Source: an optimization exercise on an open RTL-to-GDS flow (aim: small area). Production flows keep margins and buffers that such runs may drop. At most, simulation tests tie the RTL to the original design; equivalence was not proved. Not every run is shown, and edits may drop behaviour that the tests do not exercise. The RTL of runs 4 to 6 was laid out without a check of its function.

[flow/design.v]
`default_nettype none
module uart_down_counter(
        input clk,
        input rst,
        input effective,
        output ready
);
localparam bauds_per_clock = 104;
reg [$clog2(bauds_per_clock)-1:0] downcounter;
always @(posedge clk) begin
        if (rst) begin
                downcounter <= 0;
        end else if (effective) begin
                downcounter <= bauds_per_clock - 1;
        end else if (downcounter != 0) begin
                downcounter <= downcounter - 1;
        end
end
assign ready = (downcounter == 0);
endmodule
module uart_put(
        input clk,
        input rst,
        input [7:0] x,
        input effective,
        output uart,
        output ready
);
reg [3:0] state;
reg [7:0] chr;
assign ready = (state == 0);
wire [10:0] choice;
assign choice = {1'b1, chr, 2'b01};
wire counter_finish;
reg transit;
uart_down_counter counter(
        .clk(clk),
        .rst(rst),
        .effective(transit),
        .ready(counter_finish)
);
reg r_uart;
always @(posedge clk) begin
        if (rst) begin
                state <= 0;
                chr <= 0;
                transit <= 0;
                r_uart <= 1;
        end else if (effective & (state == 0)) begin
                state <= 1;
                chr <= x;
                transit <= 1;
                r_uart <= 1;
        end else if ((state != 0) & counter_finish & ~transit) begin
                if(state != 4'd11) begin
                        state <= state + 1;
                        transit <= 1;
                        r_uart <= choice[state];
                end else begin
                        state <= 0;
                        r_uart <= 1;
                end
        end else begin
                transit <= 0;
        end
end
assign uart = r_uart;
endmodule
module ffmul(
        input clk,
        input rst,
        input [63:0] x,
        input [63:0] y,
        input [63:0] pol,
        input effective,
        output [63:0] result,
        output ready
);
reg [63:0] rx;
reg [63:0] ry;
reg [63:0] rpol;
assign ready = (rx == 0);
reg [63:0] rresult;
assign result = rresult;
always @(posedge clk) begin
        if (rst) begin
                rx <= 0;
                ry <= 0;
                rpol <= 0;
                rresult <= 0;
        end else if (effective) begin
                rx <= x;
                ry <= y;
                rpol <= pol;
                rresult <= 0;
        end else if (rx != 0) begin
                if (rx[0]) begin
                        rresult <= rresult ^ ry;
                end
                rx <= rx[63:1];
                if (ry[63]) begin
                        ry <= {ry[62:0],1'b0} ^ rpol;
                end else begin
                        ry <= {ry[62:0],1'b0};
                end
        end
end
endmodule
module flagteller(
        input uart,
        input clk_12,
        input rst,
        output uart2
);
reg [7:0] my_memory [0:95];
initial begin
        $readmemh("flagteller_rom.hex", my_memory);
end
wire [63:0] target1;
wire [63:0] target2;
assign target1 = {my_memory[87],my_memory[86],my_memory[85],my_memory[84],my_memory[83],my_memory[82],my_memory[81],my_memory[80]};
assign target2 = {my_memory[95],my_memory[94],my_memory[93],my_memory[92],my_memory[91],my_memory[90],my_memory[89],my_memory[88]};
localparam bauds_per_clock = 104;
reg [31:0] state;
wire downcounter_start;
reg [$clog2(bauds_per_clock)-1:0] downcounter;
reg [3:0] bitn;
always @(posedge clk_12) begin
        if (rst) begin
                bitn <= 0;
                state <= 32'd0;
        end else begin
                case (state)
                        32'd0: begin
                                if (uart == 0) begin
                                        state <= 32'd1;
                                end
                        end
                        32'd1: begin
                                if (downcounter == 0) begin
                                        state <= 32'd2;
                                        bitn <= 7;
                                end
                        end
                        32'd2: begin
                                if (downcounter == 0) begin
                                        if (bitn == 0) begin
                                                state <= 32'd3;
                                        end else begin
                                                bitn <= bitn - 1;
                                        end
                                end
                        end
                        32'd3: begin
                                if (downcounter == 0) begin
                                        state <= 32'd0;
                                end
                        end
                endcase
        end
end
assign downcounter_start =      (state == 32'd0 && uart == 0) ? 1 : 
                                (state == 32'd1 && downcounter == 0) ? 1 :
                                (state == 32'd2 && downcounter == 0) ? 1 : 0;
always @(posedge clk_12) begin
        if (rst) begin
                downcounter <= 0;
        end else begin
                if (downcounter_start) begin
                        downcounter <= bauds_per_clock - 1;
                end else begin
                        if (downcounter != 0) begin
                                downcounter <= downcounter - 1;
                        end
                end
        end
end
wire sample_bit = (state == 32'd2 && downcounter == bauds_per_clock / 2);
reg [7:0] cur_byte;
always @(posedge clk_12) begin
        if (sample_bit) begin
                cur_byte[7-bitn] <= uart;
        end
end
wire byte_strobe = (state == 32'd3 && downcounter == bauds_per_clock / 2);
reg unlock_flag;
reg locked;
reg [3:0] char_counter;
reg [127:0] char_buf;
integer i;
always @(posedge clk_12) begin
        if (rst) begin
                char_counter <= 0;
                locked <= 0;
                char_buf <= 0;
        end else begin
                if (byte_strobe & ~locked) begin
                        if(char_counter == 4'd15) begin
                                locked <= 1;
                        end
                        char_counter <= char_counter + 1;
                        char_buf[char_counter*8 +: 8] <= cur_byte ^ 8'd42;
                end else if (locked & unlock_flag) begin
                        locked <= 0;
                end
        end
end
reg [3:0] stage;
always @(posedge clk_12) begin
        if (rst) begin
                stage <= 0;
        end else if (stage == 0) begin
                if (locked) begin
                        stage <= 1;
                end
        end else if (stage == 1) begin
                stage <= 2;
        end else if (stage == 2) begin
                if(ready1 & ready2)
                        stage <= 3;
        end else if (stage == 3) begin
                stage <= 4;
        end else if (stage == 4) begin
                if(ready1 & ready2 & ready3) begin
                        stage <= 5;
                end
        end else if (stage == 5) begin
                if((result1 == target1)
                &  (result2 == target2)) begin
                        stage <= 6;
                end else begin
                        stage <= 7;
                end
        end else if ((stage == 6)|(stage == 7)) begin
                stage <= 8;
        end else if (stage == 8) begin
                if(unlock_flag)
                        stage <= 0;
        end
end
wire ready1;
wire [63:0] result1;
wire ready2;
wire [63:0] result2;
wire ready3;
wire [63:0] result3;
reg [7:0] start_off;
reg [7:0] end_off;
reg sending;
reg [7:0] chr;
reg send_signal;
wire send_finish;
reg [63:0] enc_key;
reg enc_key_gen;
reg align_bound;
always @(posedge clk_12) begin
        if (rst) begin
                start_off <= 0;
                end_off <= 0;
                sending <= 0;
                chr <= 0;
                send_signal <= 0;
                unlock_flag <= 0;
                align_bound <= 0;
        end else if (~sending&((stage == 6)|(stage == 7))) begin
                sending <= 1;
                send_signal <= 0;
                if (stage == 6) begin
                        start_off <= 0;
                        end_off <= 8'h40;
                end else if (stage == 7) begin
                        start_off <= 8'h40;
                        end_off <= 8'h50;
                end
                align_bound <= 0;
        end else if (sending & send_finish) begin
                if (start_off == end_off) begin
                        send_signal <= 0;
                        sending <= 0;
                        unlock_flag <= 1;
                        start_off <= 0;
                        end_off <= 0;
                        chr <= 0;
                        align_bound <= 0;
                end else if (send_signal == 0) begin
                        send_signal <= 1;
                        chr <= enc_key[(start_off&7)*8 +: 8]^my_memory[start_off];
                        start_off <= start_off + 1;
                        if ((start_off&7) == 7) begin
                                align_bound <= 1;
                        end else begin
                                align_bound <= 0;
                        end
                end else begin
                        align_bound <= 0;
                end
        end else if (unlock_flag) begin
                unlock_flag <= 0;
        end else begin
                send_signal <= 0;
        end
end
reg last_ready3;
always @(posedge clk_12) begin
        if (rst) begin
                enc_key <= 0;
                enc_key_gen <= 0;
        end else if(stage == 1) begin
                enc_key_gen <= 1;
                enc_key <= char_buf[127:64]+char_buf[63:0];
        end else if(stage == 7) begin
                enc_key <= 64'hc456a1adda0b49cf;
        end else if(align_bound) begin
                enc_key_gen <= 1;
        end else begin
                enc_key_gen <= 0;
                if (ready3 & ~last_ready3) begin
                        enc_key <= result3;
                end
        end
        last_ready3 <= ready3;
end
ffmul ff1(
        .clk(clk_12),
        .rst(rst),
        .x((char_buf[63:0]&{64{stage==1}})|
                (result2&{64{stage==3}})),
        .y(64'h12345678deadc32f),
        .pol(64'h30410c084000aa3),
        .effective((stage==1)|(stage==3)),
        .result(result1),
        .ready(ready1)
);
ffmul ff2(
        .clk(clk_12),
        .rst(rst),
        .x((char_buf[127:64]&{64{stage==1}})|
                (result1&{64{stage==3}})),
        .y(64'h113355770044baef),
        .pol(64'h283),
        .effective((stage==1)|(stage==3)),
        .result(result2),
        .ready(ready2)
);
ffmul ff3(
        .clk(clk_12),
        .rst(rst),
        .x(enc_key),
        .y(64'hceba1234deaf2019),
        .pol(64'h80000000001005),
        .effective(enc_key_gen),
        .result(result3),
        .ready(ready3)
);
uart_put putter(
        .clk(clk_12),
        .rst(rst),
        .x(chr),
        .effective(send_signal),
        .uart(uart2),
        .ready(send_finish)
);
endmodule
[flow/flagteller_rom.hex]
66
6c
61
67
7b
67
66
32
5f
36
34
5f
6d
75
6c
5f
6f
76
65
72
5f
75
61
72
74
5f
69
73
5f
73
74
69
6c
6c
5f
6a
75
73
74
5f
78
6f
72
5f
61
6e
64
5f
73
68
69
66
74
5f
30
31
32
33
34
35
36
7d
21
21
57
72
6f
6e
67
20
70
61
73
73
77
6f
72
64
21
0a
30
2b
d2
48
a0
43
9b
73
2d
a9
fb
d7
cb
e8
4f
be
[flow/run.sh]
#!/bin/bash
# synth_recipe.tcl (not shown) runs the flow's synth.tcl, then flattens the netlist and writes it again
# the make line also repeats each setting of config.mk as NAME=value (left out here)
make -C /OpenROAD-flow-scripts/flow DESIGN_CONFIG=/design/flow/config.mk WORK_HOME=/design/flow/orfs CLKGATE_MAP_FILE= SYNTH_SCRIPT=/design/flow/synth_recipe.tcl finish
[flow/config.mk]
export PLATFORM = sky130hd
export DESIGN_NAME = flagteller
export DESIGN_NICKNAME = flagteller
export VERILOG_FILES = /design/flow/design.v
export SDC_FILE = /design/flow/constraint.sdc
export NUM_CORES = 4
export LEC_CHECK = 0
export CAP_MARGIN = 20
export CORE_MARGIN = 2
export CORE_UTILIZATION = 40
export PLACE_DENSITY = 0.6
export SLEW_MARGIN = 20
[flow/constraint.sdc]
create_clock -name core_clock -period 5.0 [get_ports {clk_12}]
set_input_delay 1.0000 -clock core_clock [delete_from_list [all_inputs] [get_ports {clk_12}]]
set_output_delay 1.0000 -clock core_clock [all_outputs]
set_load 0.01 [all_outputs]
==> metrics.md, run 1 <==
| Metric | Value |
|---|---|
| Critical path depth in cells | 14 |
| Placer Congestion | just over 0.9 |
| Most frequent cells in the layout | dfxtp_1 (840), nor2_1 (781), mux2i_1 (475), nand2_1 (398), a21oi_1 (291) |
| Synth async-reset ratio | 0 |
| CTS H-tree depth | 3 |
| Final period utilization | 0.781 |
| Fin worst setup slack | roughly 1.1 ns |
| Wirelength per Cell | between 20 and 25 µm |
| Hold Violations, Final | 0 |
| Die ar. | between 100000 and 150000 µm² |
| WP buf/inv | 4 |
| Number of synthesized flops with an enable pin | 8 |
| Clk root buf | clkbuf_16 |
| N_diodes | 0 |
| Setup bufs post-CTS | 0 |
| DRC viols | 0 |
| Clk slew on worst S/H paths | 0.06 ns |
| Hpwl dp | around 83 mm |
| CTS buffer count | 93 |
| Syn_area_per_cell | 8.88 µm² |
| Met1 Usage GRT | 0.319 |
| CTS tree | built |
| Seq cells post-synth | 853 |
| Status | no timing/DRC/antenna violations |
| Reg2Reg Depth | 14 |
| RSZ-0062 raised after global routing | no |
| R2R Path Start | putter.state[0] |
| Max incr delay on CP | 0.44 ns |
| Most common cell after layout, fill and taps aside | dfxtp_1 |
| Sequential share of the synthesized area | 0.435 |
| Initial DRT Pass Iterations | 6 |
| Rel. slew slack | 0.253 |
| Grt ovf | 0 |
| Final #Nets | ~4400 |
| Met2 Usage GRT | 0.354 |
| Crit end category | register |
| Cell area after synthesis | roughly 40000 µm² |
| Via count | a little over 30000 |
| CTS Hold Bufs | 0 |
| Most used flip-flop cell after synthesis | dfxtp_1 |
| Max Root-Sink Buffers | 3 |
| Synth top area share | 0.429 |
| Ranking of synthesized cells by area | dfxtp_1 (43%), mux2i_1 (12%), nor2_1 (7.5%) |
| Register-to-Register Setup Slack | between 1 and 1.5 ns |
| Number of global-route vias before repair | between 20000 and 30000 |
| Initial antenna violation count | 1 |
| Critical path, cell by cell | inv_1 > ha_1 > nand4bb_1 > nand2b_1 > nand3_1 > o21a_1 > buf_4 > inv_1 > buf_4 > nor2_1 > nor3_1 > nor4b_1 > nor4_1 > a21o_1 |
| Hold Crit Class | register to register |
| Ys Warns | 4 |
| CP top delay family | simple AND/OR/NAND/NOR gates |
| Site row count | 115 |
| Hold path cells | 2 |
| Hold path startpoint | putter.chr[6] |
| Max Freq | around 260 MHz |
| Drt via density | between 5 and 6 |
| Worst setup path start | putter.state[0] |
| Largest net degree at the start of global routing | approximately 220 |
| GR peak layer | met2 |
| Syn Inst Count | 4441 |
| Final ANT Viol Nets | 0 |
| Worst path arrival time | 4.48 ns |
| IO buf count | 3 |
| CP Launch Type | register |
| Clk sinks | approximately 850 |
| Post-CTS Resized | 0 |
| Most frequent cell after synthesis | dfxtp_1 |
| GRT met3 Usage | 0.0271 |
| First-pass GRT wire length | between 150 and 200 mm |
| Synth area leader | dfxtp_1 |
| Initial DRC count | 3000 |
| Starting Density | 0.402 |
| Worst slew pin tran | 1.12 ns |
| Overall Global Routing Usage | 0.226 |
| Max_cap viols | 0 |
| Fin. max-slew vios | 0 |
| Finish-stage setup viols | 0 |
| CP max-delay cell | nand4bb_1 |
| Critical path fanouts, max | 21 |
| Die X | ~320 µm |
| Synth-to-layout area growth | 9.77% |
| Core ar. | slightly below 100000 µm² |
| IO Pins | 4 |
| Post-synth top cells | dfxtp_1 (845), nor2_1 (784), mux2i_1 (475), nand2_1 (402), a21oi_1 (291) |
| Pre-CTS setup slack | between 1 and 1.5 ns |
| Data required time at the worst endpoint | about 5.6 ns |
| Vert. Die Dim | approximately 320 µm |
| Final WL | about 120 mm |
| Kind of critical path | register to register |
| Post-synth net total | about 4500 |
==> run 1: metal layers <==
layer  part of all wire  routed length [µm]
met4              0.040                4690
met1               0.47               54800
met2               0.44               51900
met5                  0                   0
met3              0.047                5510
==> run 1: final cells by class <==
class                      count  area [µm²]
fill                        9569       54700
multi-input combinational   3222       20900
sequential                   853       17200
clock buffer                 136        2710
tap                         1287        1610
timing repair buffer          43         410
clock inverter                23         248
inverter                      55         206
==> run 1: worst reg2reg max path, delay by kind of cell (launching register included) <==
| family | cells | cell delay, ns |
|---|---|---|
| simple gates | 7 | 1.95 |
| fa+ha+maj | 1 | 0.21 |
| buf+inv | 4 | 0.99 |
| compound gates | 2 | 0.29 |
| flops | 1 | 0.38 |
==> run 1: state kept, by name (all words and copies together), names as in the netlist, 64 cells and up, named ones only <==
register	flops
char_buf	128
enc_key	64
ff1.rresult	64
ff1.rx	64
ff1.ry	64
ff2.rresult	64
ff2.rx	64
ff2.ry	64
ff3.rresult	64
ff3.rx	64
ff3.ry	64
==> run 1: per-stage QoR <==
step | utilization | hold WS (ns) | area [µm²] | instances
after global routing | 0.442 | 0.481 | 43300 | 5619
final | 0.442 | 0.455 | 43300 | 5619
after detailed placement | 0.412 | 0.449 | 40300 | 5460
after floorplan | - | 0.432 | 39400 | 4441
after CTS | 0.442 | 0.457 | 43300 | 5619
after global placement | 0.411 | 0.446 | 40300 | 5460
==> run 1: kinds of logic after synthesis <==
family	synth area share
adders and majority gates	0.0316
and+or+nand+nor	0.168
AOI/OAI and AO/OA	0.132
muxes	0.133
xor gates and xnor gates	0.0635
DFF	0.435
buffers and inverters	0.0359
==> run 1: worst min-delay path by stage <==
stage	to	slack [ns]
floorplan	putter.chr[2]	0.43
global placement	ff3.rpol[0]	0.45
global route	putter.chr[2]	0.48
CTS	putter.chr[4]	0.46
finish	putter.chr[6]	0.45
detailed placement	putter.chr[4]	0.45
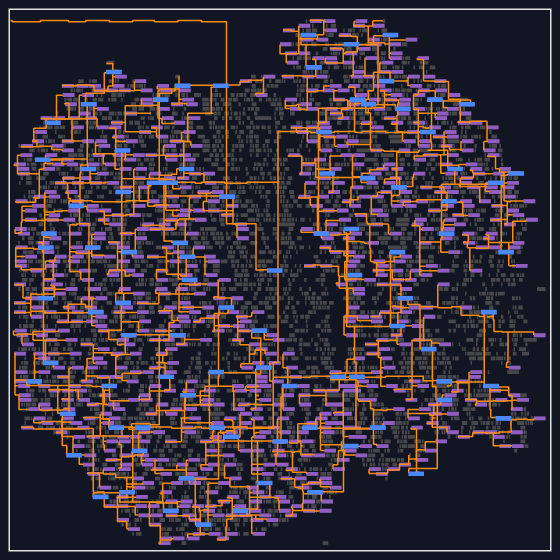
Fig. 1. Clock wires, drivers and flops (run 1).
Purple shows flip-flops, count 853. Orange shows clock wires, length 11100 µm. Blue shows cells driving clock nets, count 93.
There are 94 routed clock nets. Position of the flops: all over the die.
clock latency (worst-skew pair): 0.69 ns
skew final: 0.0365 ns

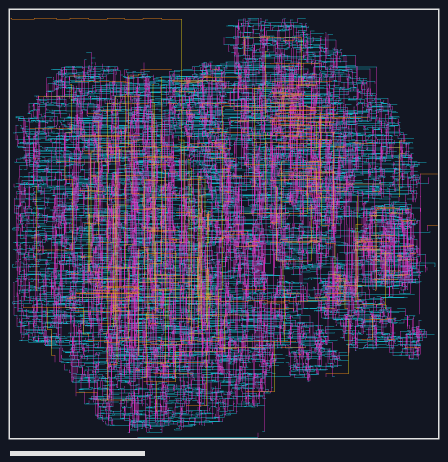
Fig. 2. Signal wires by layer (run 1).
Bar = 100 µm.
Cyan shows met1, wire length 54.8 mm. Yellow shows met4, wire length 4690 µm. Orange shows met3, wire length 5510 µm. Magenta shows met2, wire length 51.9 mm.

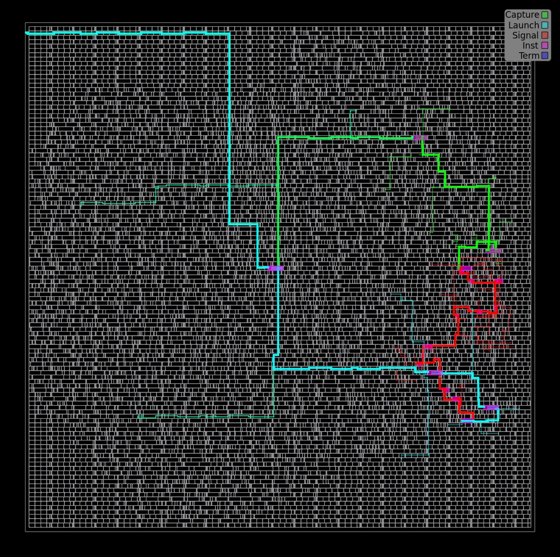
Fig. 3. Path with the least slack (run 1).
sum of negative setup slack: 0 ns
post-route minimum period: 3.91 ns
Non-Filler Instances: 5619
Finished Core Util: 0.442

Fig. 4: run 1, local utilization
The die is cut into 32 by 32 equal tiles; white is low, dark blue is high, 0 to 100% covered.
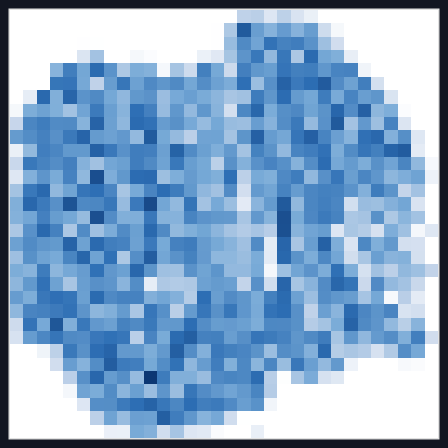

==> run 2: a larger rewrite; changed files in full <==
removed: flow/flagteller_rom.hex
==> flow/design.v <==
`default_nettype none
module flagteller(
        input uart,
        input clk_12,
        input rst,
        output uart2
);
localparam [63:0] P1  = 64'h030410c084000aa3;
localparam [63:0] P2  = 64'h0000000000000283;
localparam [63:0] Y1P = 64'h07a5506c93a7b887;    
localparam [63:0] Y2P = 64'he62ad50cd5f292a6;    
localparam [63:0] R1S = 64'h23998629be97b578;    
localparam [63:0] R2S = 64'h61b607521904f69e;    
localparam [1023:0] MSG = 1024'hd86205bd025c8c2178e5e43a9cd2d023f81cb9869d37a6ca4b6d4bbe4fe6cfd9976c20bace36b7d91f508aa364ce298f3eaed134aa3e1cce0dcb08d0f2eaef8c2e08d19b7a630ff5a52681cab4643b982e08d19b7a630ff5a52681cab4643b982e08d19b7a630ff5a52681cab4643b982e08d19b7a630ff5a52681cab4643b98;
localparam RX_IDLE = 2'd0, RX_START = 2'd1, RX_DATA = 2'd2, RX_STOP = 2'd3;
reg [1:0] rxs;
reg [6:0] dc;
reg [2:0] bp;             
wire dc0 = (dc == 7'd0);
always @(posedge clk_12) begin
        if (rst) begin
                rxs <= RX_IDLE;
                bp <= 3'd0;
        end else begin
                case (rxs)
                RX_IDLE:  if (!uart) rxs <= RX_START;
                RX_START: if (dc0) begin rxs <= RX_DATA; bp <= 3'd0; end
                RX_DATA:  if (dc0) begin
                                if (bp == 3'd7) rxs <= RX_STOP;
                                else bp <= bp + 3'd1;
                          end
                RX_STOP:  if (dc0) rxs <= RX_IDLE;
                endcase
        end
end
wire dc_load = (rxs == RX_IDLE && !uart) || ((rxs == RX_START || rxs == RX_DATA) && dc0);
always @(posedge clk_12) begin
        if (rst) dc <= 7'd0;
        else if (dc_load) dc <= 7'd103;
        else if (!dc0) dc <= dc - 7'd1;
end
wire dc52 = (dc == 7'd52);
wire sample = (rxs == RX_DATA) && dc52;
wire strobe = (rxs == RX_STOP) && dc52;
localparam S_IDLE = 3'd0, S_MEAS = 3'd1, S_A = 3'd2, S_B = 3'd3, S_TX = 3'd4;
reg [2:0] st;
reg [3:0] cc;             
reg locked;
reg [63:0] R;
reg [6:0] na;             
reg [6:0] nb;             
reg match;
reg [6:0] bt;             
reg [3:0] ts;             
reg [5:0] bi;             
wire [5:0] j = {cc[2:0], bp};
wire first = (cc == 4'd0) && (bp == 3'd0);
wire hiph = cc[3];
wire last_lo = (cc == 4'd7) && (bp == 3'd7);
wire b = uart ^ (bp[0] && bp != 3'd7);    
wire rz = (R == 64'd0);
wire eq = (R == ((st == S_MEAS) ? R1S : R2S));
wire [63:0] pol = hiph ? P2 : P1;
wire [63:0] yp = hiph ? Y2P : Y1P;
wire [63:0] base = (sample && j == 6'd0) ? 64'd0 : R;
wire [63:0] hstep = {base[0], base[63:1] ^ (pol[63:1] & {63{base[0]}})} ^ (yp & {64{b}});
wire shift = (st == S_MEAS && !rz) || (st == S_B);
always @(posedge clk_12) begin
        if (sample) R <= hstep;
        else if (shift) R <= {1'b0, R[63:1]};
end
wire [6:0] jp = {1'b0, j} + 7'd3;
always @(posedge clk_12) begin
        if (sample) begin
                if (first) na <= b ? 7'd3 : 7'd2;
                else if (b && (!hiph || jp > na)) na <= jp;
        end else if (st == S_A) begin
                na <= na - 7'd1;
        end
end
always @(posedge clk_12) begin
        if (sample && last_lo) nb <= 7'd0;
        else if (st == S_MEAS && !rz) nb <= nb + 7'd1;
        else if (st == S_B && nb != 7'd0) nb <= nb - 7'd1;
end
always @(posedge clk_12) begin
        if (st == S_MEAS && nb == 7'd0) match <= eq;
        else if (st == S_IDLE && locked) match <= match & eq;
end
wire last_byte = match ? (bi == 6'd63) : (bi == 6'd15);
wire bt0 = (bt == 7'd0);
always @(posedge clk_12) begin
        if (rst) begin
                st <= S_IDLE;
                cc <= 4'd0;
                locked <= 1'b0;
                ts <= 4'd0;
        end else begin
                if (strobe && !locked) begin
                        cc <= cc + 4'd1;
                        if (cc == 4'd15) locked <= 1'b1;
                end else if (st == S_TX && ts == 4'd0 && bt == 7'd104 && last_byte) begin
                        locked <= 1'b0;
                end
                case (st)
                S_IDLE: begin
                        if (sample && last_lo) st <= S_MEAS;
                        else if (locked) st <= S_A;
                end
                S_MEAS: if (rz) st <= S_IDLE;
                S_A:    if (na == 7'd0) st <= S_B;
                S_B:    if (rz && nb == 7'd0) st <= S_TX;
                S_TX:   if (bt0) begin
                                case (ts)
                                4'd0: ts <= 4'd1;
                                4'd1: ts <= 4'd8;
                                4'd15: if (last_byte) begin
                                                st <= S_IDLE;
                                                ts <= 4'd0;
                                        end else ts <= 4'd2;
                                4'd2: ts <= 4'd0;
                                default: ts <= ts + 4'd1;
                                endcase
                        end
                default: st <= S_IDLE;
                endcase
        end
end
always @(posedge clk_12) begin
        if (st == S_B) begin
                bt <= 7'd108;
                bi <= 6'd0;
        end else if (bt0) begin
                bt <= (ts == 4'd15 || ts == 4'd2) ? 7'd105 : 7'd104;
                if (ts == 4'd2) bi <= bi + 6'd1;
        end else begin
                bt <= bt - 7'd1;
        end
end
wire msgbit = MSG[{match, bi, ts[2:0]}];
assign uart2 = (ts == 4'd1) ? 1'b0 : (ts[3] ? msgbit : 1'b1);
endmodule
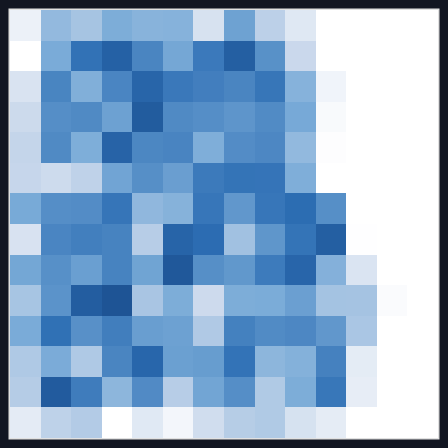
Fig. 5. Local utilization (run 2).
The die is cut into 14 by 14 equal tiles; white is low, dark blue is high, 0 to 100% covered.
21% of the tiles are nearly empty. 7.7% of the tiles are over 75% full. The fullest tile reaches 86%.
Core ar.: 19400 µm²
Starting Density: 0.406
Finished Core Util: 0.448

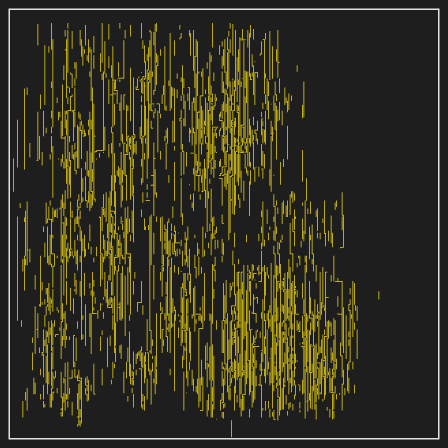
Fig. 6. Met2 routing (run 2).
The layer holds 46% of the routed length. 711 nets have wire on it. The longest straight run is 49.3 µm. The wires run mostly vertical. The layer carries 8820 µm of wire.

==> run 2 against run 1 <==
Against the previous run:
- still clean on timing, DRC and antenna
- via count down 79%
- clock-buffer cell count down 119
- critical path type is now register to output pin
- sequential share of layout area down 4.6 points
- routed wire length down 83%
- first-iteration DRC count down 80%
- flip-flop and latch count down 737
==> metrics.md, run 2 <==
| Metric | Value |
|---|---|
| Worst setup path start | ts[1] |
| Kind of critical path | register to output pin |
| Max FFs per register | 64 (-50%) |
| Overall Global Routing Usage | 0.193 (-0.0333) |
| Register-to-Register Setup Slack | 1.36 ns (+0.27 ns) |
| Skew final | 0.0115 ns (-0.0250 ns) |
| Finish-stage setup viols | 0 (unchanged) |
| Largest family of logic cells by synthesized area | simple AND/OR/NAND/NOR gates |
| Fin Hold WS | 0.485 ns (+0.0309 ns) |
| Data required time at the worst endpoint | 4.00 ns (-1.57 ns) |
| Ys Warns | 1 (-3) |
| CP top delay family | compound AO/OA/AOI/OAI gates |
| Layout fillers | 1906 (-80%) |
| Hold Violations, Final | 0 (unchanged) |
| Clk root buf | clkbuf_16 |
| Max Freq | 209 MHz (-19%) |
| CTS tree | built |
| Synth async-reset ratio | 0 (unchanged) |
| CTS H-tree depth | 4 (+1) |
| XOR/XNOR share of the synthesized area | 0.0789 (+0.0154) |
| WP buf/inv | 3 (-1) |
| Seq cells post-synth | 116 (-86%) |
| Grt ovf | 0 (unchanged) |
| CTS buffer count | 17 (-82%) |
| Syn Inst Count | 899 (-80%) |
| Placer Congestion | 0.916 (-1.4%) |
| Vert. Die Dim | 144 µm (-55%) |
| Number of synthesized flops with an enable pin | 72 (+64) |
| Setup bufs post-CTS | 0 (unchanged) |
| Register Area | 3050 µm² (-82%) |
| Clk slew on worst S/H paths | 0.06 ns (about the same) |
| Initial DRT Pass Iterations | 7 (+1) |
| Post-synthesis mux area share | 0.0379 (-0.0955) |
| Sequential share of the synthesized area | 0.386 (-0.0489) |
| Largest Register | R |
| FF-to-FF End | nb[6] |
| Clock latency (worst-skew pair) | 0.42 ns (-0.27 ns) |
| Via count | 6572 (-79%) |
| Die ar. | 20800 µm² (-79%) |
| Cell area after synthesis | 7880 µm² (-80%) |
| IO Pins | 4 (unchanged) |
| Count of different cell masters after synthesis | 64 |
| Worst slew pin tran | 0.948 ns (-0.172 ns) |
| Fin area | 8700 µm² (-80%) |
| Most frequent cells in the layout | nand2_1 (110), edfxtp_1 (72), nor2_1 (70), o21ai_0 (56), a21oi_1 (49) |
| Sum of negative setup slack | 0 ns (unchanged) |
| Critical path depth in cells | 11 (-3) |
| Max_cap viols | 0 (unchanged) |
| First-pass GRT wire length | 31.6 mm (-82%) |
| Syn_area_per_cell | 8.77 µm² (-1.3%) |
| Die X | 144 µm (-55%) |
| Drt via density | 5.68 (+2.6%) |
| CP Launch Type | register |
| Hpwl dp | 13.5 mm (-84%) |
| Synth Area in Compound Gates | 0.168 (+0.0362) |
| IO buf count | 3 (unchanged) |
| Final ANT Viol Nets | 0 (unchanged) |
| Final #Nets | 923 (-79%) |
| Worst Setup EP | uart2 |
| Placed Cells | 1125 (-79%) |
| Post-route minimum period | 4.79 ns (+0.887 ns) |
| Adder-cell share of the synthesized area | 0.0660 (+0.0344) |
| Placed inst area | 8130 µm² (-80%) |
| CTS Hold Bufs | 0 (unchanged) |
| Fin. max-slew vios | 0 (unchanged) |
| Max incr delay on CP | 0.58 ns (+0.14 ns) |
| Number of global-route vias before repair | 6069 (-79%) |
| Clk sinks | 116 (-86%) |
| Initial antenna violation count | 0 (-1) |
| Critical path, cell by cell | buf_4 > inv_1 > ha_1 > or2_1 > a21boi_0 > mux4_2 > a211o_1 > a41oi_1 > o22ai_1 > a31oi_1 > clkdlybuf4s50_1 |
| Wirelength per Cell | 16.7 µm (-20%) |
| Most frequent cell after synthesis | nand2_1 |
| Synth-to-layout area growth | 10.4% |
| CP max-delay cell | clkdlybuf4s50_1 |
| Final period utilization | 0.958 (+0.177) |
| Ranking of synthesized cells by area | edfxtp_1 (27%), dfxtp_1 (11%), ha_1 (6.4%) |
| Crit end category | output pin |
| Critical path fanouts, max | 20 (-4.8%) |
| Non-Filler Instances | 1157 (-79%) |
| Most used flip-flop cell after synthesis | edfxtp_1 |
| Hold Crit Class | register to register |
| Site row count | 51 (-56%) |
| Largest net degree at the start of global routing | 65 (-71%) |
| Reg2Reg Depth | 13 (-1) |
| Post-synth top cells | nand2_1 (110), edfxtp_1 (72), nor2_1 (71), o21ai_0 (56), a21oi_1 (49) |
| Most common cell after layout, fill and taps aside | nand2_1 |
| Pre-CTS setup slack | 0.712 ns (-0.298 ns) |
| Max Root-Sink Buffers | 2 (-1) |
| RSZ-0062 raised after global routing | no |
| N_diodes | 0 (unchanged) |
| Worst path arrival time | 3.79 ns (-0.69 ns) |
| Fin worst setup slack | 0.208 ns (-0.887 ns) |
| Synth area leader | edfxtp_1 |
| Layout cells sized above 1 | 0.0729 |
| Post-synth net total | 943 (-79%) |
| Multi-input gate area | 4490 µm² (-79%) |
| Final WL | 19.4 mm (-83%) |
| Status | no timing/DRC/antenna violations |
| Initial DRC count | 587 (-80%) |
| DRC viols | 0 (unchanged) |
| Synth top area share | 0.274 (-0.155) |
| Rel. slew slack | 0.368 (+0.115) |
| Post-Synth Simple-Gate Area | 0.216 (+0.0481) |
| R2R Path Start | R[56] |
| Post-CTS Resized | 0 (unchanged) |
## run 2: cell types whose count changed after synthesis, sizes merged, moves of 203 or more
cell	change
xor2	-203
nor2	-712
dfxtp	-801
a21oi	-244
mux2i	-462
nand2	-293
## run 2: cell type report
cell class,count,area share
Multi-Input combinational cell,692,0.516
Timing Repair Buffer,16,0.0147
Clock inverter,15,0.0164
Clock buffer,17,0.0489
Tap cell,265,0.0381
Inverter,36,0.0155
Sequential cell,116,0.350
## run 2: cells by family after synthesis
| group | count (synthesis) |
|---|---|
| fa+ha+maj | 41 |
| flops | 116 |
| compound gates | 208 |
| mux | 23 |
| simple gates | 349 |
| xor+xnor | 71 |
| buf+inv | 91 |
## run 2: how the worst min path moves through the flow
stage	startpoint	end	slack, ns	depth (start not counted)
6_report	dc[3]	dc[3]	0.49	2
3_3_place_gp	dc[3]	dc[3]	0.48	2
2_1_floorplan	dc[3]	dc[3]	0.45	2
3_5_place_dp	dc[3]	dc[3]	0.48	2
4_1_cts	dc[3]	dc[3]	0.49	2
5_1_grt	dc[3]	dc[3]	0.52	2
## run 2: per-stage QoR
step	util
2_1_floorplan	-
3_3_place_gp	0.419
3_5_place_dp	0.419
4_1_cts	0.448
5_1_grt	0.448
6_report	0.448
## run 2: worst reg2reg max path: stages, from the launching register on
cell	delay (ns)
edfxtp_1	0.49
nor4_1	0.39
nand4_1	0.16
nor4_1	0.51
a21oi_1	0.28
inv_1	0.25
ha_1	0.31
a21o_1	0.19
a21oi_1	0.21
o21bai_1	0.09
a21oi_1	0.18
mux2i_1	0.23
xor2_1	0.16
nor2_1	0.05
## run 2: per-layer routing
layer,share of wire,vias to the layer above,routed length [µm],track usage
li1,-,3232,-,-
met1,0.48,3108,9270,0.279
met2,0.46,194,8820,0.294
met3,0.045,38,873,0.0298
met4,0.021,0,399,0.0680
met5,0,-,0,0
Fig. 7: run 2, signal wires by layer
Bar = 50 µm.
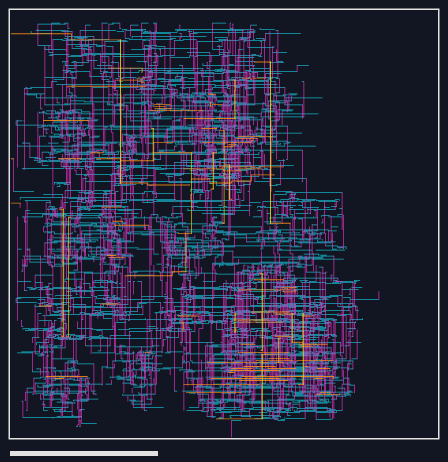

==> run 2 -> run 3 <==
--- a/flow/design.v
+++ b/flow/design.v
@@ -48,7 +48,6 @@
 reg locked;
 reg [63:0] R;
 reg [6:0] na;             
-reg [6:0] nb;             
 reg match;
 reg [6:0] bt;             
 reg [3:0] ts;             
@@ -59,12 +58,13 @@
 wire last_lo = (cc == 4'd7) && (bp == 3'd7);
 wire b = uart ^ (bp[0] && bp != 3'd7);    
 wire rz = (R == 64'd0);
+wire bt0 = (bt == 7'd0);
 wire eq = (R == ((st == S_MEAS) ? R1S : R2S));
 wire [63:0] pol = hiph ? P2 : P1;
 wire [63:0] yp = hiph ? Y2P : Y1P;
-wire [63:0] base = (sample && j == 6'd0) ? 64'd0 : R;
-wire [63:0] hstep = {base[0], base[63:1] ^ (pol[63:1] & {63{base[0]}})} ^ (yp & {64{b}});
-wire shift = (st == S_MEAS && !rz) || (st == S_B);
+wire [63:0] hstep = {R[0], R[63:1] ^ (pol[63:1] & {63{R[0]}})} ^ (yp & {64{b}});
+wire clr = (rxs == RX_START) && (cc[2:0] == 3'd0) && (st != S_A);
+wire shift = (st == S_MEAS) || (st == S_B) || clr;
 always @(posedge clk_12) begin
         if (sample) R <= hstep;
         else if (shift) R <= {1'b0, R[63:1]};
@@ -79,16 +79,10 @@
         end
 end
 always @(posedge clk_12) begin
-        if (sample && last_lo) nb <= 7'd0;
-        else if (st == S_MEAS && !rz) nb <= nb + 7'd1;
-        else if (st == S_B && nb != 7'd0) nb <= nb - 7'd1;
-end
-always @(posedge clk_12) begin
-        if (st == S_MEAS && nb == 7'd0) match <= eq;
+        if (st == S_MEAS && bt0) match <= eq;
         else if (st == S_IDLE && locked) match <= match & eq;
 end
 wire last_byte = match ? (bi == 6'd63) : (bi == 6'd15);
-wire bt0 = (bt == 7'd0);
 always @(posedge clk_12) begin
         if (rst) begin
                 st <= S_IDLE;
@@ -109,7 +103,7 @@
                 end
                 S_MEAS: if (rz) st <= S_IDLE;
                 S_A:    if (na == 7'd0) st <= S_B;
-                S_B:    if (rz && nb == 7'd0) st <= S_TX;
+                S_B:    if (rz && bt0) st <= S_TX;
                 S_TX:   if (bt0) begin
                                 case (ts)
                                 4'd0: ts <= 4'd1;
@@ -127,14 +121,19 @@
         end
 end
 always @(posedge clk_12) begin
-        if (st == S_B) begin
-                bt <= 7'd108;
-                bi <= 6'd0;
-        end else if (bt0) begin
-                bt <= (ts == 4'd15 || ts == 4'd2) ? 7'd105 : 7'd104;
-                if (ts == 4'd2) bi <= bi + 6'd1;
-        end else begin
-                bt <= bt - 7'd1;
+        if (sample && last_lo) begin
+                bt <= 7'd0;
+        end else if (st == S_MEAS) begin
+                if (!rz) bt <= bt + 7'd1;
+        end else if (st == S_B) begin
+                if (!bt0) bt <= bt - 7'd1;
+                else if (rz) begin bt <= 7'd108; bi <= 6'd0; end
+        end else if (st == S_TX) begin
+                if (!bt0) bt <= bt - 7'd1;
+                else begin
+                        bt <= (ts == 4'd15 || ts == 4'd2) ? 7'd105 : 7'd104;
+                        if (ts == 4'd2) bi <= bi + 6'd1;
+                end
         end
 end
 wire msgbit = MSG[{match, bi, ts[2:0]}];
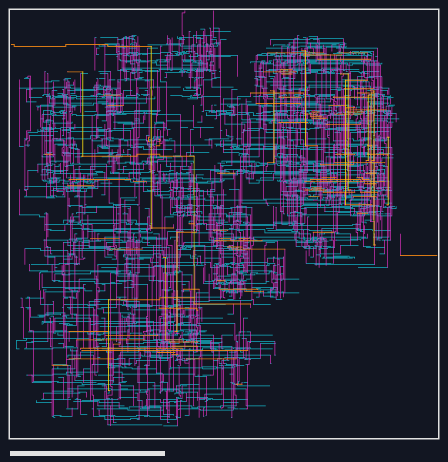
Fig. 8. Signal wires by layer (run 3).
Bar = 50 µm.
Yellow shows met4, wire length 477 µm. Orange shows met3, wire length 916 µm. Magenta shows met2, wire length 8390 µm. Cyan shows met1, wire length 8190 µm.

==> run 3 against run 2 <==
Against the previous run:
- area after synthesis shrank 9.0%
- critical path depth down 1
- fmax up 3.7%
- die area is 8.7% lower
- first-iteration DRC count increased by 20%
- sequential share of layout area up 3.2 points
- clock skew rose by 0.0019 ns
- setup slack improved by 0.17 ns
- routed wire length shrank 7.2%
- global-route usage rose by 0.31 points
- flip-flop and latch count decreased by 7
- critical path type unchanged
- largest cell class unchanged
==> metrics.md, run 3 <==
| Metric | Value |
|---|---|
| Status | no timing/DRC/antenna violations |
| Ranking of synthesized cells by area | edfxtp_1 (33%), dfxtp_1 (8.7%), ha_1 (6.6%) |
| Hold Crit Class | register to register |
| Count of different cell masters after synthesis | 73 (+14%) |
| Wirelength per Cell | 18.4 µm (+10%) |
| Hold path startpoint | R[60] |
| Clk sinks | 109 (-6.0%) |
| First-pass GRT wire length | 29.0 mm (-8.2%) |
| Ys Warns | 1 (unchanged) |
| N_diodes | 0 (unchanged) |
| Hold Violations, Final | 0 (unchanged) |
| Fin. max-slew vios | 0 (unchanged) |
| Number of global-route vias before repair | 5490 (-9.5%) |
| Layout fillers | 1638 (-14%) |
| Syn Inst Count | 759 (-16%) |
| Number of synthesized flops with an enable pin | 78 (+8.3%) |
| Most frequent cells in the layout | edfxtp_1 (78), nor2_1 (58), nand2_1 (52), a21oi_1 (52), xor2_1 (42) |
| Worst slew pin tran | 1.06 ns (+0.109 ns) |
| Multi-input gate area | 3910 µm² (-13%) |
| IO Pins | 4 (unchanged) |
| RSZ-0062 raised after global routing | no |
| Clock latency (worst-skew pair) | 0.36 ns (-0.06 ns) |
| Critical path fanouts, max | 12 (-40%) |
| Synth area leader | edfxtp_1 |
| Post-synth net total | 800 (-15%) |
| Clk root buf | clkbuf_16 |
| FF-to-FF End | bi[2] |
| IO buf count | 3 (unchanged) |
| Final #Nets | 787 (-15%) |
| Post-route minimum period | 4.62 ns (-0.169 ns) |
| Sum of negative setup slack | 0 ns (unchanged) |
| Crit end category | output pin |
| Data required time at the worst endpoint | 4.00 ns (about the same) |
| Worst path arrival time | 3.62 ns (-0.17 ns) |
| Skew final | 0.0134 ns (+0.00189 ns) |
| Drt via density | 5.98 (+5.2%) |
| Starting Density | 0.412 (+0.00564) |
| Top Layer Used | met4 |
| Setup bufs post-CTS | 0 (unchanged) |
| Cell area after synthesis | 7170 µm² (-9.0%) |
| Largest net degree at the start of global routing | 57 (-12%) |
| CP Launch Type | register |
| Final WL | 18.0 mm (-7.2%) |
| Final period utilization | 0.925 (-0.0339) |
| Largest Register | R |
| CTS tree | built |
| Finish-stage setup viols | 0 (unchanged) |
| WL met1 | 8.19 mm (-12%) |
| Register-to-Register Setup Slack | 1.82 ns (+0.46 ns) |
| Placer Congestion | 0.920 (+0.45%) |
| Overall Global Routing Usage | 0.196 (+0.00308) |
| Initial DRT Pass Iterations | 5 (-2) |
| Rel. slew slack | 0.290 (-0.0781) |
| Met3 routed WL | 915 µm (+4.8%) |
| Max FFs per register | 64 (unchanged) |
| Synth async-reset ratio | 0 (unchanged) |
| Die ar. | 19000 µm² (-8.7%) |
| Reg2Reg Depth | 5 (-8) |
| Kind of critical path | register to output pin |
| Most common cell after layout, fill and taps aside | edfxtp_1 |
| Most used flip-flop cell after synthesis | edfxtp_1 |
| Sequential share of the synthesized area | 0.413 (+0.0269) |
| Hpwl dp | 13.0 mm (-3.6%) |
| Syn_area_per_cell | 9.45 µm² (+7.8%) |
| Post-synth top cells | edfxtp_1 (78), nor2_1 (59), nand2_1 (53), a21oi_1 (52), xor2_1 (42) |
| Post-CTS Resized | 0 (unchanged) |
| Site row count | 48 (-5.9%) |
| CTS buffer count | 9 (-8) |
| CTS H-tree depth | 3 (-1) |
| Initial antenna violation count | 0 (unchanged) |
| Hold Path End | R[59] |
| DRC viols | 0 (unchanged) |
| Vert. Die Dim | 138 µm (-4.5%) |
| CTS Hold Bufs | 0 (unchanged) |
| Seq cells post-synth | 109 (-6.0%) |
| Initial DRC count | 704 (+20%) |
| Max_cap viols | 0 (unchanged) |
| Clk slew on worst S/H paths | 0.08 ns (+0.02 ns) |
| Layout cells sized above 1 | 0.0746 (+0.00170) |
| Core ar. | 17400 µm² (-10%) |
| Final ANT Viol Nets | 0 (unchanged) |
| Hold path cells | 0 (-2) |
| Via count | 5833 (-11%) |
| Grt ovf | 0 (unchanged) |
| Synth top area share | 0.326 (+0.0521) |
| Met2 wire length | 8.39 mm (-5.0%) |
| Max Root-Sink Buffers | 2 (unchanged) |
| Die X | 138 µm (-4.5%) |
| Synth-to-layout area growth | 8.02% |
| Max Freq | 216 MHz (+3.7%) |
| R2R Path Start | R[23] |
| Most frequent cell after synthesis | edfxtp_1 |
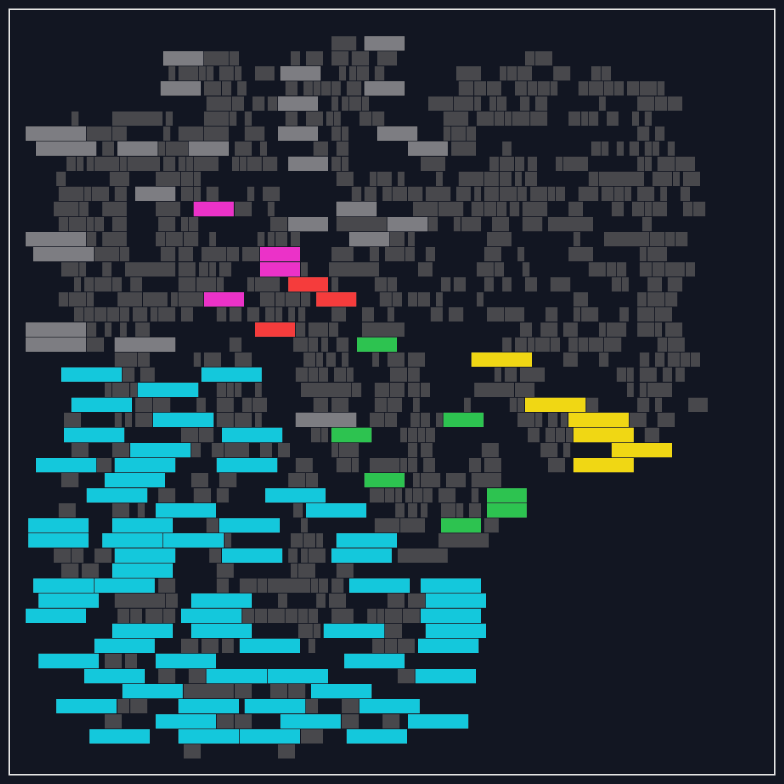
Fig. 9. Sequential cells grouped by signal name (run 3).
Other sequential cells in the stronger grey, the rest of the logic in the fainter grey.
Yellow shows bi, flops 6, where east. Cyan shows R, flops 64. Green shows bt, flops 7, where centre. Red shows st, flops 3. Magenta shows cc, flops 4.
Another 25 sequential cells are not coloured.
Register Area: 2960 µm²
Finished Core Util: 0.445

run 3: changes by cell type in the layout (fill, tap and decap cells not counted), moves of 10 or more:
cell      change
a211oi_1     +10
and2_1       -12
dfxtp_1      -11
nand2_1      -58
nor2_1       -12
o21ai_0      -25
xnor2_1      -15
xor2_1       +18
run 3: routing by layer:
layer	up-vias	track usage
li1	2765	-
met1	2834	0.265
met2	201	0.312
met3	33	0.0358
met4	0	0.0782
met5	-	0
run 3: kinds of logic (layout without fill, tap and decap cells):
family          Yosys count  count (layout)  synth area share
buf+inv                  79              71            0.0427
fa+ha+maj                38              38            0.0663
compound gates          170             170             0.156
flops                   109             109             0.413
mux                      17              17            0.0291
simple gates            272             272             0.202
xor+xnor                 74              74            0.0903
run 3: how the worst max path moves through the flow:
stage	startpoint	endpoint	slack, ns	depth (start not counted)
finish	ts[0]	uart2	0.38	10
global route	ts[0]	uart2	0.20	10
CTS	ts[0]	uart2	0.43	10
detailed placement	ts[0]	uart2	0.81	10
global placement	ts[0]	uart2	0.87	10
floorplan	ts[0]	uart2	1.15	11
run 3: cell type report:
class	instances	area share
Clock buffer	10	0.0295
Clock inverter	6	0.00840
Multi-Input combinational cell	571	0.505
Sequential cell	109	0.382
Timing Repair Buffer	20	0.0220
Tap cell	225	0.0363
Inverter	35	0.0170
run 3: per-stage QoR:
stage	cell area, µm²	instances	hold WS (ns)	setup slack [ns]
2_1_floorplan	7170	759	0.427	1.15
3_3_place_gp	7460	960	0.452	0.873
3_5_place_dp	7460	960	0.448	0.814
4_1_cts	7750	976	0.476	0.426
5_1_grt	7750	976	0.486	0.195
6_report	7750	976	0.468	0.377
run 3: critical path, stage by stage (launching register included):
cell             delay [ns]
dfxtp_1                0.58
inv_1                  0.12
ha_1                   0.47
nand2_1                0.17
nand3_1                0.09
o311a_1                0.15
or4b_2                 0.67
a31oi_1                0.16
a311oi_1               0.07
o2bb2ai_1              0.21
clkdlybuf4s50_1        0.57
Fig. 10: run 3, path with the least slack
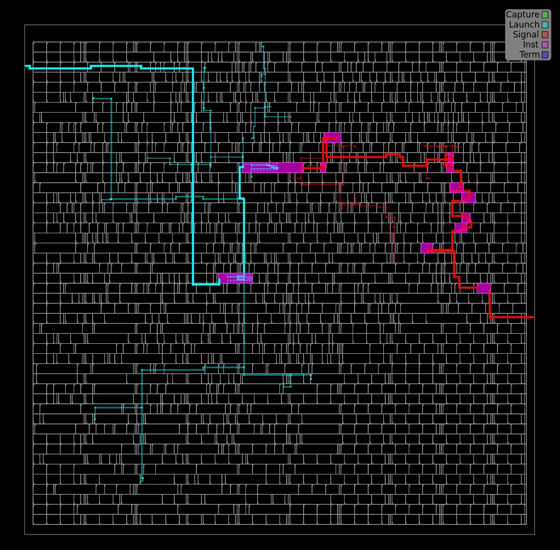

==> run 3 -> run 4 <==
--- a/flow/design.v
+++ b/flow/design.v
@@ -9,8 +9,7 @@
 localparam [63:0] P2  = 64'h0000000000000283;
 localparam [63:0] Y1P = 64'h07a5506c93a7b887;    
 localparam [63:0] Y2P = 64'he62ad50cd5f292a6;    
-localparam [63:0] R1S = 64'h23998629be97b578;    
-localparam [63:0] R2S = 64'h61b607521904f69e;    
+localparam [127:0] PW = 128'h72336c6c33745f67346c665f41475046;   
 localparam [1023:0] MSG = 1024'hd86205bd025c8c2178e5e43a9cd2d023f81cb9869d37a6ca4b6d4bbe4fe6cfd9976c20bace36b7d91f508aa364ce298f3eaed134aa3e1cce0dcb08d0f2eaef8c2e08d19b7a630ff5a52681cab4643b982e08d19b7a630ff5a52681cab4643b982e08d19b7a630ff5a52681cab4643b982e08d19b7a630ff5a52681cab4643b98;
 localparam RX_IDLE = 2'd0, RX_START = 2'd1, RX_DATA = 2'd2, RX_STOP = 2'd3;
 reg [1:0] rxs;
@@ -47,7 +46,7 @@
 reg [3:0] cc;             
 reg locked;
 reg [63:0] R;
-reg [6:0] na;             
+reg [6:0] na;
 reg match;
 reg [6:0] bt;             
 reg [3:0] ts;             
@@ -59,7 +58,6 @@
 wire b = uart ^ (bp[0] && bp != 3'd7);    
 wire rz = (R == 64'd0);
 wire bt0 = (bt == 7'd0);
-wire eq = (R == ((st == S_MEAS) ? R1S : R2S));
 wire [63:0] pol = hiph ? P2 : P1;
 wire [63:0] yp = hiph ? Y2P : Y1P;
 wire [63:0] hstep = {R[0], R[63:1] ^ (pol[63:1] & {63{R[0]}})} ^ (yp & {64{b}});
@@ -69,18 +67,21 @@
         if (sample) R <= hstep;
         else if (shift) R <= {1'b0, R[63:1]};
 end
-wire [6:0] jp = {1'b0, j} + 7'd3;
 always @(posedge clk_12) begin
         if (sample) begin
-                if (first) na <= b ? 7'd3 : 7'd2;
-                else if (b && (!hiph || jp > na)) na <= jp;
+                if (first) na <= b ? 7'd0 : 7'd127;
+                else if (b && (!hiph || na[6] || j > na[5:0])) na <= {1'b0, j};
         end else if (st == S_A) begin
                 na <= na - 7'd1;
         end
 end
+reg mflag;
+wire pwok = (uart == PW[{cc, bp}]);
 always @(posedge clk_12) begin
-        if (st == S_MEAS && bt0) match <= eq;
-        else if (st == S_IDLE && locked) match <= match & eq;
+        if (sample) mflag <= pwok & (mflag | first);
+end
+always @(posedge clk_12) begin
+        if (st == S_IDLE && locked) match <= mflag;
 end
 wire last_byte = match ? (bi == 6'd63) : (bi == 6'd15);
 always @(posedge clk_12) begin
@@ -102,7 +103,7 @@
                         else if (locked) st <= S_A;
                 end
                 S_MEAS: if (rz) st <= S_IDLE;
-                S_A:    if (na == 7'd0) st <= S_B;
+                S_A:    if (na == 7'd125) st <= S_B;
                 S_B:    if (rz && bt0) st <= S_TX;
                 S_TX:   if (bt0) begin
                                 case (ts)
--- a/flow/config.mk
+++ b/flow/config.mk
@@ -5,8 +5,12 @@
 export SDC_FILE = /design/flow/constraint.sdc
 export NUM_CORES = 4
 export LEC_CHECK = 0
+export ABC_AREA = 1
 export CAP_MARGIN = 20
 export CORE_MARGIN = 2
-export CORE_UTILIZATION = 40
-export PLACE_DENSITY = 0.6
+export CORE_UTILIZATION = 60
+export CTS_BUF_LIST = sky130_fd_sc_hd__clkbuf_8
+export CTS_CLUSTER_DIAMETER = 80
+export CTS_CLUSTER_SIZE = 30
+export PLACE_DENSITY = 0.7
 export SLEW_MARGIN = 20
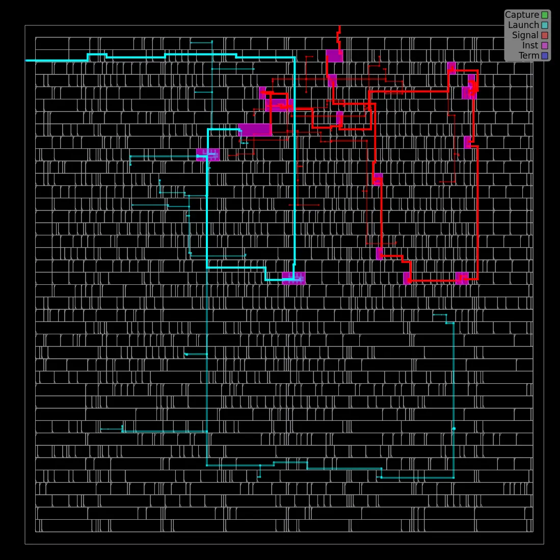
Fig. 11. Path with the least slack (run 4).
fin worst setup slack: 0.463 ns
Non-Filler Instances: 1059

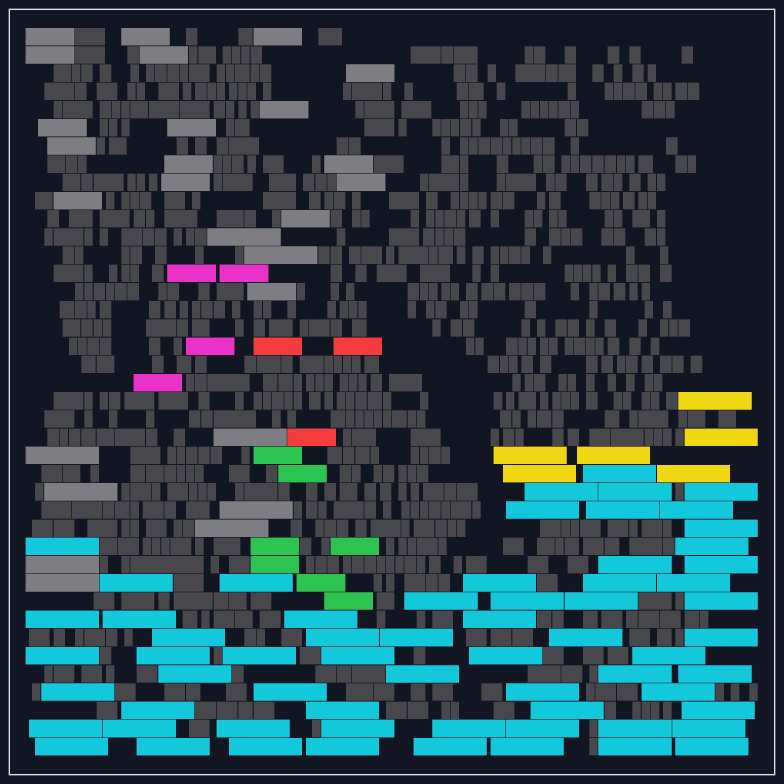
Fig. 12. Sequential cells grouped by signal name (run 4).
Other sequential cells in the stronger grey, the rest of the logic in the fainter grey.
Yellow shows bi, flops 6, where east. Red shows st, flops 3. Magenta shows cc, flops 4, where west. Cyan shows R, flops 64. Green shows bt, flops 7.
Another 26 sequential cells are not coloured.
Register Area: 2990 µm²
Seq area share: 0.392

==> run 4 against run 3 <==
Against the previous run:
- setup slack better by 0.086 ns
- core utilization up 20 points
- non-clock buffer count down 14
- largest cell class unchanged
- highest routed layer unchanged
- routed wire length down 1.3%
- sequential share of layout area up 0.96 points
==> metrics.md, run 4 <==
| Metric | Value |
|---|---|
| Final #Nets | 948 (+20%) |
| Synth top area share | 0.326 (-0.000644) |
| Finish-stage setup viols | 0 (unchanged) |
| Synth area leader | edfxtp_1 |
| Max_cap viols | 0 (unchanged) |
| Largest family of logic cells by synthesized area | simple AND/OR/NAND/NOR gates |
| Adder-cell share of the synthesized area | 0.0653 (-0.000968) |
| Max Root-Sink Buffers | 2 (unchanged) |
| Wirelength per Cell | 16.7 µm (-9.0%) |
| Sequential share of the synthesized area | 0.411 (-0.00191) |
| R2R Path Start | dc[0] |
| CTS H-tree depth | 3 (unchanged) |
| Via count | 6284 (+7.7%) |
| Number of synthesized flops with an enable pin | 79 (+1.3%) |
| Fin. max-slew vios | 0 (unchanged) |
| Most used flip-flop cell after synthesis | edfxtp_1 |
| CTS buffer count | 9 (unchanged) |
| Sum of negative setup slack | 0 ns (unchanged) |
| Rel. slew slack | 0.472 (+0.182) |
| Initial DRC count | 706 (+0.28%) |
| Clk slew on worst S/H paths | 0.10 ns (+0.02 ns) |
| Synth async-reset ratio | 0 (unchanged) |
| Post-synth net total | 953 (+19%) |
| Post-synthesis mux area share | 0 (-0.0291) |
| DRC viols | 0 (unchanged) |
| Critical path fanouts, max | 11 (-1) |
| Count of different cell masters after synthesis | 43 (-41%) |
| Skew final | 0.0187 ns (+0.00535 ns) |
| Initial DRT Pass Iterations | 5 (unchanged) |
| IO Pins | 4 (unchanged) |
| Final WL | 17.7 mm (-1.3%) |
| Worst path arrival time | 3.54 ns (-0.08 ns) |
| FF-to-FF End | R[59] |
| Max incr delay on CP | 0.62 ns (-0.05 ns) |
| Site row count | 40 (-17%) |
| Post-CTS Resized | 0 (unchanged) |
| Grt ovf | 0 (unchanged) |
| Most frequent cell after synthesis | nand2_1 |
| N_diodes | 0 (unchanged) |
| Number of global-route vias before repair | 5892 (+7.3%) |
| Max Freq | 220 MHz (+1.9%) |
| Hold path cells | 0 (unchanged) |
| Placed inst area | 7420 µm² (-0.54%) |
| Critical path, cell by cell | inv_1 > ha_1 > inv_1 > nand2_1 > nand3_1 > nand3_1 > nand2_1 > nand2_1 > nand2_1 > inv_1 > nand2_1 > nand2_1 > nand2_1 > o21ai_1 > a21oi_1 > clkdlybuf4s50_1 |
| Layout fillers | 1017 (-38%) |
| RSZ-0062 raised after global routing | no |
| Overall Global Routing Usage | 0.276 (+0.0800) |
| Final period utilization | 0.907 (-0.0171) |
| Die ar. | 13000 µm² (-31%) |
| Synth Area in Compound Gates | 0.111 (-0.0451) |
| Worst slew pin tran | 0.792 ns (-0.265 ns) |
| Setup bufs post-CTS | 0 (unchanged) |
| Max FFs per register | 64 (unchanged) |
| Synth-to-layout area growth | 4.90% |
| Core ar. | 11900 µm² (-32%) |
| Hold Crit Class | register to register |
| CP Launch Type | register |
| Die X | 114 µm (-17%) |
| Post-route minimum period | 4.54 ns (-0.0856 ns) |
| CTS Hold Bufs | 0 (unchanged) |
| Syn_area_per_cell | 7.98 µm² (-16%) |
| Cell area after synthesis | 7280 µm² (+1.5%) |
| CP max-delay cell | dfxtp_1 |
| Hpwl dp | 13.0 mm (+0.51%) |
| Initial antenna violation count | 0 (unchanged) |
| Seq cells post-synth | 110 (+0.92%) |
| Largest Register | R |
| Hold Violations, Final | 0 (unchanged) |
| First-pass GRT wire length | 28.8 mm (-0.76%) |
| Hold Path End | R[33] |
| Clk sinks | 110 (+0.92%) |
| CTS tree | built |
| Ys Warns | 1 (unchanged) |
| Syn Inst Count | 912 (+20%) |
| IO buf count | 3 (unchanged) |
| Reg2Reg Depth | 9 (+4) |
| Data required time at the worst endpoint | 4.00 ns (about the same) |
| Placer Congestion | 1.02 (+11%) |
| Layout cells sized above 1 | 0.0647 (-0.00987) |
| Post-synth top cells | nand2_1 (188), inv_1 (111), nand3_1 (105), edfxtp_1 (79), nor2_1 (68) |
| Worst setup path start | ts[0] |
| Vert. Die Dim | 114 µm (-17%) |
| Most frequent cells in the layout | nand2_1 (188), inv_1 (111), nand3_1 (104), edfxtp_1 (79), nor2_1 (68) |
| Crit end category | output pin |
| Largest net degree at the start of global routing | 44 (-23%) |
| Post-Synth Simple-Gate Area | 0.261 (+0.0584) |
| Ranking of synthesized cells by area | edfxtp_1 (33%), nand2_1 (9.7%), dfxtp_1 (8.5%) |
| Fin area | 7640 µm² (-1.5%) |
| Starting Density | 0.611 (+0.199) |
| XOR/XNOR share of the synthesized area | 0.0734 (-0.0170) |
| Clk root buf | clkbuf_8 |
| Status | no timing/DRC/antenna violations |
| Worst path most repeated cell | nand2_1 |
| Drt via density | 5.93 (-0.71%) |
| Kind of critical path | register to output pin |
| Hold path startpoint | R[34] |
| Final ANT Viol Nets | 0 (unchanged) |
| Register-to-Register Setup Slack | 2.30 ns (+0.48 ns) |
| Clock latency (worst-skew pair) | 0.40 ns (+0.04 ns) |
| Most common cell after layout, fill and taps aside | nand2_1 |
==> run 4: worst max path at each step <==
stage	end	depth (start not counted)	slack, ns
after global placement	uart2	16	0.91
after detailed placement	uart2	16	0.97
after global routing	uart2	16	0.30
final	uart2	16	0.46
after floorplan	R[0]	8	1.69
after CTS	uart2	16	0.51
==> run 4: logic make-up (layout without fill, tap and decap cells) <==
group / after synthesis / count (layout)
flops: 110 / 110
buf+inv: 145 / 145
fa+ha+maj: 38 / 38
simple gates: 417 / 417
xor+xnor: 61 / 61
compound gates: 141 / 141
==> run 4: stage by stage <==
step	cells	util	setup slack [ns]	hold slack, ns
2_1_floorplan	912	-	1.69	0.427
3_5_place_dp	1043	0.623	0.966	0.437
3_3_place_gp	1043	0.623	0.910	0.430
4_1_cts	1059	0.641	0.505	0.462
6_report	1059	0.641	0.463	0.462
5_1_grt	1059	0.641	0.296	0.472
==> run 4: layout make-up <==
type,count,area (µm²),share of cell area
clock buffers,10,138,0.0180
multi-input cells,657,3730,0.488
flip-flops and latches,110,2990,0.392
repair buffers,6,52.6,0.00688
clock inverters,6,76.3,0.00999
inverters,123,464,0.0608
well taps,147,184,0.0241
==> run 4: critical path, delay by kind of cell, from the launching register on <==
kind                     cells  cell delay, ns
adder cells (fa/ha/maj)      1            0.41
buffers and inverters        4            1.01
AND/OR/NAND/NOR              9            0.85
AO/OA/AOI/OAI                2            0.25
flip-flops                   1            0.62
==> run 4: layer usage <==
| layer | vias to the layer above | share of wire | track usage |
|---|---|---|---|
| met2 | 253 | 0.47 | 0.447 |
| li1 | 3063 | - | - |
| met1 | 2934 | 0.44 | 0.374 |
| met3 | 34 | 0.067 | 0.0471 |
| met4 | 0 | 0.024 | 0.102 |
| met5 | - | 0 | 0 |
Fig. 13: run 4, local utilization
The die is cut into 11 by 11 equal tiles; white is low, dark blue is high, 0 to 100% covered.
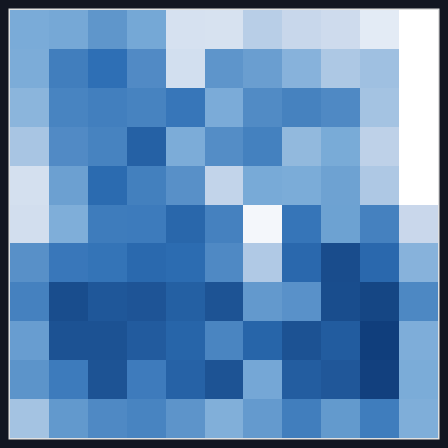

==> run 4 -> run 5 <==
==> flow/config.mk (replaced) <==
export PLATFORM = sky130hd
export DESIGN_NAME = flagteller
export DESIGN_NICKNAME = flagteller
export VERILOG_FILES = /design/flow/design.v
export SDC_FILE = /design/flow/constraint.sdc
export NUM_CORES = 4
export LEC_CHECK = 0
export CAP_MARGIN = 20
export CORE_MARGIN = 2
export CORE_UTILIZATION = 60
export CTS_BUF_LIST = sky130_fd_sc_hd__clkbuf_8
export CTS_CLUSTER_DIAMETER = 60
export CTS_CLUSTER_SIZE = 20
export PLACE_DENSITY = 0.7
export SLEW_MARGIN = 20
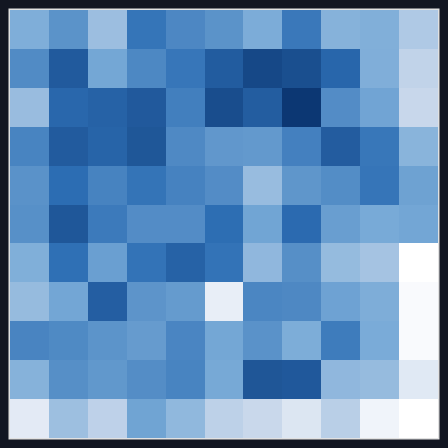
Fig. 14. Local utilization (run 5).
The die is cut into 11 by 11 equal tiles; white is low, dark blue is high, 0 to 100% covered.
1.7% of the tiles are nearly empty. The mean over all tiles is 56%. The fullest tile reaches 97%. 19% of the tiles are over 75% full.

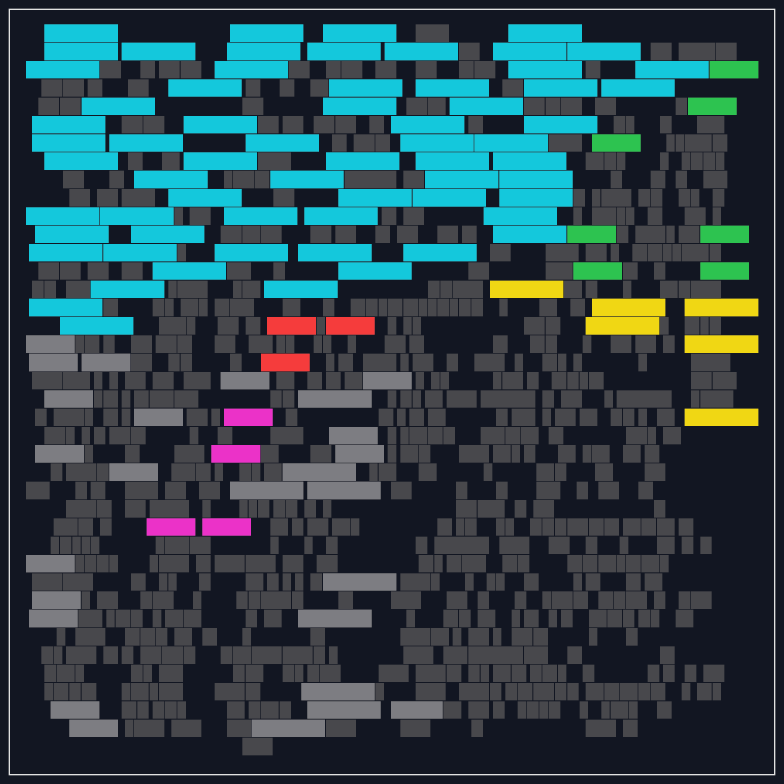
Fig. 15. Sequential cells grouped by signal name (run 5).
Other sequential cells in the stronger grey, the rest of the logic in the fainter grey.
Red shows st, flops 3. Cyan shows R, flops 64. Yellow shows bi, flops 6, where east. Green shows bt, flops 7. Magenta shows cc, flops 4.
Another 26 sequential cells are not coloured.

==> run 5 against run 4 <==
Against the previous run:
- still clean on timing, DRC and antenna
- cell count down 16%
- area after synthesis down 1.0%
- cell area down 2.2%
- critical path type unchanged
==> metrics.md, run 5 <==
| Metric | Value |
|---|---|
| Status | no timing/DRC/antenna violations |
| Critical path fanouts, max | 11 (unchanged) |
| Setup bufs post-CTS | 0 (unchanged) |
| Die ar. | 12900 µm² (-0.96%) |
| Max incr delay on CP | 0.60 ns (-0.02 ns) |
| Fin Hold WS | 0.446 ns (-0.0161 ns) |
| Die X | 114 µm (-0.48%) |
| Layout fillers | 1001 (-1.6%) |
| Initial antenna violation count | 0 (unchanged) |
| Grt ovf | 0 (unchanged) |
| Max_cap viols | 0 (unchanged) |
| Placer Congestion | 0.987 (-3.3%) |
| RSZ-0062 raised after global routing | no |
| Final ANT Viol Nets | 0 (unchanged) |
| CTS buffer count | 9 (unchanged) |
| Worst path most repeated cell | a21oi_1 |
| Overall Global Routing Usage | 0.268 (-0.00808) |
| Initial DRT Pass Iterations | 6 (+1) |
| Post-synthesis mux area share | 0.0318 (+0.0318) |
| Hold Violations, Final | 0 (unchanged) |
| Final period utilization | 0.924 (+0.0165) |
| CTS Hold Bufs | 0 (unchanged) |
| DRC viols | 0 (unchanged) |
| Skew final | 0.0252 ns (+0.00650 ns) |
| Worst slew pin tran | 1.04 ns (+0.246 ns) |
| IO buf count | 3 (unchanged) |
| Post-Synth Simple-Gate Area | 0.206 (-0.0547) |
| R2R Path Start | dc[0] |
| Synth area leader | edfxtp_1 |
| Synth async-reset ratio | 0 (unchanged) |
| Sum of negative setup slack | 0 ns (unchanged) |
| Post-synth net total | 797 (-16%) |
| Largest family of logic cells by synthesized area | simple AND/OR/NAND/NOR gates |
| Fin. max-slew vios | 0 (unchanged) |
| Crit end category | output pin |
| Core ar. | 11900 µm² (-0.42%) |
| Synth Area in Compound Gates | 0.142 (+0.0311) |
| Number of synthesized flops with an enable pin | 79 (unchanged) |
| Synth-to-layout area growth | 3.63% |
| Placed inst area | 7290 µm² (-1.8%) |
| Syn_area_per_cell | 9.53 µm² (+19%) |
| Max Freq | 216 MHz (-1.8%) |
| Rel. slew slack | 0.305 (-0.166) |
| Post-synth top cells | edfxtp_1 (79), nor2_1 (63), nand2_1 (51), a21oi_1 (44), xor2_1 (41) |
| Fin area | 7470 µm² (-2.2%) |
| Synth top area share | 0.329 (+0.00328) |
| Initial DRC count | 522 (-26%) |
| Clock latency (worst-skew pair) | 0.40 ns (about the same) |
| Hpwl dp | 11.8 mm (-9.3%) |
| First-pass GRT wire length | 27.5 mm (-4.3%) |
| Ys Warns | 1 (unchanged) |
| Most common cell after layout, fill and taps aside | edfxtp_1 |
| Most frequent cells in the layout | edfxtp_1 (79), nor2_1 (63), nand2_1 (51), a21oi_1 (44), xor2_1 (41) |
| Layout cells sized above 1 | 0.0714 (+0.00674) |
| Most used flip-flop cell after synthesis | edfxtp_1 |
| Final #Nets | 778 (-18%) |
| IO Pins | 4 (unchanged) |
| Largest Register | R |
| Max Root-Sink Buffers | 2 (unchanged) |
| Data required time at the worst endpoint | 4.00 ns (about the same) |
| Ranking of synthesized cells by area | edfxtp_1 (33%), dfxtp_1 (8.6%), ha_1 (6.6%) |
| Met2 wire length | 7.86 mm (-5.3%) |
| Starting Density | 0.608 (-0.00354) |
| Met3 routed WL | 850 µm (-29%) |
| Wirelength per Cell | 18.7 µm (+12%) |
| WL met1 | 7.54 mm (-3.5%) |
| Hold Crit Class | register to register |
| Vert. Die Dim | 114 µm (-0.48%) |
| Clk sinks | 110 (unchanged) |
| Max FFs per register | 64 (unchanged) |
| Count of different cell masters after synthesis | 74 (+72%) |
| Largest net degree at the start of global routing | 33 (-25%) |
| Worst path arrival time | 3.62 ns (+0.08 ns) |
| Site row count | 40 (unchanged) |
| N_diodes | 0 (unchanged) |
| Kind of critical path | register to output pin |
| Finish-stage setup viols | 0 (unchanged) |
| Clk root buf | clkbuf_8 |
| CTS H-tree depth | 3 (unchanged) |
| Critical path, cell by cell | inv_1 > ha_1 > nand2b_1 > a21oi_1 > a221oi_1 > a21oi_1 > o221ai_1 > nand3_1 > a211oi_1 > clkdlybuf4s50_1 |
| Seq cells post-synth | 110 (unchanged) |
| CP Launch Type | register |
| Via count | 5677 (-9.7%) |
| Worst setup path start | ts[0] |
| XOR/XNOR share of the synthesized area | 0.0897 (+0.0164) |
| Syn Inst Count | 756 (-17%) |
| Top Layer Used | met4 |
| Hold path startpoint | R[40] |
| Most frequent cell after synthesis | edfxtp_1 |
| Drt via density | 6.39 (+7.6%) |
| Number of global-route vias before repair | 5411 (-8.2%) |
| Final WL | 16.6 mm (-6.2%) |
| Post-CTS Resized | 0 (unchanged) |
| Adder-cell share of the synthesized area | 0.0660 (+0.000657) |
| Cell area after synthesis | 7210 µm² (-1.0%) |
| Clk slew on worst S/H paths | 0.12 ns (+0.02 ns) |
| CTS tree | built |
| Sequential share of the synthesized area | 0.415 (+0.00414) |
| CP max-delay cell | clkdlybuf4s50_1 |
| Post-route minimum period | 4.62 ns (+0.0825 ns) |
| Finished Core Util | 0.630 (-0.0114) |
## run 5: changes by cell type after synthesis, sizes merged, moves of 15 or more
cell    previous run  this run
nand2b             0        18
nand3            111        32
nand2            192        52
inv              123        32
o21ai             49        31
clkbuf             6        21
## run 5: worst paths after layout
check / to / slack, ns / cells after the start
min reg2reg: R[39] / 0.45 / 0
max reg2reg: R[55] / 1.86 / 6
max: uart2 / 0.38 / 10
min: R[39] / 0.45 / 0
## run 5: worst max-delay path: cells and delay by family (launching register included)
kind                     cells  cell delay, ns
buffers and inverters        2            0.90
AO/OA/AOI/OAI                5            1.10
AND/OR/NAND/NOR              2            0.41
adder cells (fa/ha/maj)      1            0.49
flip-flops                   1            0.33
## run 5: cells by family after synthesis
kind of cell,after synthesis
AO/OA/AOI/OAI,158
XOR/XNOR,73
adder cells (fa/ha/maj),38
buffers and inverters,77
flip-flops,110
multiplexers,17
AND/OR/NAND/NOR,283
## run 5: area by class of cell
type / count / area [µm²] / area share
Multi-Input combinational cell: 569 / 3870 / 0.518
Sequential cell: 110 / 2990 / 0.401
Tap cell: 147 / 184 / 0.0246
Clock buffer: 9 / 124 / 0.0166
Timing Repair Buffer: 15 / 120 / 0.0161
Inverter: 32 / 120 / 0.0161
Clock inverter: 7 / 60.1 / 0.00804
## run 5: routing by layer
layer / track usage / vias to the layer above
li1: - / 2736
met1: 0.366 / 2707
met2: 0.435 / 208
met3: 0.0441 / 26
met4: 0.0984 / 0
met5: 0 / -
## run 5: through the flow
stage	setup slack (ns)	cells
6_report	0.380	889
3_3_place_gp	0.834	873
5_1_grt	0.168	889
3_5_place_dp	0.867	873
4_1_cts	0.406	889
2_1_floorplan	1.12	756
Fig. 16: run 5, signal wires by layer
Bar = 20 µm.
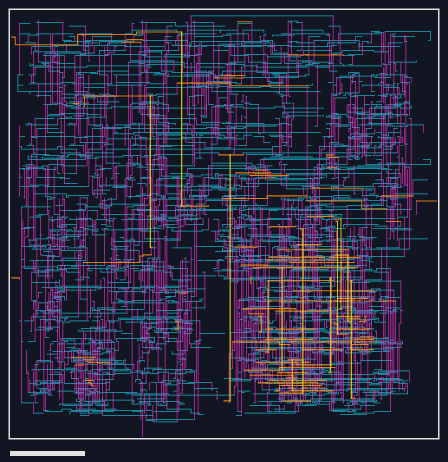

==> run 5 -> run 6 <==
--- a/flow/config.mk
+++ b/flow/config.mk
@@ -5,6 +5,7 @@
 export SDC_FILE = /design/flow/constraint.sdc
 export NUM_CORES = 4
 export LEC_CHECK = 0
+export ABC_AREA = 1
 export CAP_MARGIN = 20
 export CORE_MARGIN = 2
 export CORE_UTILIZATION = 60
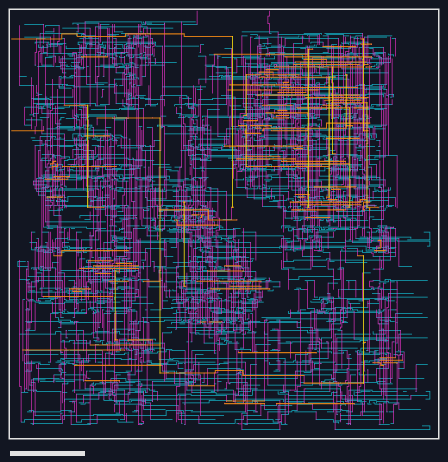
Fig. 17. Signal wires by layer (run 6).
Bar = 20 µm.
Magenta shows met2, wire length 8300 µm. Cyan shows met1, wire length 7810 µm. Orange shows met3, wire length 1190 µm. Yellow shows met4, wire length 427 µm.

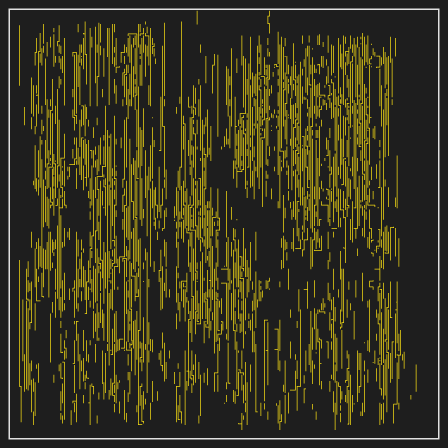
Fig. 18. Met2 routing (run 6).
The longest straight run is 56.4 µm. 758 nets have wire on it. The wires run mostly vertical.
via count: 6284
final WL: 17.7 mm

==> run 6 against run 5 <==
Against the previous run:
- setup slack improved by 0.082 ns
- cell area grew 2.2%
- sequential share of layout area down 0.90 points
- clock skew shrank 0.0065 ns
- register-to-register slack better by 0.44 ns
- via count rose by 11%
- area after synthesis is 1.0% higher
- global-route usage increased by 0.81 points
- die area increased by 0.97%
- highest routed layer unchanged
==> metrics.md, run 6 <==
| Metric | Value |
|---|---|
| RSZ-0062 raised after global routing | no |
| Critical path fanouts, max | 11 (unchanged) |
| Max Freq | 220 MHz (+1.8%) |
| Clk slew on worst S/H paths | 0.10 ns (-0.02 ns) |
| Data required time at the worst endpoint | 4.00 ns (about the same) |
| CTS buffer count | 9 (unchanged) |
| Final period utilization | 0.907 (-0.0165) |
| Clk sinks | 110 (unchanged) |
| Final ANT Viol Nets | 0 (unchanged) |
| Most used flip-flop cell after synthesis | edfxtp_1 |
| Fin Hold WS | 0.462 ns (+0.0161 ns) |
| Rel. slew slack | 0.472 (+0.166) |
| Most common cell after layout, fill and taps aside | nand2_1 |
| Drt via density | 5.93 (-7.1%) |
| CTS tree | built |
| Sum of negative setup slack | 0 ns (unchanged) |
| Wirelength per Cell | 16.7 µm (-11%) |
| Most frequent cells in the layout | nand2_1 (188), inv_1 (111), nand3_1 (104), edfxtp_1 (79), nor2_1 (68) |
| Largest net degree at the start of global routing | 44 (+33%) |
| Syn_area_per_cell | 7.98 µm² (-16%) |
| Vert. Die Dim | 114 µm (+0.48%) |
| Synth area leader | edfxtp_1 |
| Placed inst area | 7420 µm² (+1.8%) |
| Finish-stage setup viols | 0 (unchanged) |
| Number of synthesized flops with an enable pin | 79 (unchanged) |
| CTS Hold Bufs | 0 (unchanged) |
| Synth top area share | 0.326 (-0.00328) |
| Synth async-reset ratio | 0 (unchanged) |
| Count of different cell masters after synthesis | 43 (-42%) |
| Synth-to-layout area growth | 4.90% |
| Post-route minimum period | 4.54 ns (-0.0825 ns) |
| Starting Density | 0.611 (+0.00354) |
| Max_cap viols | 0 (unchanged) |
| Overall Global Routing Usage | 0.276 (+0.00808) |
| Max Root-Sink Buffers | 2 (unchanged) |
| Post-synth top cells | nand2_1 (188), inv_1 (111), nand3_1 (105), edfxtp_1 (79), nor2_1 (68) |
| DRC viols | 0 (unchanged) |
| Kind of critical path | register to output pin |
| CTS H-tree depth | 3 (unchanged) |
| First-pass GRT wire length | 28.8 mm (+4.5%) |
| Initial DRC count | 706 (+35%) |
| IO buf count | 3 (unchanged) |
| Die ar. | 13000 µm² (+0.97%) |
| Clk root buf | clkbuf_8 |
| Status | no timing/DRC/antenna violations |
| Final #Nets | 948 (+22%) |
| Post-CTS Resized | 0 (unchanged) |
| Ranking of synthesized cells by area | edfxtp_1 (33%), nand2_1 (9.7%), dfxtp_1 (8.5%) |
| Die X | 114 µm (+0.48%) |
| Worst path arrival time | 3.54 ns (-0.08 ns) |
| Hold Violations, Final | 0 (unchanged) |
| Crit end category | output pin |
| Post-synth net total | 953 (+20%) |
| Seq cells post-synth | 110 (unchanged) |
| Initial antenna violation count | 0 (unchanged) |
| Core ar. | 11900 µm² (+0.42%) |
| Placer Congestion | 1.02 (+3.4%) |
| Hpwl dp | 13.0 mm (+10%) |
| Fin. max-slew vios | 0 (unchanged) |
| Fin area | 7640 µm² (+2.2%) |
| Sequential share of the synthesized area | 0.411 (-0.00414) |
| Largest Register | R |
| CP Launch Type | register |
| Hold Crit Class | register to register |
| Syn Inst Count | 912 (+21%) |
| N_diodes | 0 (unchanged) |
| Skew final | 0.0187 ns (-0.00650 ns) |
| Ys Warns | 1 (unchanged) |
| Max FFs per register | 64 (unchanged) |
| Setup bufs post-CTS | 0 (unchanged) |
| IO Pins | 4 (unchanged) |
| Number of global-route vias before repair | 5892 (+8.9%) |
| Clock latency (worst-skew pair) | 0.40 ns (about the same) |
| Layout cells sized above 1 | 0.0647 (-0.00674) |
| Worst slew pin tran | 0.792 ns (-0.246 ns) |
| Grt ovf | 0 (unchanged) |
| Most frequent cell after synthesis | nand2_1 |
| Initial DRT Pass Iterations | 5 (-1) |
| Site row count | 40 (unchanged) |
| Cell area after synthesis | 7280 µm² (+1.0%) |
## run 6: cell count changes after synthesis, sizes merged, moves of 9 or more
cell    before  now
nand2       52  192
inv         32  123
nand3       32  111
nand2b      18    0
o21ai       31   49
clkbuf      21    6
nor4        21    7
xnor2       32   18
nor2        65   78
nor3        28   15
a21oi       44   56
nor2b       12    0
a31oi       13    3
mux2i        9    0
## run 6: kinds of logic after synthesis
kind of cell | share of synthesized area
DFF | 0.411
and+or+nand+nor | 0.261
buffers and inverters | 0.0784
xor gates and xnor gates | 0.0734
adders and majority gates | 0.0653
AOI/OAI and AO/OA | 0.111
## run 6: final timing paths
check,start,endpoint,slack [ns],cells past startpoint
worst min register to register,R[34],R[33],0.46,0
worst max register to register,dc[0],R[59],2.30,9
worst max-delay path,ts[0],uart2,0.46,16
worst min-delay path,R[34],R[33],0.46,0
## run 6: per-stage QoR
stage | utilization | instances | setup WS [ns]
6_report | 0.641 | 1059 | 0.463
5_1_grt | 0.641 | 1059 | 0.296
4_1_cts | 0.641 | 1059 | 0.505
3_5_place_dp | 0.623 | 1043 | 0.966
3_3_place_gp | 0.623 | 1043 | 0.910
2_1_floorplan | - | 912 | 1.69
## run 6: per-layer routing
layer  routed length [µm]  track usage
met1                 7810        0.374
met2                 8300        0.447
met3                 1190       0.0471
met4                  427        0.102
met5                    0            0
## run 6: final cells by class
cell class	count	area [µm²]
timing repair buffer	6	52.6
clock buffer	10	138
multi-input combinational	657	3730
inverter	123	464
tap	147	184
fill	1017	4270
clock inverter	6	76.3
sequential	110	2990
## run 6: worst max-delay path, stage by stage, from the launching register on
cell and delay (ns):
dfxtp_1 0.62, inv_1 0.29, ha_1 0.41, inv_1 0.13, nand2_1 0.19, nand3_1 0.18
nand3_1 0.08, nand2_1 0.07, nand2_1 0.05, nand2_1 0.10, inv_1 0.04, nand2_1 0.05
nand2_1 0.06, nand2_1 0.07, o21ai_1 0.10, a21oi_1 0.15, clkdlybuf4s50_1 0.55
==> run 6 -> run 7 <==
--- a/flow/design.v
+++ b/flow/design.v
@@ -10,12 +10,14 @@
 localparam [63:0] Y1P = 64'h07a5506c93a7b887;    
 localparam [63:0] Y2P = 64'he62ad50cd5f292a6;    
 localparam [127:0] PW = 128'h72336c6c33745f67346c665f41475046;   
-localparam [1023:0] MSG = 1024'hd86205bd025c8c2178e5e43a9cd2d023f81cb9869d37a6ca4b6d4bbe4fe6cfd9976c20bace36b7d91f508aa364ce298f3eaed134aa3e1cce0dcb08d0f2eaef8c2e08d19b7a630ff5a52681cab4643b982e08d19b7a630ff5a52681cab4643b982e08d19b7a630ff5a52681cab4643b982e08d19b7a630ff5a52681cab4643b98;
+localparam [1023:0] MSG = 1024'hd86205bd025c8c2178e5e43a9cd2d023f81cb9869d37a6ca4b6d4bbe4fe6cfd9976c20bace36b7d91f508aa364ce298f3eaed134aa3e1cce0dcb08d0f2eaef8cd86205bd025c8c2178e5e43a9cd2d023f81cb9869d37a6ca4b6d4bbe4fe6cfd9976c20bace36b7d91f508aa364ce298f2e08d19b7a630ff5a52681cab4643b98;
 localparam RX_IDLE = 2'd0, RX_START = 2'd1, RX_DATA = 2'd2, RX_STOP = 2'd3;
 reg [1:0] rxs;
-reg [6:0] dc;
+reg [6:0] dc;              
 reg [2:0] bp;             
-wire dc0 = (dc == 7'd0);
+localparam [6:0] DC0 = 7'h01, DC52 = 7'h6b, DC103 = 7'h79;
+wire dc0 = (dc == DC0);
+wire dc52 = (dc == DC52);
 always @(posedge clk_12) begin
         if (rst) begin
                 rxs <= RX_IDLE;
@@ -34,11 +36,10 @@
 end
 wire dc_load = (rxs == RX_IDLE && !uart) || ((rxs == RX_START || rxs == RX_DATA) && dc0);
 always @(posedge clk_12) begin
-        if (rst) dc <= 7'd0;
-        else if (dc_load) dc <= 7'd103;
-        else if (!dc0) dc <= dc - 7'd1;
+        if (rst) dc <= DC0;
+        else if (dc_load) dc <= DC103;
+        else if (!dc0) dc <= {dc[5:0], dc[6] ^ dc[5]};
 end
-wire dc52 = (dc == 7'd52);
 wire sample = (rxs == RX_DATA) && dc52;
 wire strobe = (rxs == RX_STOP) && dc52;
 localparam S_IDLE = 3'd0, S_MEAS = 3'd1, S_A = 3'd2, S_B = 3'd3, S_TX = 3'd4;
--- a/flow/config.mk
+++ b/flow/config.mk
@@ -5,7 +5,6 @@
 export SDC_FILE = /design/flow/constraint.sdc
 export NUM_CORES = 4
 export LEC_CHECK = 0
-export ABC_AREA = 1
 export CAP_MARGIN = 20
 export CORE_MARGIN = 2
 export CORE_UTILIZATION = 60
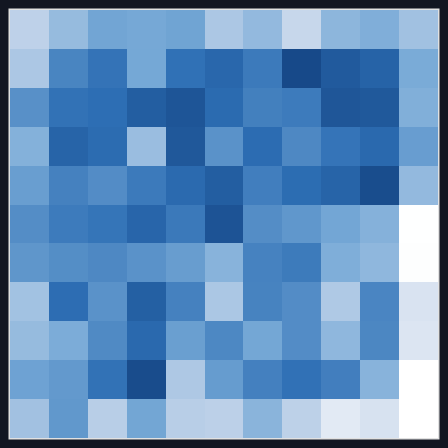
Fig. 19. Local utilization (run 7).
The die is cut into 11 by 11 equal tiles; white is low, dark blue is high, 0 to 100% covered.
22% of the tiles are over 75% full. 3.3% of the tiles are nearly empty. The mean over all tiles is 57%. The fullest tile reaches 90%. The emptiest ninth of the die: south-east.

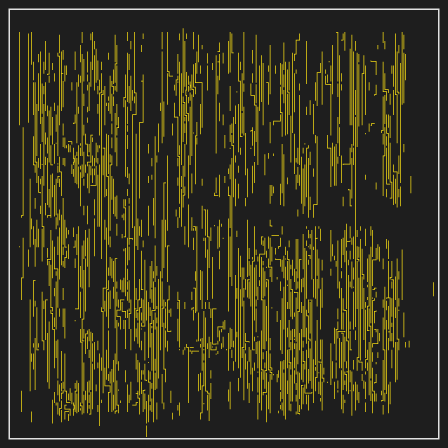
Fig. 20. Met2 routing (run 7).
633 nets have wire on it. The wires run mostly vertical. The layer holds 47% of the routed length.

==> run 7 against run 6 <==
Against the previous run:
- critical endpoint unchanged
- hold slack lost 0.0054 ns
- flip-flop and latch count is the same
- critical path depth shrank 6
- routed wire length shrank 8.4%
- global-route usage shrank 1.3 points
- critical path type unchanged
- non-clock buffer count grew 7
- cell area shrank 2.5%
- area after synthesis shrank 1.8%
==> metrics.md, run 7 <==
| Metric | Value |
|---|---|
| Clk slew on worst S/H paths | 0.11 ns (about the same) |
| RSZ-0062 raised after global routing | no |
| Syn_area_per_cell | 9.59 µm² (+20%) |
| Clock Buffer Count | 9 (-1) |
| Number of global-route vias before repair | 5435 (-7.8%) |
| Tapcells | 143 (-2.7%) |
| Final #Nets | 762 (-20%) |
| IO buf count | 3 (unchanged) |
| CTS H-tree depth | 3 (unchanged) |
| Seq Cell Count | 110 (unchanged) |
| Buffering overhead | 0.0141 (+0.00723) |
| Initial DRC count | 477 (-32%) |
| Initial DRT Pass Iterations | 5 (unchanged) |
| Critical path fanouts, max | 12 (+1) |
| Hold Path End | dc[5] |
| Most used flip-flop cell after synthesis | edfxtp_1 |
| Largest net degree at the start of global routing | 35 (-20%) |
| Clock latency (worst-skew pair) | 0.39 ns (about the same) |
| Via count | 5608 (-11%) |
| Post-synth net total | 784 (-18%) |
| FF-to-FF End | R[10] |
| Worst slew pin tran | 0.933 ns (+0.141 ns) |
| Fin. max-slew vios | 0 (unchanged) |
| Data required time at the worst endpoint | 4.00 ns (about the same) |
| Final clock-cell share | 0.0294 (+0.00138) |
| Grt ovf | 0 (unchanged) |
| Sequential share of the synthesized area | 0.418 (+0.00733) |
| Fraction of area in multi-input gates | 0.513 (+0.0247) |
| Drt via density | 6.43 (+8.4%) |
| Count of different cell masters after synthesis | 76 (+77%) |
| Final WL | 16.2 mm (-8.4%) |
| Top cell category | multi-input gates |
| Multi-input gate area | 3820 µm² (+2.5%) |
| Most frequent cells in the layout | edfxtp_1 (79), nand2_1 (61), a21oi_1 (58), nor2_1 (54), o21ai_0 (42) |
| Comb_multi_in | 555 (-16%) |
| Wirelength per Cell | 18.6 µm (+11%) |
| Non-Filler Instances | 872 (-18%) |
| Layout cells sized above 1 | 0.0782 (+0.0135) |
| Seq area share | 0.402 (+0.00987) |
| Synth area leader | edfxtp_1 |
| Synth async-reset ratio | 0 (unchanged) |
| Initial antenna violation count | 0 (unchanged) |
| Largest Register | R |
| Setup bufs post-CTS | 0 (unchanged) |
| Cell area after synthesis | 7150 µm² (-1.8%) |
| Register-to-Register Setup Slack | 1.79 ns (-0.51 ns) |
| Hold Violations, Final | 0 (unchanged) |
| Seq cells post-synth | 110 (unchanged) |
| Hpwl dp | 11.5 mm (-12%) |
| Worst path arrival time | 3.77 ns (+0.23 ns) |
| Post-CTS Resized | 0 (unchanged) |
| CTS tree | built |
| Finish-stage setup viols | 0 (unchanged) |
| Logic inverters | 35 (-72%) |
| Hold Crit Class | register to register |
| Most frequent cell after synthesis | edfxtp_1 |
| Syn Inst Count | 746 (-18%) |
| Number of synthesized flops with an enable pin | 79 (unchanged) |
| Ranking of synthesized cells by area | edfxtp_1 (33%), dfxtp_1 (8.7%), ha_1 (6.1%) |
| Post-route minimum period | 4.77 ns (+0.233 ns) |
| Register Area | 2990 µm² (unchanged) |
| Status | no timing/DRC/antenna violations |
| Die X | 113 µm (-0.85%) |
| Max Root-Sink Buffers | 2 (unchanged) |
| Core ar. | 11500 µm² (-3.3%) |
| Post-synth top cells | edfxtp_1 (79), nand2_1 (61), a21oi_1 (58), nor2_1 (54), o21ai_0 (42) |
| Most common cell after layout, fill and taps aside | edfxtp_1 |
| Skew final | 0.0160 ns (-0.00270 ns) |
| Max_cap viols | 0 (unchanged) |
| Die ar. | 12800 µm² (-1.7%) |
| Hold path cells | 2 (+2) |
| Final ANT Viol Nets | 0 (unchanged) |
| Reg2Reg Depth | 5 (-4) |
| Placer Congestion | 0.897 (-12%) |
| Starting Density | 0.621 (+0.00990) |
| CP Launch Type | register |
| Clk root buf | clkbuf_8 |
| Site row count | 39 (-2.5%) |
| Max FFs per register | 64 (unchanged) |
| CTS Hold Bufs | 0 (unchanged) |
| Non-clock buffer total of the final layout | 13 (+7) |
| N_diodes | 0 (unchanged) |
| Clk sinks | 110 (unchanged) |
| Sum of negative setup slack | 0 ns (unchanged) |
| R2R Path Start | rxs[0] |
| CTS buffer count | 9 (unchanged) |
| Placed Cells | 856 (-18%) |
| Crit end category | output pin |
| Max Freq | 210 MHz (-4.9%) |
| Synth-to-layout area growth | 4.15% |
| DRC viols | 0 (unchanged) |
| IO Pins | 4 (unchanged) |
| Ys Warns | 1 (unchanged) |
| Overall Global Routing Usage | 0.264 (-0.0125) |
| Layout fillers | 942 (-7.4%) |
| Vert. Die Dim | 113 µm (-0.85%) |
| First-pass GRT wire length | 27.0 mm (-6.2%) |
| Rel. slew slack | 0.377 (-0.0946) |
| Hold path startpoint | dc[4] |
| Final period utilization | 0.954 (+0.0467) |
| Synth top area share | 0.332 (+0.00581) |
| Kind of critical path | register to output pin |
run 7: cell count changes after synthesis, moves of 14 or more:
cell / delta
clkbuf_1: +21
inv_1: -76
nand2_1: -127
nand2b_1: +21
nand3_1: -85
nor2_1: -14
run 7: kinds of logic (layout without fill, tap and decap cells):
| group | Yosys count | in the layout | share of synthesized area |
|---|---|---|---|
| buffers and inverters | 81 | 64 | 0.0479 |
| adder cells (fa/ha/maj) | 35 | 35 | 0.0612 |
| XOR/XNOR | 68 | 68 | 0.0833 |
| flip-flops | 110 | 110 | 0.418 |
| AND/OR/NAND/NOR | 255 | 255 | 0.189 |
| AO/OA/AOI/OAI | 182 | 182 | 0.169 |
| multiplexers | 15 | 15 | 0.0318 |
run 7: per-stage QoR:
stage / cell area [µm²] / utilization / setup slack [ns] / hold slack [ns]
floorplan: 7150 / - / 1.13 / 0.422
global placement: 7230 / 0.628 / 0.796 / 0.432
detailed placement: 7230 / 0.628 / 0.740 / 0.439
CTS: 7450 / 0.647 / 0.272 / 0.460
global route: 7450 / 0.647 / 0.0499 / 0.467
finish: 7450 / 0.647 / 0.229 / 0.456
run 7: layer usage:
metal	vias to the layer above	GRT usage	wire [µm]
met2	189	0.425	7600
li1	2699	-	-
met5	-	0	0
met3	37	0.0520	979
met4	0	0.0919	387
met1	2683	0.358	7270
run 7: critical path: stages, from the launching register on:
cell             delay (ns)
dfxtp_1                0.35
inv_1                  0.11
ha_1                   0.53
nor2_1                 0.35
a21oi_1                0.07
mux4_2                 0.48
o211a_1                0.22
o41ai_1                0.35
nand4_1                0.19
a32o_1                 0.25
clkdlybuf4s50_1        0.47
run 7: worst max path at each step:
stage | start | to | slack [ns]
4_1_cts | ts[0] | uart2 | 0.27
3_3_place_gp | ts[0] | uart2 | 0.80
3_5_place_dp | ts[0] | uart2 | 0.74
6_report | ts[0] | uart2 | 0.23
2_1_floorplan | rxs[0] | R[0] | 1.13
5_1_grt | ts[0] | uart2 | 0.05
Fig. 21: run 7, sequential cells grouped by signal name
Other sequential cells in the stronger grey, the rest of the logic in the fainter grey.
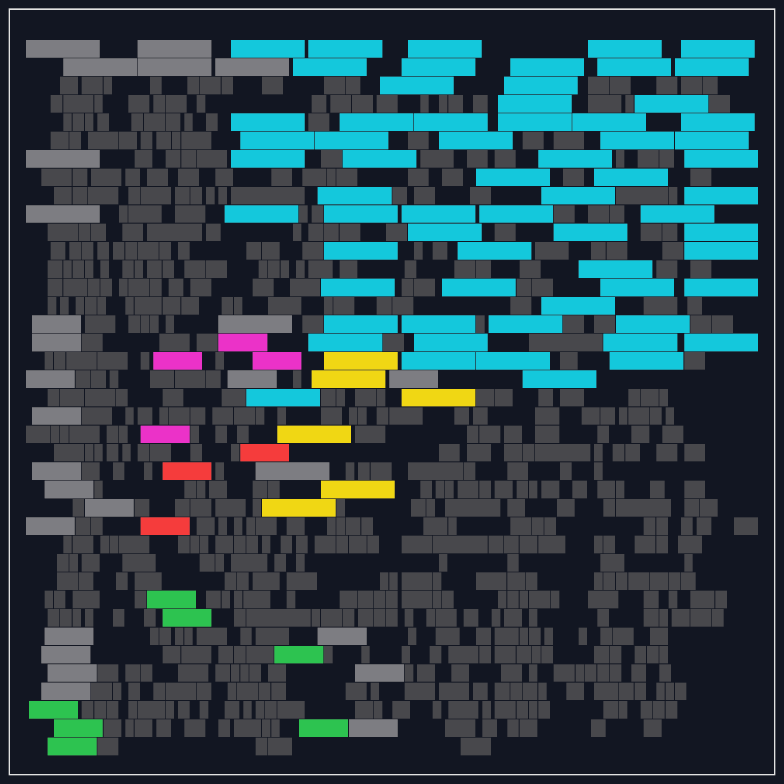

--- run 8: outline of the changes from run 7 ---
flow/design.v: 143 -> 434 lines; modules unchanged: 0
  flagteller: edited, 142 -> 145 lines
  flagteller_msg: new, 288 lines
==> module flagteller as of run 8 <==
module flagteller(
        input uart,
        input clk_12,
        input rst,
        output uart2
);
localparam [63:0] P1  = 64'h030410c084000aa3;
localparam [63:0] P2  = 64'h0000000000000283;
localparam [63:0] Y1P = 64'h07a5506c93a7b887;    
localparam [63:0] Y2P = 64'he62ad50cd5f292a6;    
localparam [127:0] PW = 128'h72336c6c33745f67346c665f41475046;   
localparam RX_IDLE = 2'd0, RX_START = 2'd1, RX_DATA = 2'd2, RX_STOP = 2'd3;
reg [1:0] rxs;
reg [6:0] dc;              
reg [2:0] bp;             
localparam [6:0] DC0 = 7'h01, DC52 = 7'h6b, DC103 = 7'h79;
wire dc0 = (dc == DC0);
wire dc52 = (dc == DC52);
always @(posedge clk_12) begin
        if (rst) begin
                rxs <= RX_IDLE;
                bp <= 3'd0;
        end else begin
                case (rxs)
                RX_IDLE:  if (!uart) rxs <= RX_START;
                RX_START: if (dc0) begin rxs <= RX_DATA; bp <= 3'd0; end
                RX_DATA:  if (dc0) begin
                                if (bp == 3'd7) rxs <= RX_STOP;
                                else bp <= bp + 3'd1;
                          end
                RX_STOP:  if (dc0) rxs <= RX_IDLE;
                endcase
        end
end
wire dc_load = (rxs == RX_IDLE && !uart) || ((rxs == RX_START || rxs == RX_DATA) && dc0);
always @(posedge clk_12) begin
        if (rst) dc <= DC0;
        else if (dc_load) dc <= DC103;
        else if (!dc0) dc <= {dc[5:0], dc[6] ^ dc[5]};
end
wire sample = (rxs == RX_DATA) && dc52;
wire strobe = (rxs == RX_STOP) && dc52;
localparam S_IDLE = 3'd0, S_MEAS = 3'd1, S_A = 3'd2, S_B = 3'd3, S_TX = 3'd4;
reg [2:0] st;
reg [3:0] cc;             
reg locked;
reg [63:0] R;
reg [6:0] na;
reg match;
reg [6:0] bt;             
reg [3:0] ts;             
reg [5:0] bi;             
wire [5:0] j = {cc[2:0], bp};
wire first = (cc == 4'd0) && (bp == 3'd0);
wire hiph = cc[3];
wire last_lo = (cc == 4'd7) && (bp == 3'd7);
wire b = uart ^ (bp[0] && bp != 3'd7);    
wire rz = (R == 64'd0);
wire bt0 = (bt == 7'd0);
wire [63:0] pol = hiph ? P2 : P1;
wire [63:0] yp = hiph ? Y2P : Y1P;
wire [63:0] hstep = {R[0], R[63:1] ^ (pol[63:1] & {63{R[0]}})} ^ (yp & {64{b}});
wire clr = (rxs == RX_START) && (cc[2:0] == 3'd0) && (st != S_A);
wire shift = (st == S_MEAS) || (st == S_B) || clr;
always @(posedge clk_12) begin
        if (sample) R <= hstep;
        else if (shift) R <= {1'b0, R[63:1]};
end
always @(posedge clk_12) begin
        if (sample) begin
                if (first) na <= b ? 7'd0 : 7'd127;
                else if (b && (!hiph || na[6] || j > na[5:0])) na <= {1'b0, j};
        end else if (st == S_A) begin
                na <= na - 7'd1;
        end
end
reg mflag;
wire pwok = (uart == PW[{cc, bp}]);
always @(posedge clk_12) begin
        if (sample) mflag <= pwok & (mflag | first);
end
always @(posedge clk_12) begin
        if (st == S_IDLE && locked) match <= mflag;
end
wire last_byte = match ? (bi == 6'd63) : (bi == 6'd15);
always @(posedge clk_12) begin
        if (rst) begin
                st <= S_IDLE;
                cc <= 4'd0;
                locked <= 1'b0;
                ts <= 4'd0;
        end else begin
                if (strobe && !locked) begin
                        cc <= cc + 4'd1;
                        if (cc == 4'd15) locked <= 1'b1;
                end else if (st == S_TX && ts == 4'd0 && bt == 7'd103 && last_byte) begin
                        locked <= 1'b0;
                end
                case (st)
                S_IDLE: begin
                        if (sample && last_lo) st <= S_MEAS;
                        else if (locked) st <= S_A;
                end
                S_MEAS: if (rz) st <= S_IDLE;
                S_A:    if (na == 7'd125) st <= S_B;
                S_B:    if (rz && bt0) st <= S_TX;
                S_TX:   if (bt0) begin
                                case (ts)
                                4'd0: ts <= 4'd1;
                                4'd1: ts <= 4'd8;
                                4'd15: if (last_byte) begin
                                                st <= S_IDLE;
                                                ts <= 4'd0;
                                        end else ts <= 4'd2;
                                4'd2: ts <= 4'd0;
                                default: ts <= ts + 4'd1;
                                endcase
                        end
                default: st <= S_IDLE;
                endcase
        end
end
always @(posedge clk_12) begin
        if (sample && last_lo) begin
                bt <= 7'd0;
        end else if (st == S_MEAS) begin
                if (!rz) bt <= bt + 7'd1;
        end else if (st == S_B) begin
                if (!bt0) bt <= bt - 7'd1;
                else if (rz) begin bt <= 7'd107; bi <= 6'd0; end
        end else if (st == S_TX) begin
                if (!bt0) bt <= bt - 7'd1;
                else begin
                        bt <= (ts == 4'd15 || ts == 4'd2) ? 7'd105 : 7'd104;
                        if (ts == 4'd2) bi <= bi + 6'd1;
                end
        end
end
wire msgbit;
flagteller_msg msg(.x0(match), .x1(bi[5]), .x2(bi[4]), .x3(bi[3]), .x4(bi[2]), .x5(bi[1]),
        .x6(bi[0]), .x7(ts[2]), .x8(ts[1]), .x9(ts[0]), .z0(msgbit));
reg txd;
always @(posedge clk_12) txd <= rst | ((ts == 4'd1) ? 1'b0 : (ts[3] ? msgbit : 1'b1));
assign uart2 = txd;
endmodule
==> flow/flow/run.sh (new file) <==
#!/bin/bash
# Standard layout, except that clock tree synthesis inserts no dummy loads.
set -euo pipefail
export CTS_ARGS="-sink_clustering_enable -repair_clock_nets -dont_use_dummy_load -sink_clustering_size 20 -sink_clustering_max_diameter 60 -buf_list sky130_fd_sc_hd__clkbuf_8"
bash standard.sh > standard.log 2>&1
==> flow/standard.sh (new file) <==
#!/bin/bash
# synth_recipe.tcl (not shown) runs the flow's synth.tcl, then flattens the netlist and writes it again
# the make line also repeats each setting of config.mk as NAME=value (left out here)
make -C /OpenROAD-flow-scripts/flow DESIGN_CONFIG=/design/flow/config.mk WORK_HOME=/design/flow/orfs CLKGATE_MAP_FILE= SYNTH_SCRIPT=/design/flow/synth_recipe.tcl "${@:-finish}"
removed: flow/run.sh
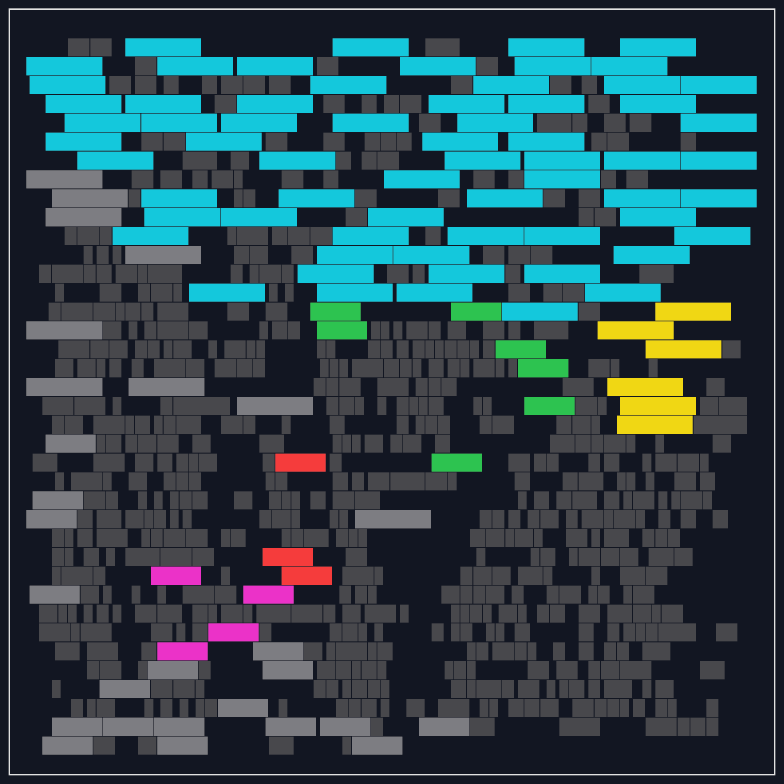
Fig. 22. Sequential cells grouped by signal name (run 8).
Other sequential cells in the stronger grey, the rest of the logic in the fainter grey.
Cyan shows R, flops 64. Green shows bt, flops 7. Magenta shows cc, flops 4, where south-west. Yellow shows bi, flops 6, where east. Red shows st, flops 3.
Another 27 sequential cells are not coloured.

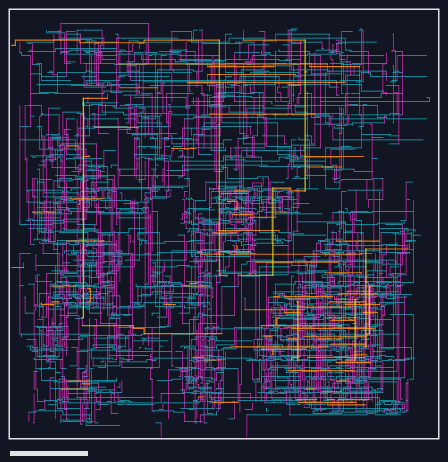
Fig. 23. Signal wires by layer (run 8).
Bar = 20 µm.
Yellow shows met4, wire length 246 µm. Cyan shows met1, wire length 6690 µm. Magenta shows met2, wire length 6800 µm. Orange shows met3, wire length 937 µm.
via count: 5245
Overall Global Routing Usage: 0.257
Wirelength per Cell: 17.8 µm
final WL: 14.7 mm

==> run 8 against run 7 <==
Against the previous run:
- still clean on timing, DRC and antenna
- area after synthesis down 5.6%
- first-iteration DRC count down 2.1%
- die area down 5.4%
- cell count down 5.3%
- critical path type is now register to register
==> metrics.md, run 8 <==
| Metric | Value |
|---|---|
| Hpwl dp | 10.3 mm (-11%) |
| Starting Density | 0.620 (-0.000826) |
| Syn Inst Count | 713 (-4.4%) |
| Multi-input gate area | 3420 µm² (-10%) |
| Synth-to-layout area growth | 2.93% |
| FF-to-FF End | R[29] |
| R2R Path Start | rxs[0] |
| CTS buffer count | 9 (unchanged) |
| Site row count | 38 (-2.6%) |
| Core ar. | 10900 µm² (-5.5%) |
| Kind of critical path | register to register |
| Post-route minimum period | 3.31 ns (-1.46 ns) |
| Final ANT Viol Nets | 0 (unchanged) |
| First-pass GRT wire length | 24.0 mm (-11%) |
| Placer Congestion | 0.967 (+7.8%) |
| Layout fillers | 850 (-9.8%) |
| Data required time at the worst endpoint | 5.09 ns (+1.09 ns) |
| IO Pins | 4 (unchanged) |
| Number of global-route vias before repair | 4844 (-11%) |
| Status | no timing/DRC/antenna violations |
| Number of synthesized flops with an enable pin | 79 (unchanged) |
| Synth area leader | edfxtp_1 |
| Crit end category | register |
| Rel. slew slack | 0.281 (-0.0964) |
| CP Launch Type | register |
| RSZ-0062 raised after global routing | no |
| Vert. Die Dim | 110 µm (-2.7%) |
| Critical path, cell by cell | inv_1 > ha_1 > nand2_1 > nand3_2 > buf_4 |
| WP buf/inv | 2 (unchanged) |
| Cell area after synthesis | 6750 µm² (-5.6%) |
| Worst path arrival time | 3.39 ns (-0.38 ns) |
| CP max-delay cell | nand3_2 |
| Placed Cells | 817 (-4.6%) |
| Synth top area share | 0.351 (+0.0196) |
| Final period utilization | 0.661 (-0.293) |
| Skew final | 0.0343 ns (+0.0183 ns) |
| Layout cells sized above 1 | 0.0437 (-0.0345) |
| Clk root buf | clkbuf_8 |
| CTS H-tree depth | 3 (unchanged) |
| Clock latency (worst-skew pair) | 0.39 ns (about the same) |
| Max incr delay on CP | 1.00 ns (+0.47 ns) |
| Initial antenna violation count | 0 (unchanged) |
| Finish-stage setup viols | 0 (unchanged) |
| Max Root-Sink Buffers | 2 (unchanged) |
| Hold Crit Class | register to register |
| Seq cells post-synth | 111 (+0.91%) |
| Sum of negative setup slack | 0 ns (unchanged) |
| Max FFs per register | 64 (unchanged) |
| Most frequent cell after synthesis | edfxtp_1 |
| Register-to-Register Setup Slack | 1.69 ns (-0.10 ns) |
| Finished Core Util | 0.638 (-0.00842) |
| DRC viols | 0 (unchanged) |
| Clk sinks | 111 (+0.91%) |
| Most common cell after layout, fill and taps aside | edfxtp_1 |
| Hold Path End | dc[5] |
| Post-synth net total | 744 (-5.1%) |
| Largest Register | R |
| Die X | 110 µm (-2.7%) |
| Register Area | 3010 µm² (+0.67%) |
| Syn_area_per_cell | 9.47 µm² (-1.2%) |
| Ys Warns | 1 (unchanged) |
| Grt ovf | 0 (unchanged) |
| Fin Hold WS | 0.445 ns (-0.0114 ns) |
| CTS tree | built |
| Die ar. | 12100 µm² (-5.4%) |
| Post-synth top cells | edfxtp_1 (79), nor2_1 (64), a21oi_1 (55), nand2_1 (55), xor2_1 (38) |
| Setup bufs post-CTS | 0 (unchanged) |
| Largest net degree at the start of global routing | 40 (+14%) |
| Count of different cell masters after synthesis | 71 (-6.6%) |
| CP top delay family | simple AND/OR/NAND/NOR gates |
| Final #Nets | 719 (-5.6%) |
| Max Freq | 302 MHz (+44%) |
| Post-CTS Resized | 0 (unchanged) |
| Drt via density | 6.35 (-1.3%) |
| Initial DRT Pass Iterations | 5 (unchanged) |
| Ranking of synthesized cells by area | edfxtp_1 (35%), dfxtp_1 (9.5%), ha_1 (5.2%) |
| Critical path fanouts, max | 39 (+27) |
| Most used flip-flop cell after synthesis | edfxtp_1 |
| Clk slew on worst S/H paths | 0.08 ns (-0.03 ns) |
| Most frequent cells in the layout | edfxtp_1 (79), nor2_1 (63), nand2_1 (55), a21oi_1 (55), xor2_1 (38) |
| Synth async-reset ratio | 0 (unchanged) |
| Hold path startpoint | dc[4] |
| Sequential share of the synthesized area | 0.446 (+0.0277) |
| Max_cap viols | 0 (unchanged) |
| Worst slew pin tran | 1.07 ns (+0.137 ns) |
| Reg2Reg Depth | 5 (unchanged) |
| CTS Hold Bufs | 0 (unchanged) |
| Hold Violations, Final | 0 (unchanged) |
| IO buf count | 3 (unchanged) |
| Non-Filler Instances | 826 (-5.3%) |
| Initial DRC count | 467 (-2.1%) |
| Fin. max-slew vios | 0 (unchanged) |
| Hold path cells | 2 (unchanged) |
| N_diodes | 0 (unchanged) |
-- run 8: cell types whose count changed in the layout (fill, tap and decap cells not counted), moves of 5 or more --
cell,previous run,this run
nand3_1,19,13
o31ai_1,0,5
ha_1,35,28
nand2_1,61,55
nor4_1,15,23
o21ai_0,42,37
nand2b_1,21,8
nor2_1,54,63
nor2b_1,9,4
mux4_2,6,1
-- run 8: kinds of logic (layout without fill, tap and decap cells) --
| family | after synthesis | count (layout) | synth area share |
|---|---|---|---|
| xor+xnor | 71 | 71 | 0.0921 |
| buf+inv | 83 | 56 | 0.0484 |
| fa+ha+maj | 28 | 28 | 0.0519 |
| compound gates | 171 | 171 | 0.167 |
| flops | 111 | 111 | 0.446 |
| simple gates | 242 | 242 | 0.182 |
| mux | 7 | 7 | 0.0122 |
-- run 8: routing by layer --
layer	vias to the layer above	track usage	wire length, µm
li1	2549	-	-
met1	2483	0.353	6690
met2	194	0.407	6800
met3	19	0.0506	936
met4	0	0.0929	246
met5	-	0	0
-- run 8: per-stage QoR --
stage	setup WS [ns]	instance area [µm²]
CTS	1.68	6950
global placement	1.77	6830
finish	1.69	6950
detailed placement	1.67	6830
global route	1.40	6950
floorplan	1.17	6750
-- run 8: final cells by class --
class,instances,area share
timing repair buffer,9,0.0108
sequential,111,0.433
multi-input combinational,519,0.492
tap,140,0.0252
clock buffer,9,0.0178
inverter,38,0.0205
-- run 8: how the worst max path moves through the flow --
| stage | to | slack [ns] | start | cells after the start |
|---|---|---|---|---|
| final | R[29] | 1.69 | rxs[0] | 5 |
| after CTS | R[29] | 1.68 | rxs[0] | 5 |
| after global placement | R[37] | 1.77 | uart | 5 |
| after floorplan | R[0] | 1.17 | rxs[0] | 7 |
| after detailed placement | R[34] | 1.67 | rxs[0] | 5 |
| after global routing | R[28] | 1.40 | rxs[0] | 5 |
-- run 8: tightest hold or removal path, cell delays in order, from the launching register on --
cell and delay, ns:
dfxtp_1 0.31, inv_1 0.04, a21oi_1 0.05
==> run 8 -> run 9 <==
==> flow/flow/run.sh (replaced) <==
#!/bin/bash
# Standard layout, except that clock tree synthesis inserts no dummy loads.
set -euo pipefail
export CTS_ARGS="-sink_clustering_enable -repair_clock_nets -dont_use_dummy_load -sink_clustering_size 40 -sink_clustering_max_diameter 200 -buf_list sky130_fd_sc_hd__clkbuf_8"
bash standard.sh > standard.log 2>&1
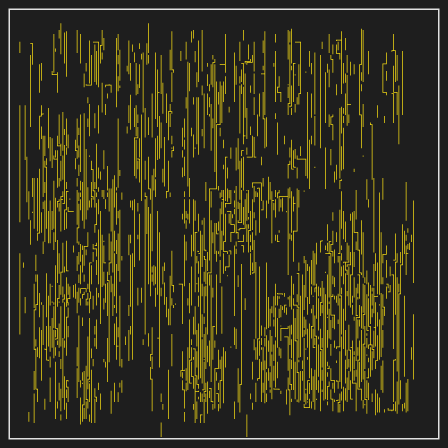
Fig. 24. Met2 routing (run 9).
The layer holds 46% of the routed length. 593 nets have wire on it. The wires run mostly vertical. The longest straight run is 37.7 µm.

==> run 9 against run 8 <==
Against the previous run:
- highest routed layer unchanged
- clock-buffer cell count did not move
- first-iteration DRC count stayed put
- still clean
- synthesized cell count is the same
- cell area unchanged
- flip-flop and latch count stayed put
==> metrics.md, run 9 <==
| Metric | Value |
|---|---|
| CP max-delay cell | nand3_2 |
| Syn_area_per_cell | 9.47 µm² (unchanged) |
| WL met1 | 6.69 mm (unchanged) |
| Grt ovf | 0 (unchanged) |
| Finish-stage setup viols | 0 (unchanged) |
| Placer Congestion | 0.967 (unchanged) |
| Fin. max-slew vios | 0 (unchanged) |
| Post-synth net total | 744 (unchanged) |
| Placed Cells | 817 (unchanged) |
| Largest Register | R |
| Layout cells sized above 1 | 0.0437 (unchanged) |
| Starting Density | 0.620 (unchanged) |
| Max Root-Sink Buffers | 2 (unchanged) |
| Number of global-route vias before repair | 4844 (unchanged) |
| Clk slew on worst S/H paths | 0.08 ns (about the same) |
| Syn Inst Count | 713 (unchanged) |
| FF-to-FF End | R[29] |
| Register-to-Register Setup Slack | 1.69 ns (about the same) |
| Most frequent cell after synthesis | edfxtp_1 |
| Max Freq | 302 MHz (unchanged) |
| Top Layer Used | met4 |
| Worst path arrival time | 3.39 ns (about the same) |
| Layout fillers | 850 (unchanged) |
| Most frequent cells in the layout | edfxtp_1 (79), nor2_1 (63), nand2_1 (55), a21oi_1 (55), xor2_1 (38) |
| R2R Path Start | rxs[0] |
| Max incr delay on CP | 1.00 ns (about the same) |
| First-pass GRT wire length | 24.0 mm (unchanged) |
| Ys Warns | 1 (unchanged) |
| Initial DRT Pass Iterations | 5 (unchanged) |
| Overall Global Routing Usage | 0.257 (unchanged) |
| Synth-to-layout area growth | 2.93% (unchanged) |
| Crit end category | register |
| Ranking of synthesized cells by area | edfxtp_1 (35%), dfxtp_1 (9.5%), ha_1 (5.2%) |
| CTS buffer count | 9 (unchanged) |
| Seq cells post-synth | 111 (unchanged) |
| IO Pins | 4 (unchanged) |
| Most used flip-flop cell after synthesis | edfxtp_1 |
| Setup bufs post-CTS | 0 (unchanged) |
| Via count | 5245 (unchanged) |
| Worst Setup EP | R[29] |
| Drt via density | 6.35 (unchanged) |
| Vert. Die Dim | 110 µm (unchanged) |
| WP buf/inv | 2 (unchanged) |
| Met3 routed WL | 936 µm (unchanged) |
| Critical path depth in cells | 5 (unchanged) |
| Die ar. | 12100 µm² (unchanged) |
| Number of synthesized flops with an enable pin | 79 (unchanged) |
| Hold Violations, Final | 0 (unchanged) |
| Status | no timing/DRC/antenna violations |
| Synth area leader | edfxtp_1 |
| Finished Core Util | 0.638 (unchanged) |
| Post-CTS Resized | 0 (unchanged) |
| Core ar. | 10900 µm² (unchanged) |
| Site row count | 38 (unchanged) |
| Worst slew pin tran | 1.07 ns (unchanged) |
| CP Launch Type | register |
| Initial antenna violation count | 0 (unchanged) |
| Final #Nets | 719 (unchanged) |
| Rel. slew slack | 0.281 (unchanged) |
| Max FFs per register | 64 (unchanged) |
| Kind of critical path | register to register |
| Initial DRC count | 467 (unchanged) |
| Post-synth top cells | edfxtp_1 (79), nor2_1 (64), a21oi_1 (55), nand2_1 (55), xor2_1 (38) |
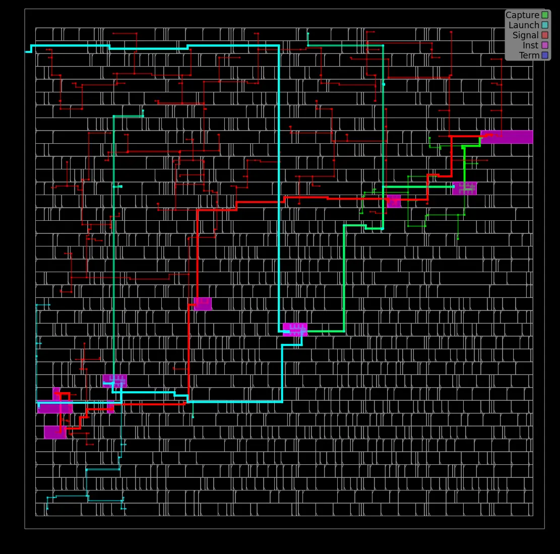
Fig. 25. Path with the least slack (run 9).
post-route minimum period: 3.31 ns
Non-Filler Instances: 826

[run 9: cell counts after synthesis]
Identical to the previous run, type by type.
[run 9: layer usage]
layer / GRT usage / up-vias
li1: - / 2549
met1: 0.353 / 2483
met2: 0.407 / 194
met3: 0.0506 / 19
met4: 0.0929 / 0
met5: 0 / -
[run 9: worst min-delay path by stage]
stage / startpoint / end / slack (ns) / cells after the start
6_report: dc[4] / dc[5] / 0.44 / 2
2_1_floorplan: dc[2] / dc[3] / 0.42 / 2
3_3_place_gp: dc[2] / dc[3] / 0.43 / 2
3_5_place_dp: R[40] / R[39] / 0.44 / 0
5_1_grt: dc[4] / dc[5] / 0.47 / 2
4_1_cts: dc[4] / dc[5] / 0.44 / 2
[run 9: cell families (layout without fill, tap and decap cells)]
group / Yosys count / after routing / synth area share
multiplexers: 7 / 7 / 0.0122
AO/OA/AOI/OAI: 171 / 171 / 0.167
flip-flops: 111 / 111 / 0.446
AND/OR/NAND/NOR: 242 / 242 / 0.182
buffers and inverters: 83 / 56 / 0.0484
adder cells (fa/ha/maj): 28 / 28 / 0.0519
XOR/XNOR: 71 / 71 / 0.0921
[run 9: metrics by stage]
stage                     cell area, µm²
final                               6950
after global routing                6950
after CTS                           6950
after detailed placement            6830
after global placement              6830
after floorplan                     6750
[run 9: area by class of cell]
| class | count | area, µm² | share of cell area |
|---|---|---|---|
| sequential | 111 | 3010 | 0.433 |
| inverter | 38 | 143 | 0.0205 |
| tap | 140 | 175 | 0.0252 |
| clock buffer | 9 | 124 | 0.0178 |
| multi-input combinational | 519 | 3420 | 0.492 |
| timing repair buffer | 9 | 75.1 | 0.0108 |
[run 9: worst register-to-register path: stages, from the launching register on]
cell	delay, ns
dfxtp_1	0.39
inv_1	0.08
ha_1	0.29
nand2_1	0.66
nand3_2	1.00
buf_4	0.59

==> layout pictures side by side <==
Local utilization.
picture 1
The die is cut into 11 by 11 equal tiles; white is low, dark blue is high, 0 to 100% covered.
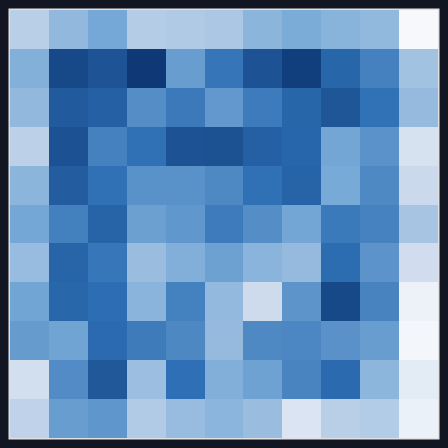
picture 2
The die is cut into 14 by 14 equal tiles; white is low, dark blue is high, 0 to 100% covered.
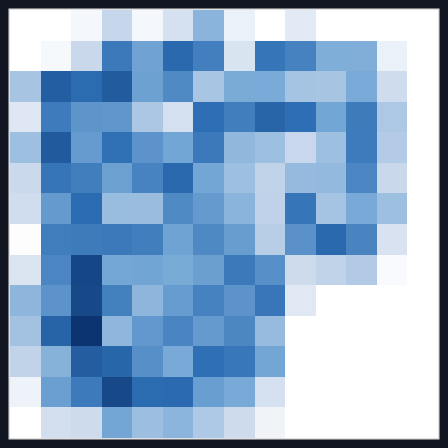
- picture 2 = run 3
- picture 1 = run 8


==> gallery <==
Met2 routing.
panel A
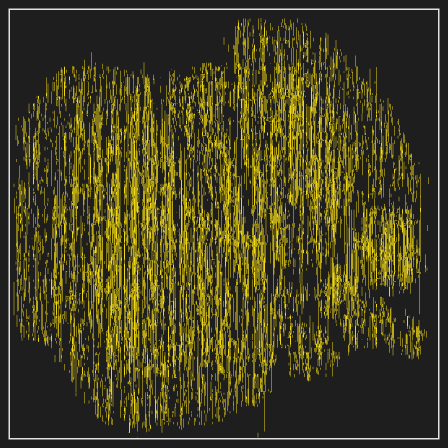
panel B
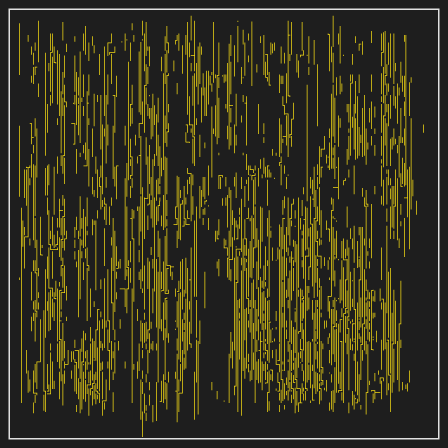
panel C
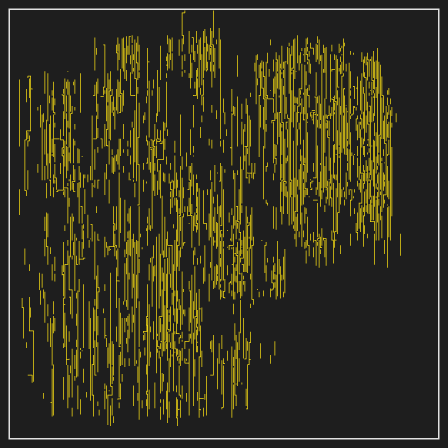
Panel A comes from run 1.
Panel C comes from run 3.
Panel B comes from run 5.

Key to panel B:
643 nets have wire on it. The layer holds 47% of the routed length. The longest straight run is 51.7 µm. The wires run mostly vertical.

## port drivers added, routing unchanged
The flow's constraints put no driver on any port. The routed layouts listed below were extracted and timed again, unchanged, in two steps.
Step 1 (the two cells are an assumption about what drives the block):
set clk [get_ports {clk_12}]
set_driving_cell -lib_cell sky130_fd_sc_hd__clkbuf_16 $clk
set_driving_cell -lib_cell sky130_fd_sc_hd__buf_2 [delete_from_list [all_inputs] $clk]
Step 2, shift: input delay + t, output delay - t, t = (earliest + latest rising clock arrival at the registers) / 2. This alone moves slack from input paths to output paths.
a / b / c = ideal ports / drivers / drivers and shift; a / b = the first two.
run | t (ns) | slack for setup (ns) | hold slack, ns | worst data-port slew with drivers (ns) | cell pins on the clock port's net
run 1 | 0.738 | 1.095 / 1.095 / 0.924 | 0.455 / 0.455 / 0.455 | 0.06 | 1
run 2 | 0.461 | 0.208 / 0.165 / 0.626 | 0.485 / 0.485 / 0.485 | 0.03 | 1
run 3 | 0.394 | 0.377 / 0.335 / 0.729 | 0.468 / 0.468 / 0.468 | 0.04 | 1
run 4 | 0.422 | 0.463 / 0.426 / 0.848 | 0.462 / 0.462 / 0.462 | 0.03 | 1
run 5 | 0.425 | 0.380 / 0.344 / 0.770 | 0.446 / 0.446 / 0.446 | 0.03 | 1
run 6 | 0.422 | 0.463 / 0.426 / 0.848 | 0.462 / 0.462 / 0.462 | 0.03 | 1
run 7 | 0.423 | 0.229 / 0.191 / 0.614 | 0.456 / 0.456 / 0.456 | 0.03 | 1
run 8 | 0.415 | 1.693 / 1.693 / 1.668 | 0.445 / 0.445 / 0.445 | 0.03 | 1
run 9 | 0.415 | 1.693 / 1.693 / 1.668 | 0.445 / 0.445 / 0.445 | 0.03 | 1
After both steps setup and hold are still met in every run listed. For run 1, which loses most, drivers alone change the setup slack by 0.000 ns; drivers and shift together by -0.171 ns.
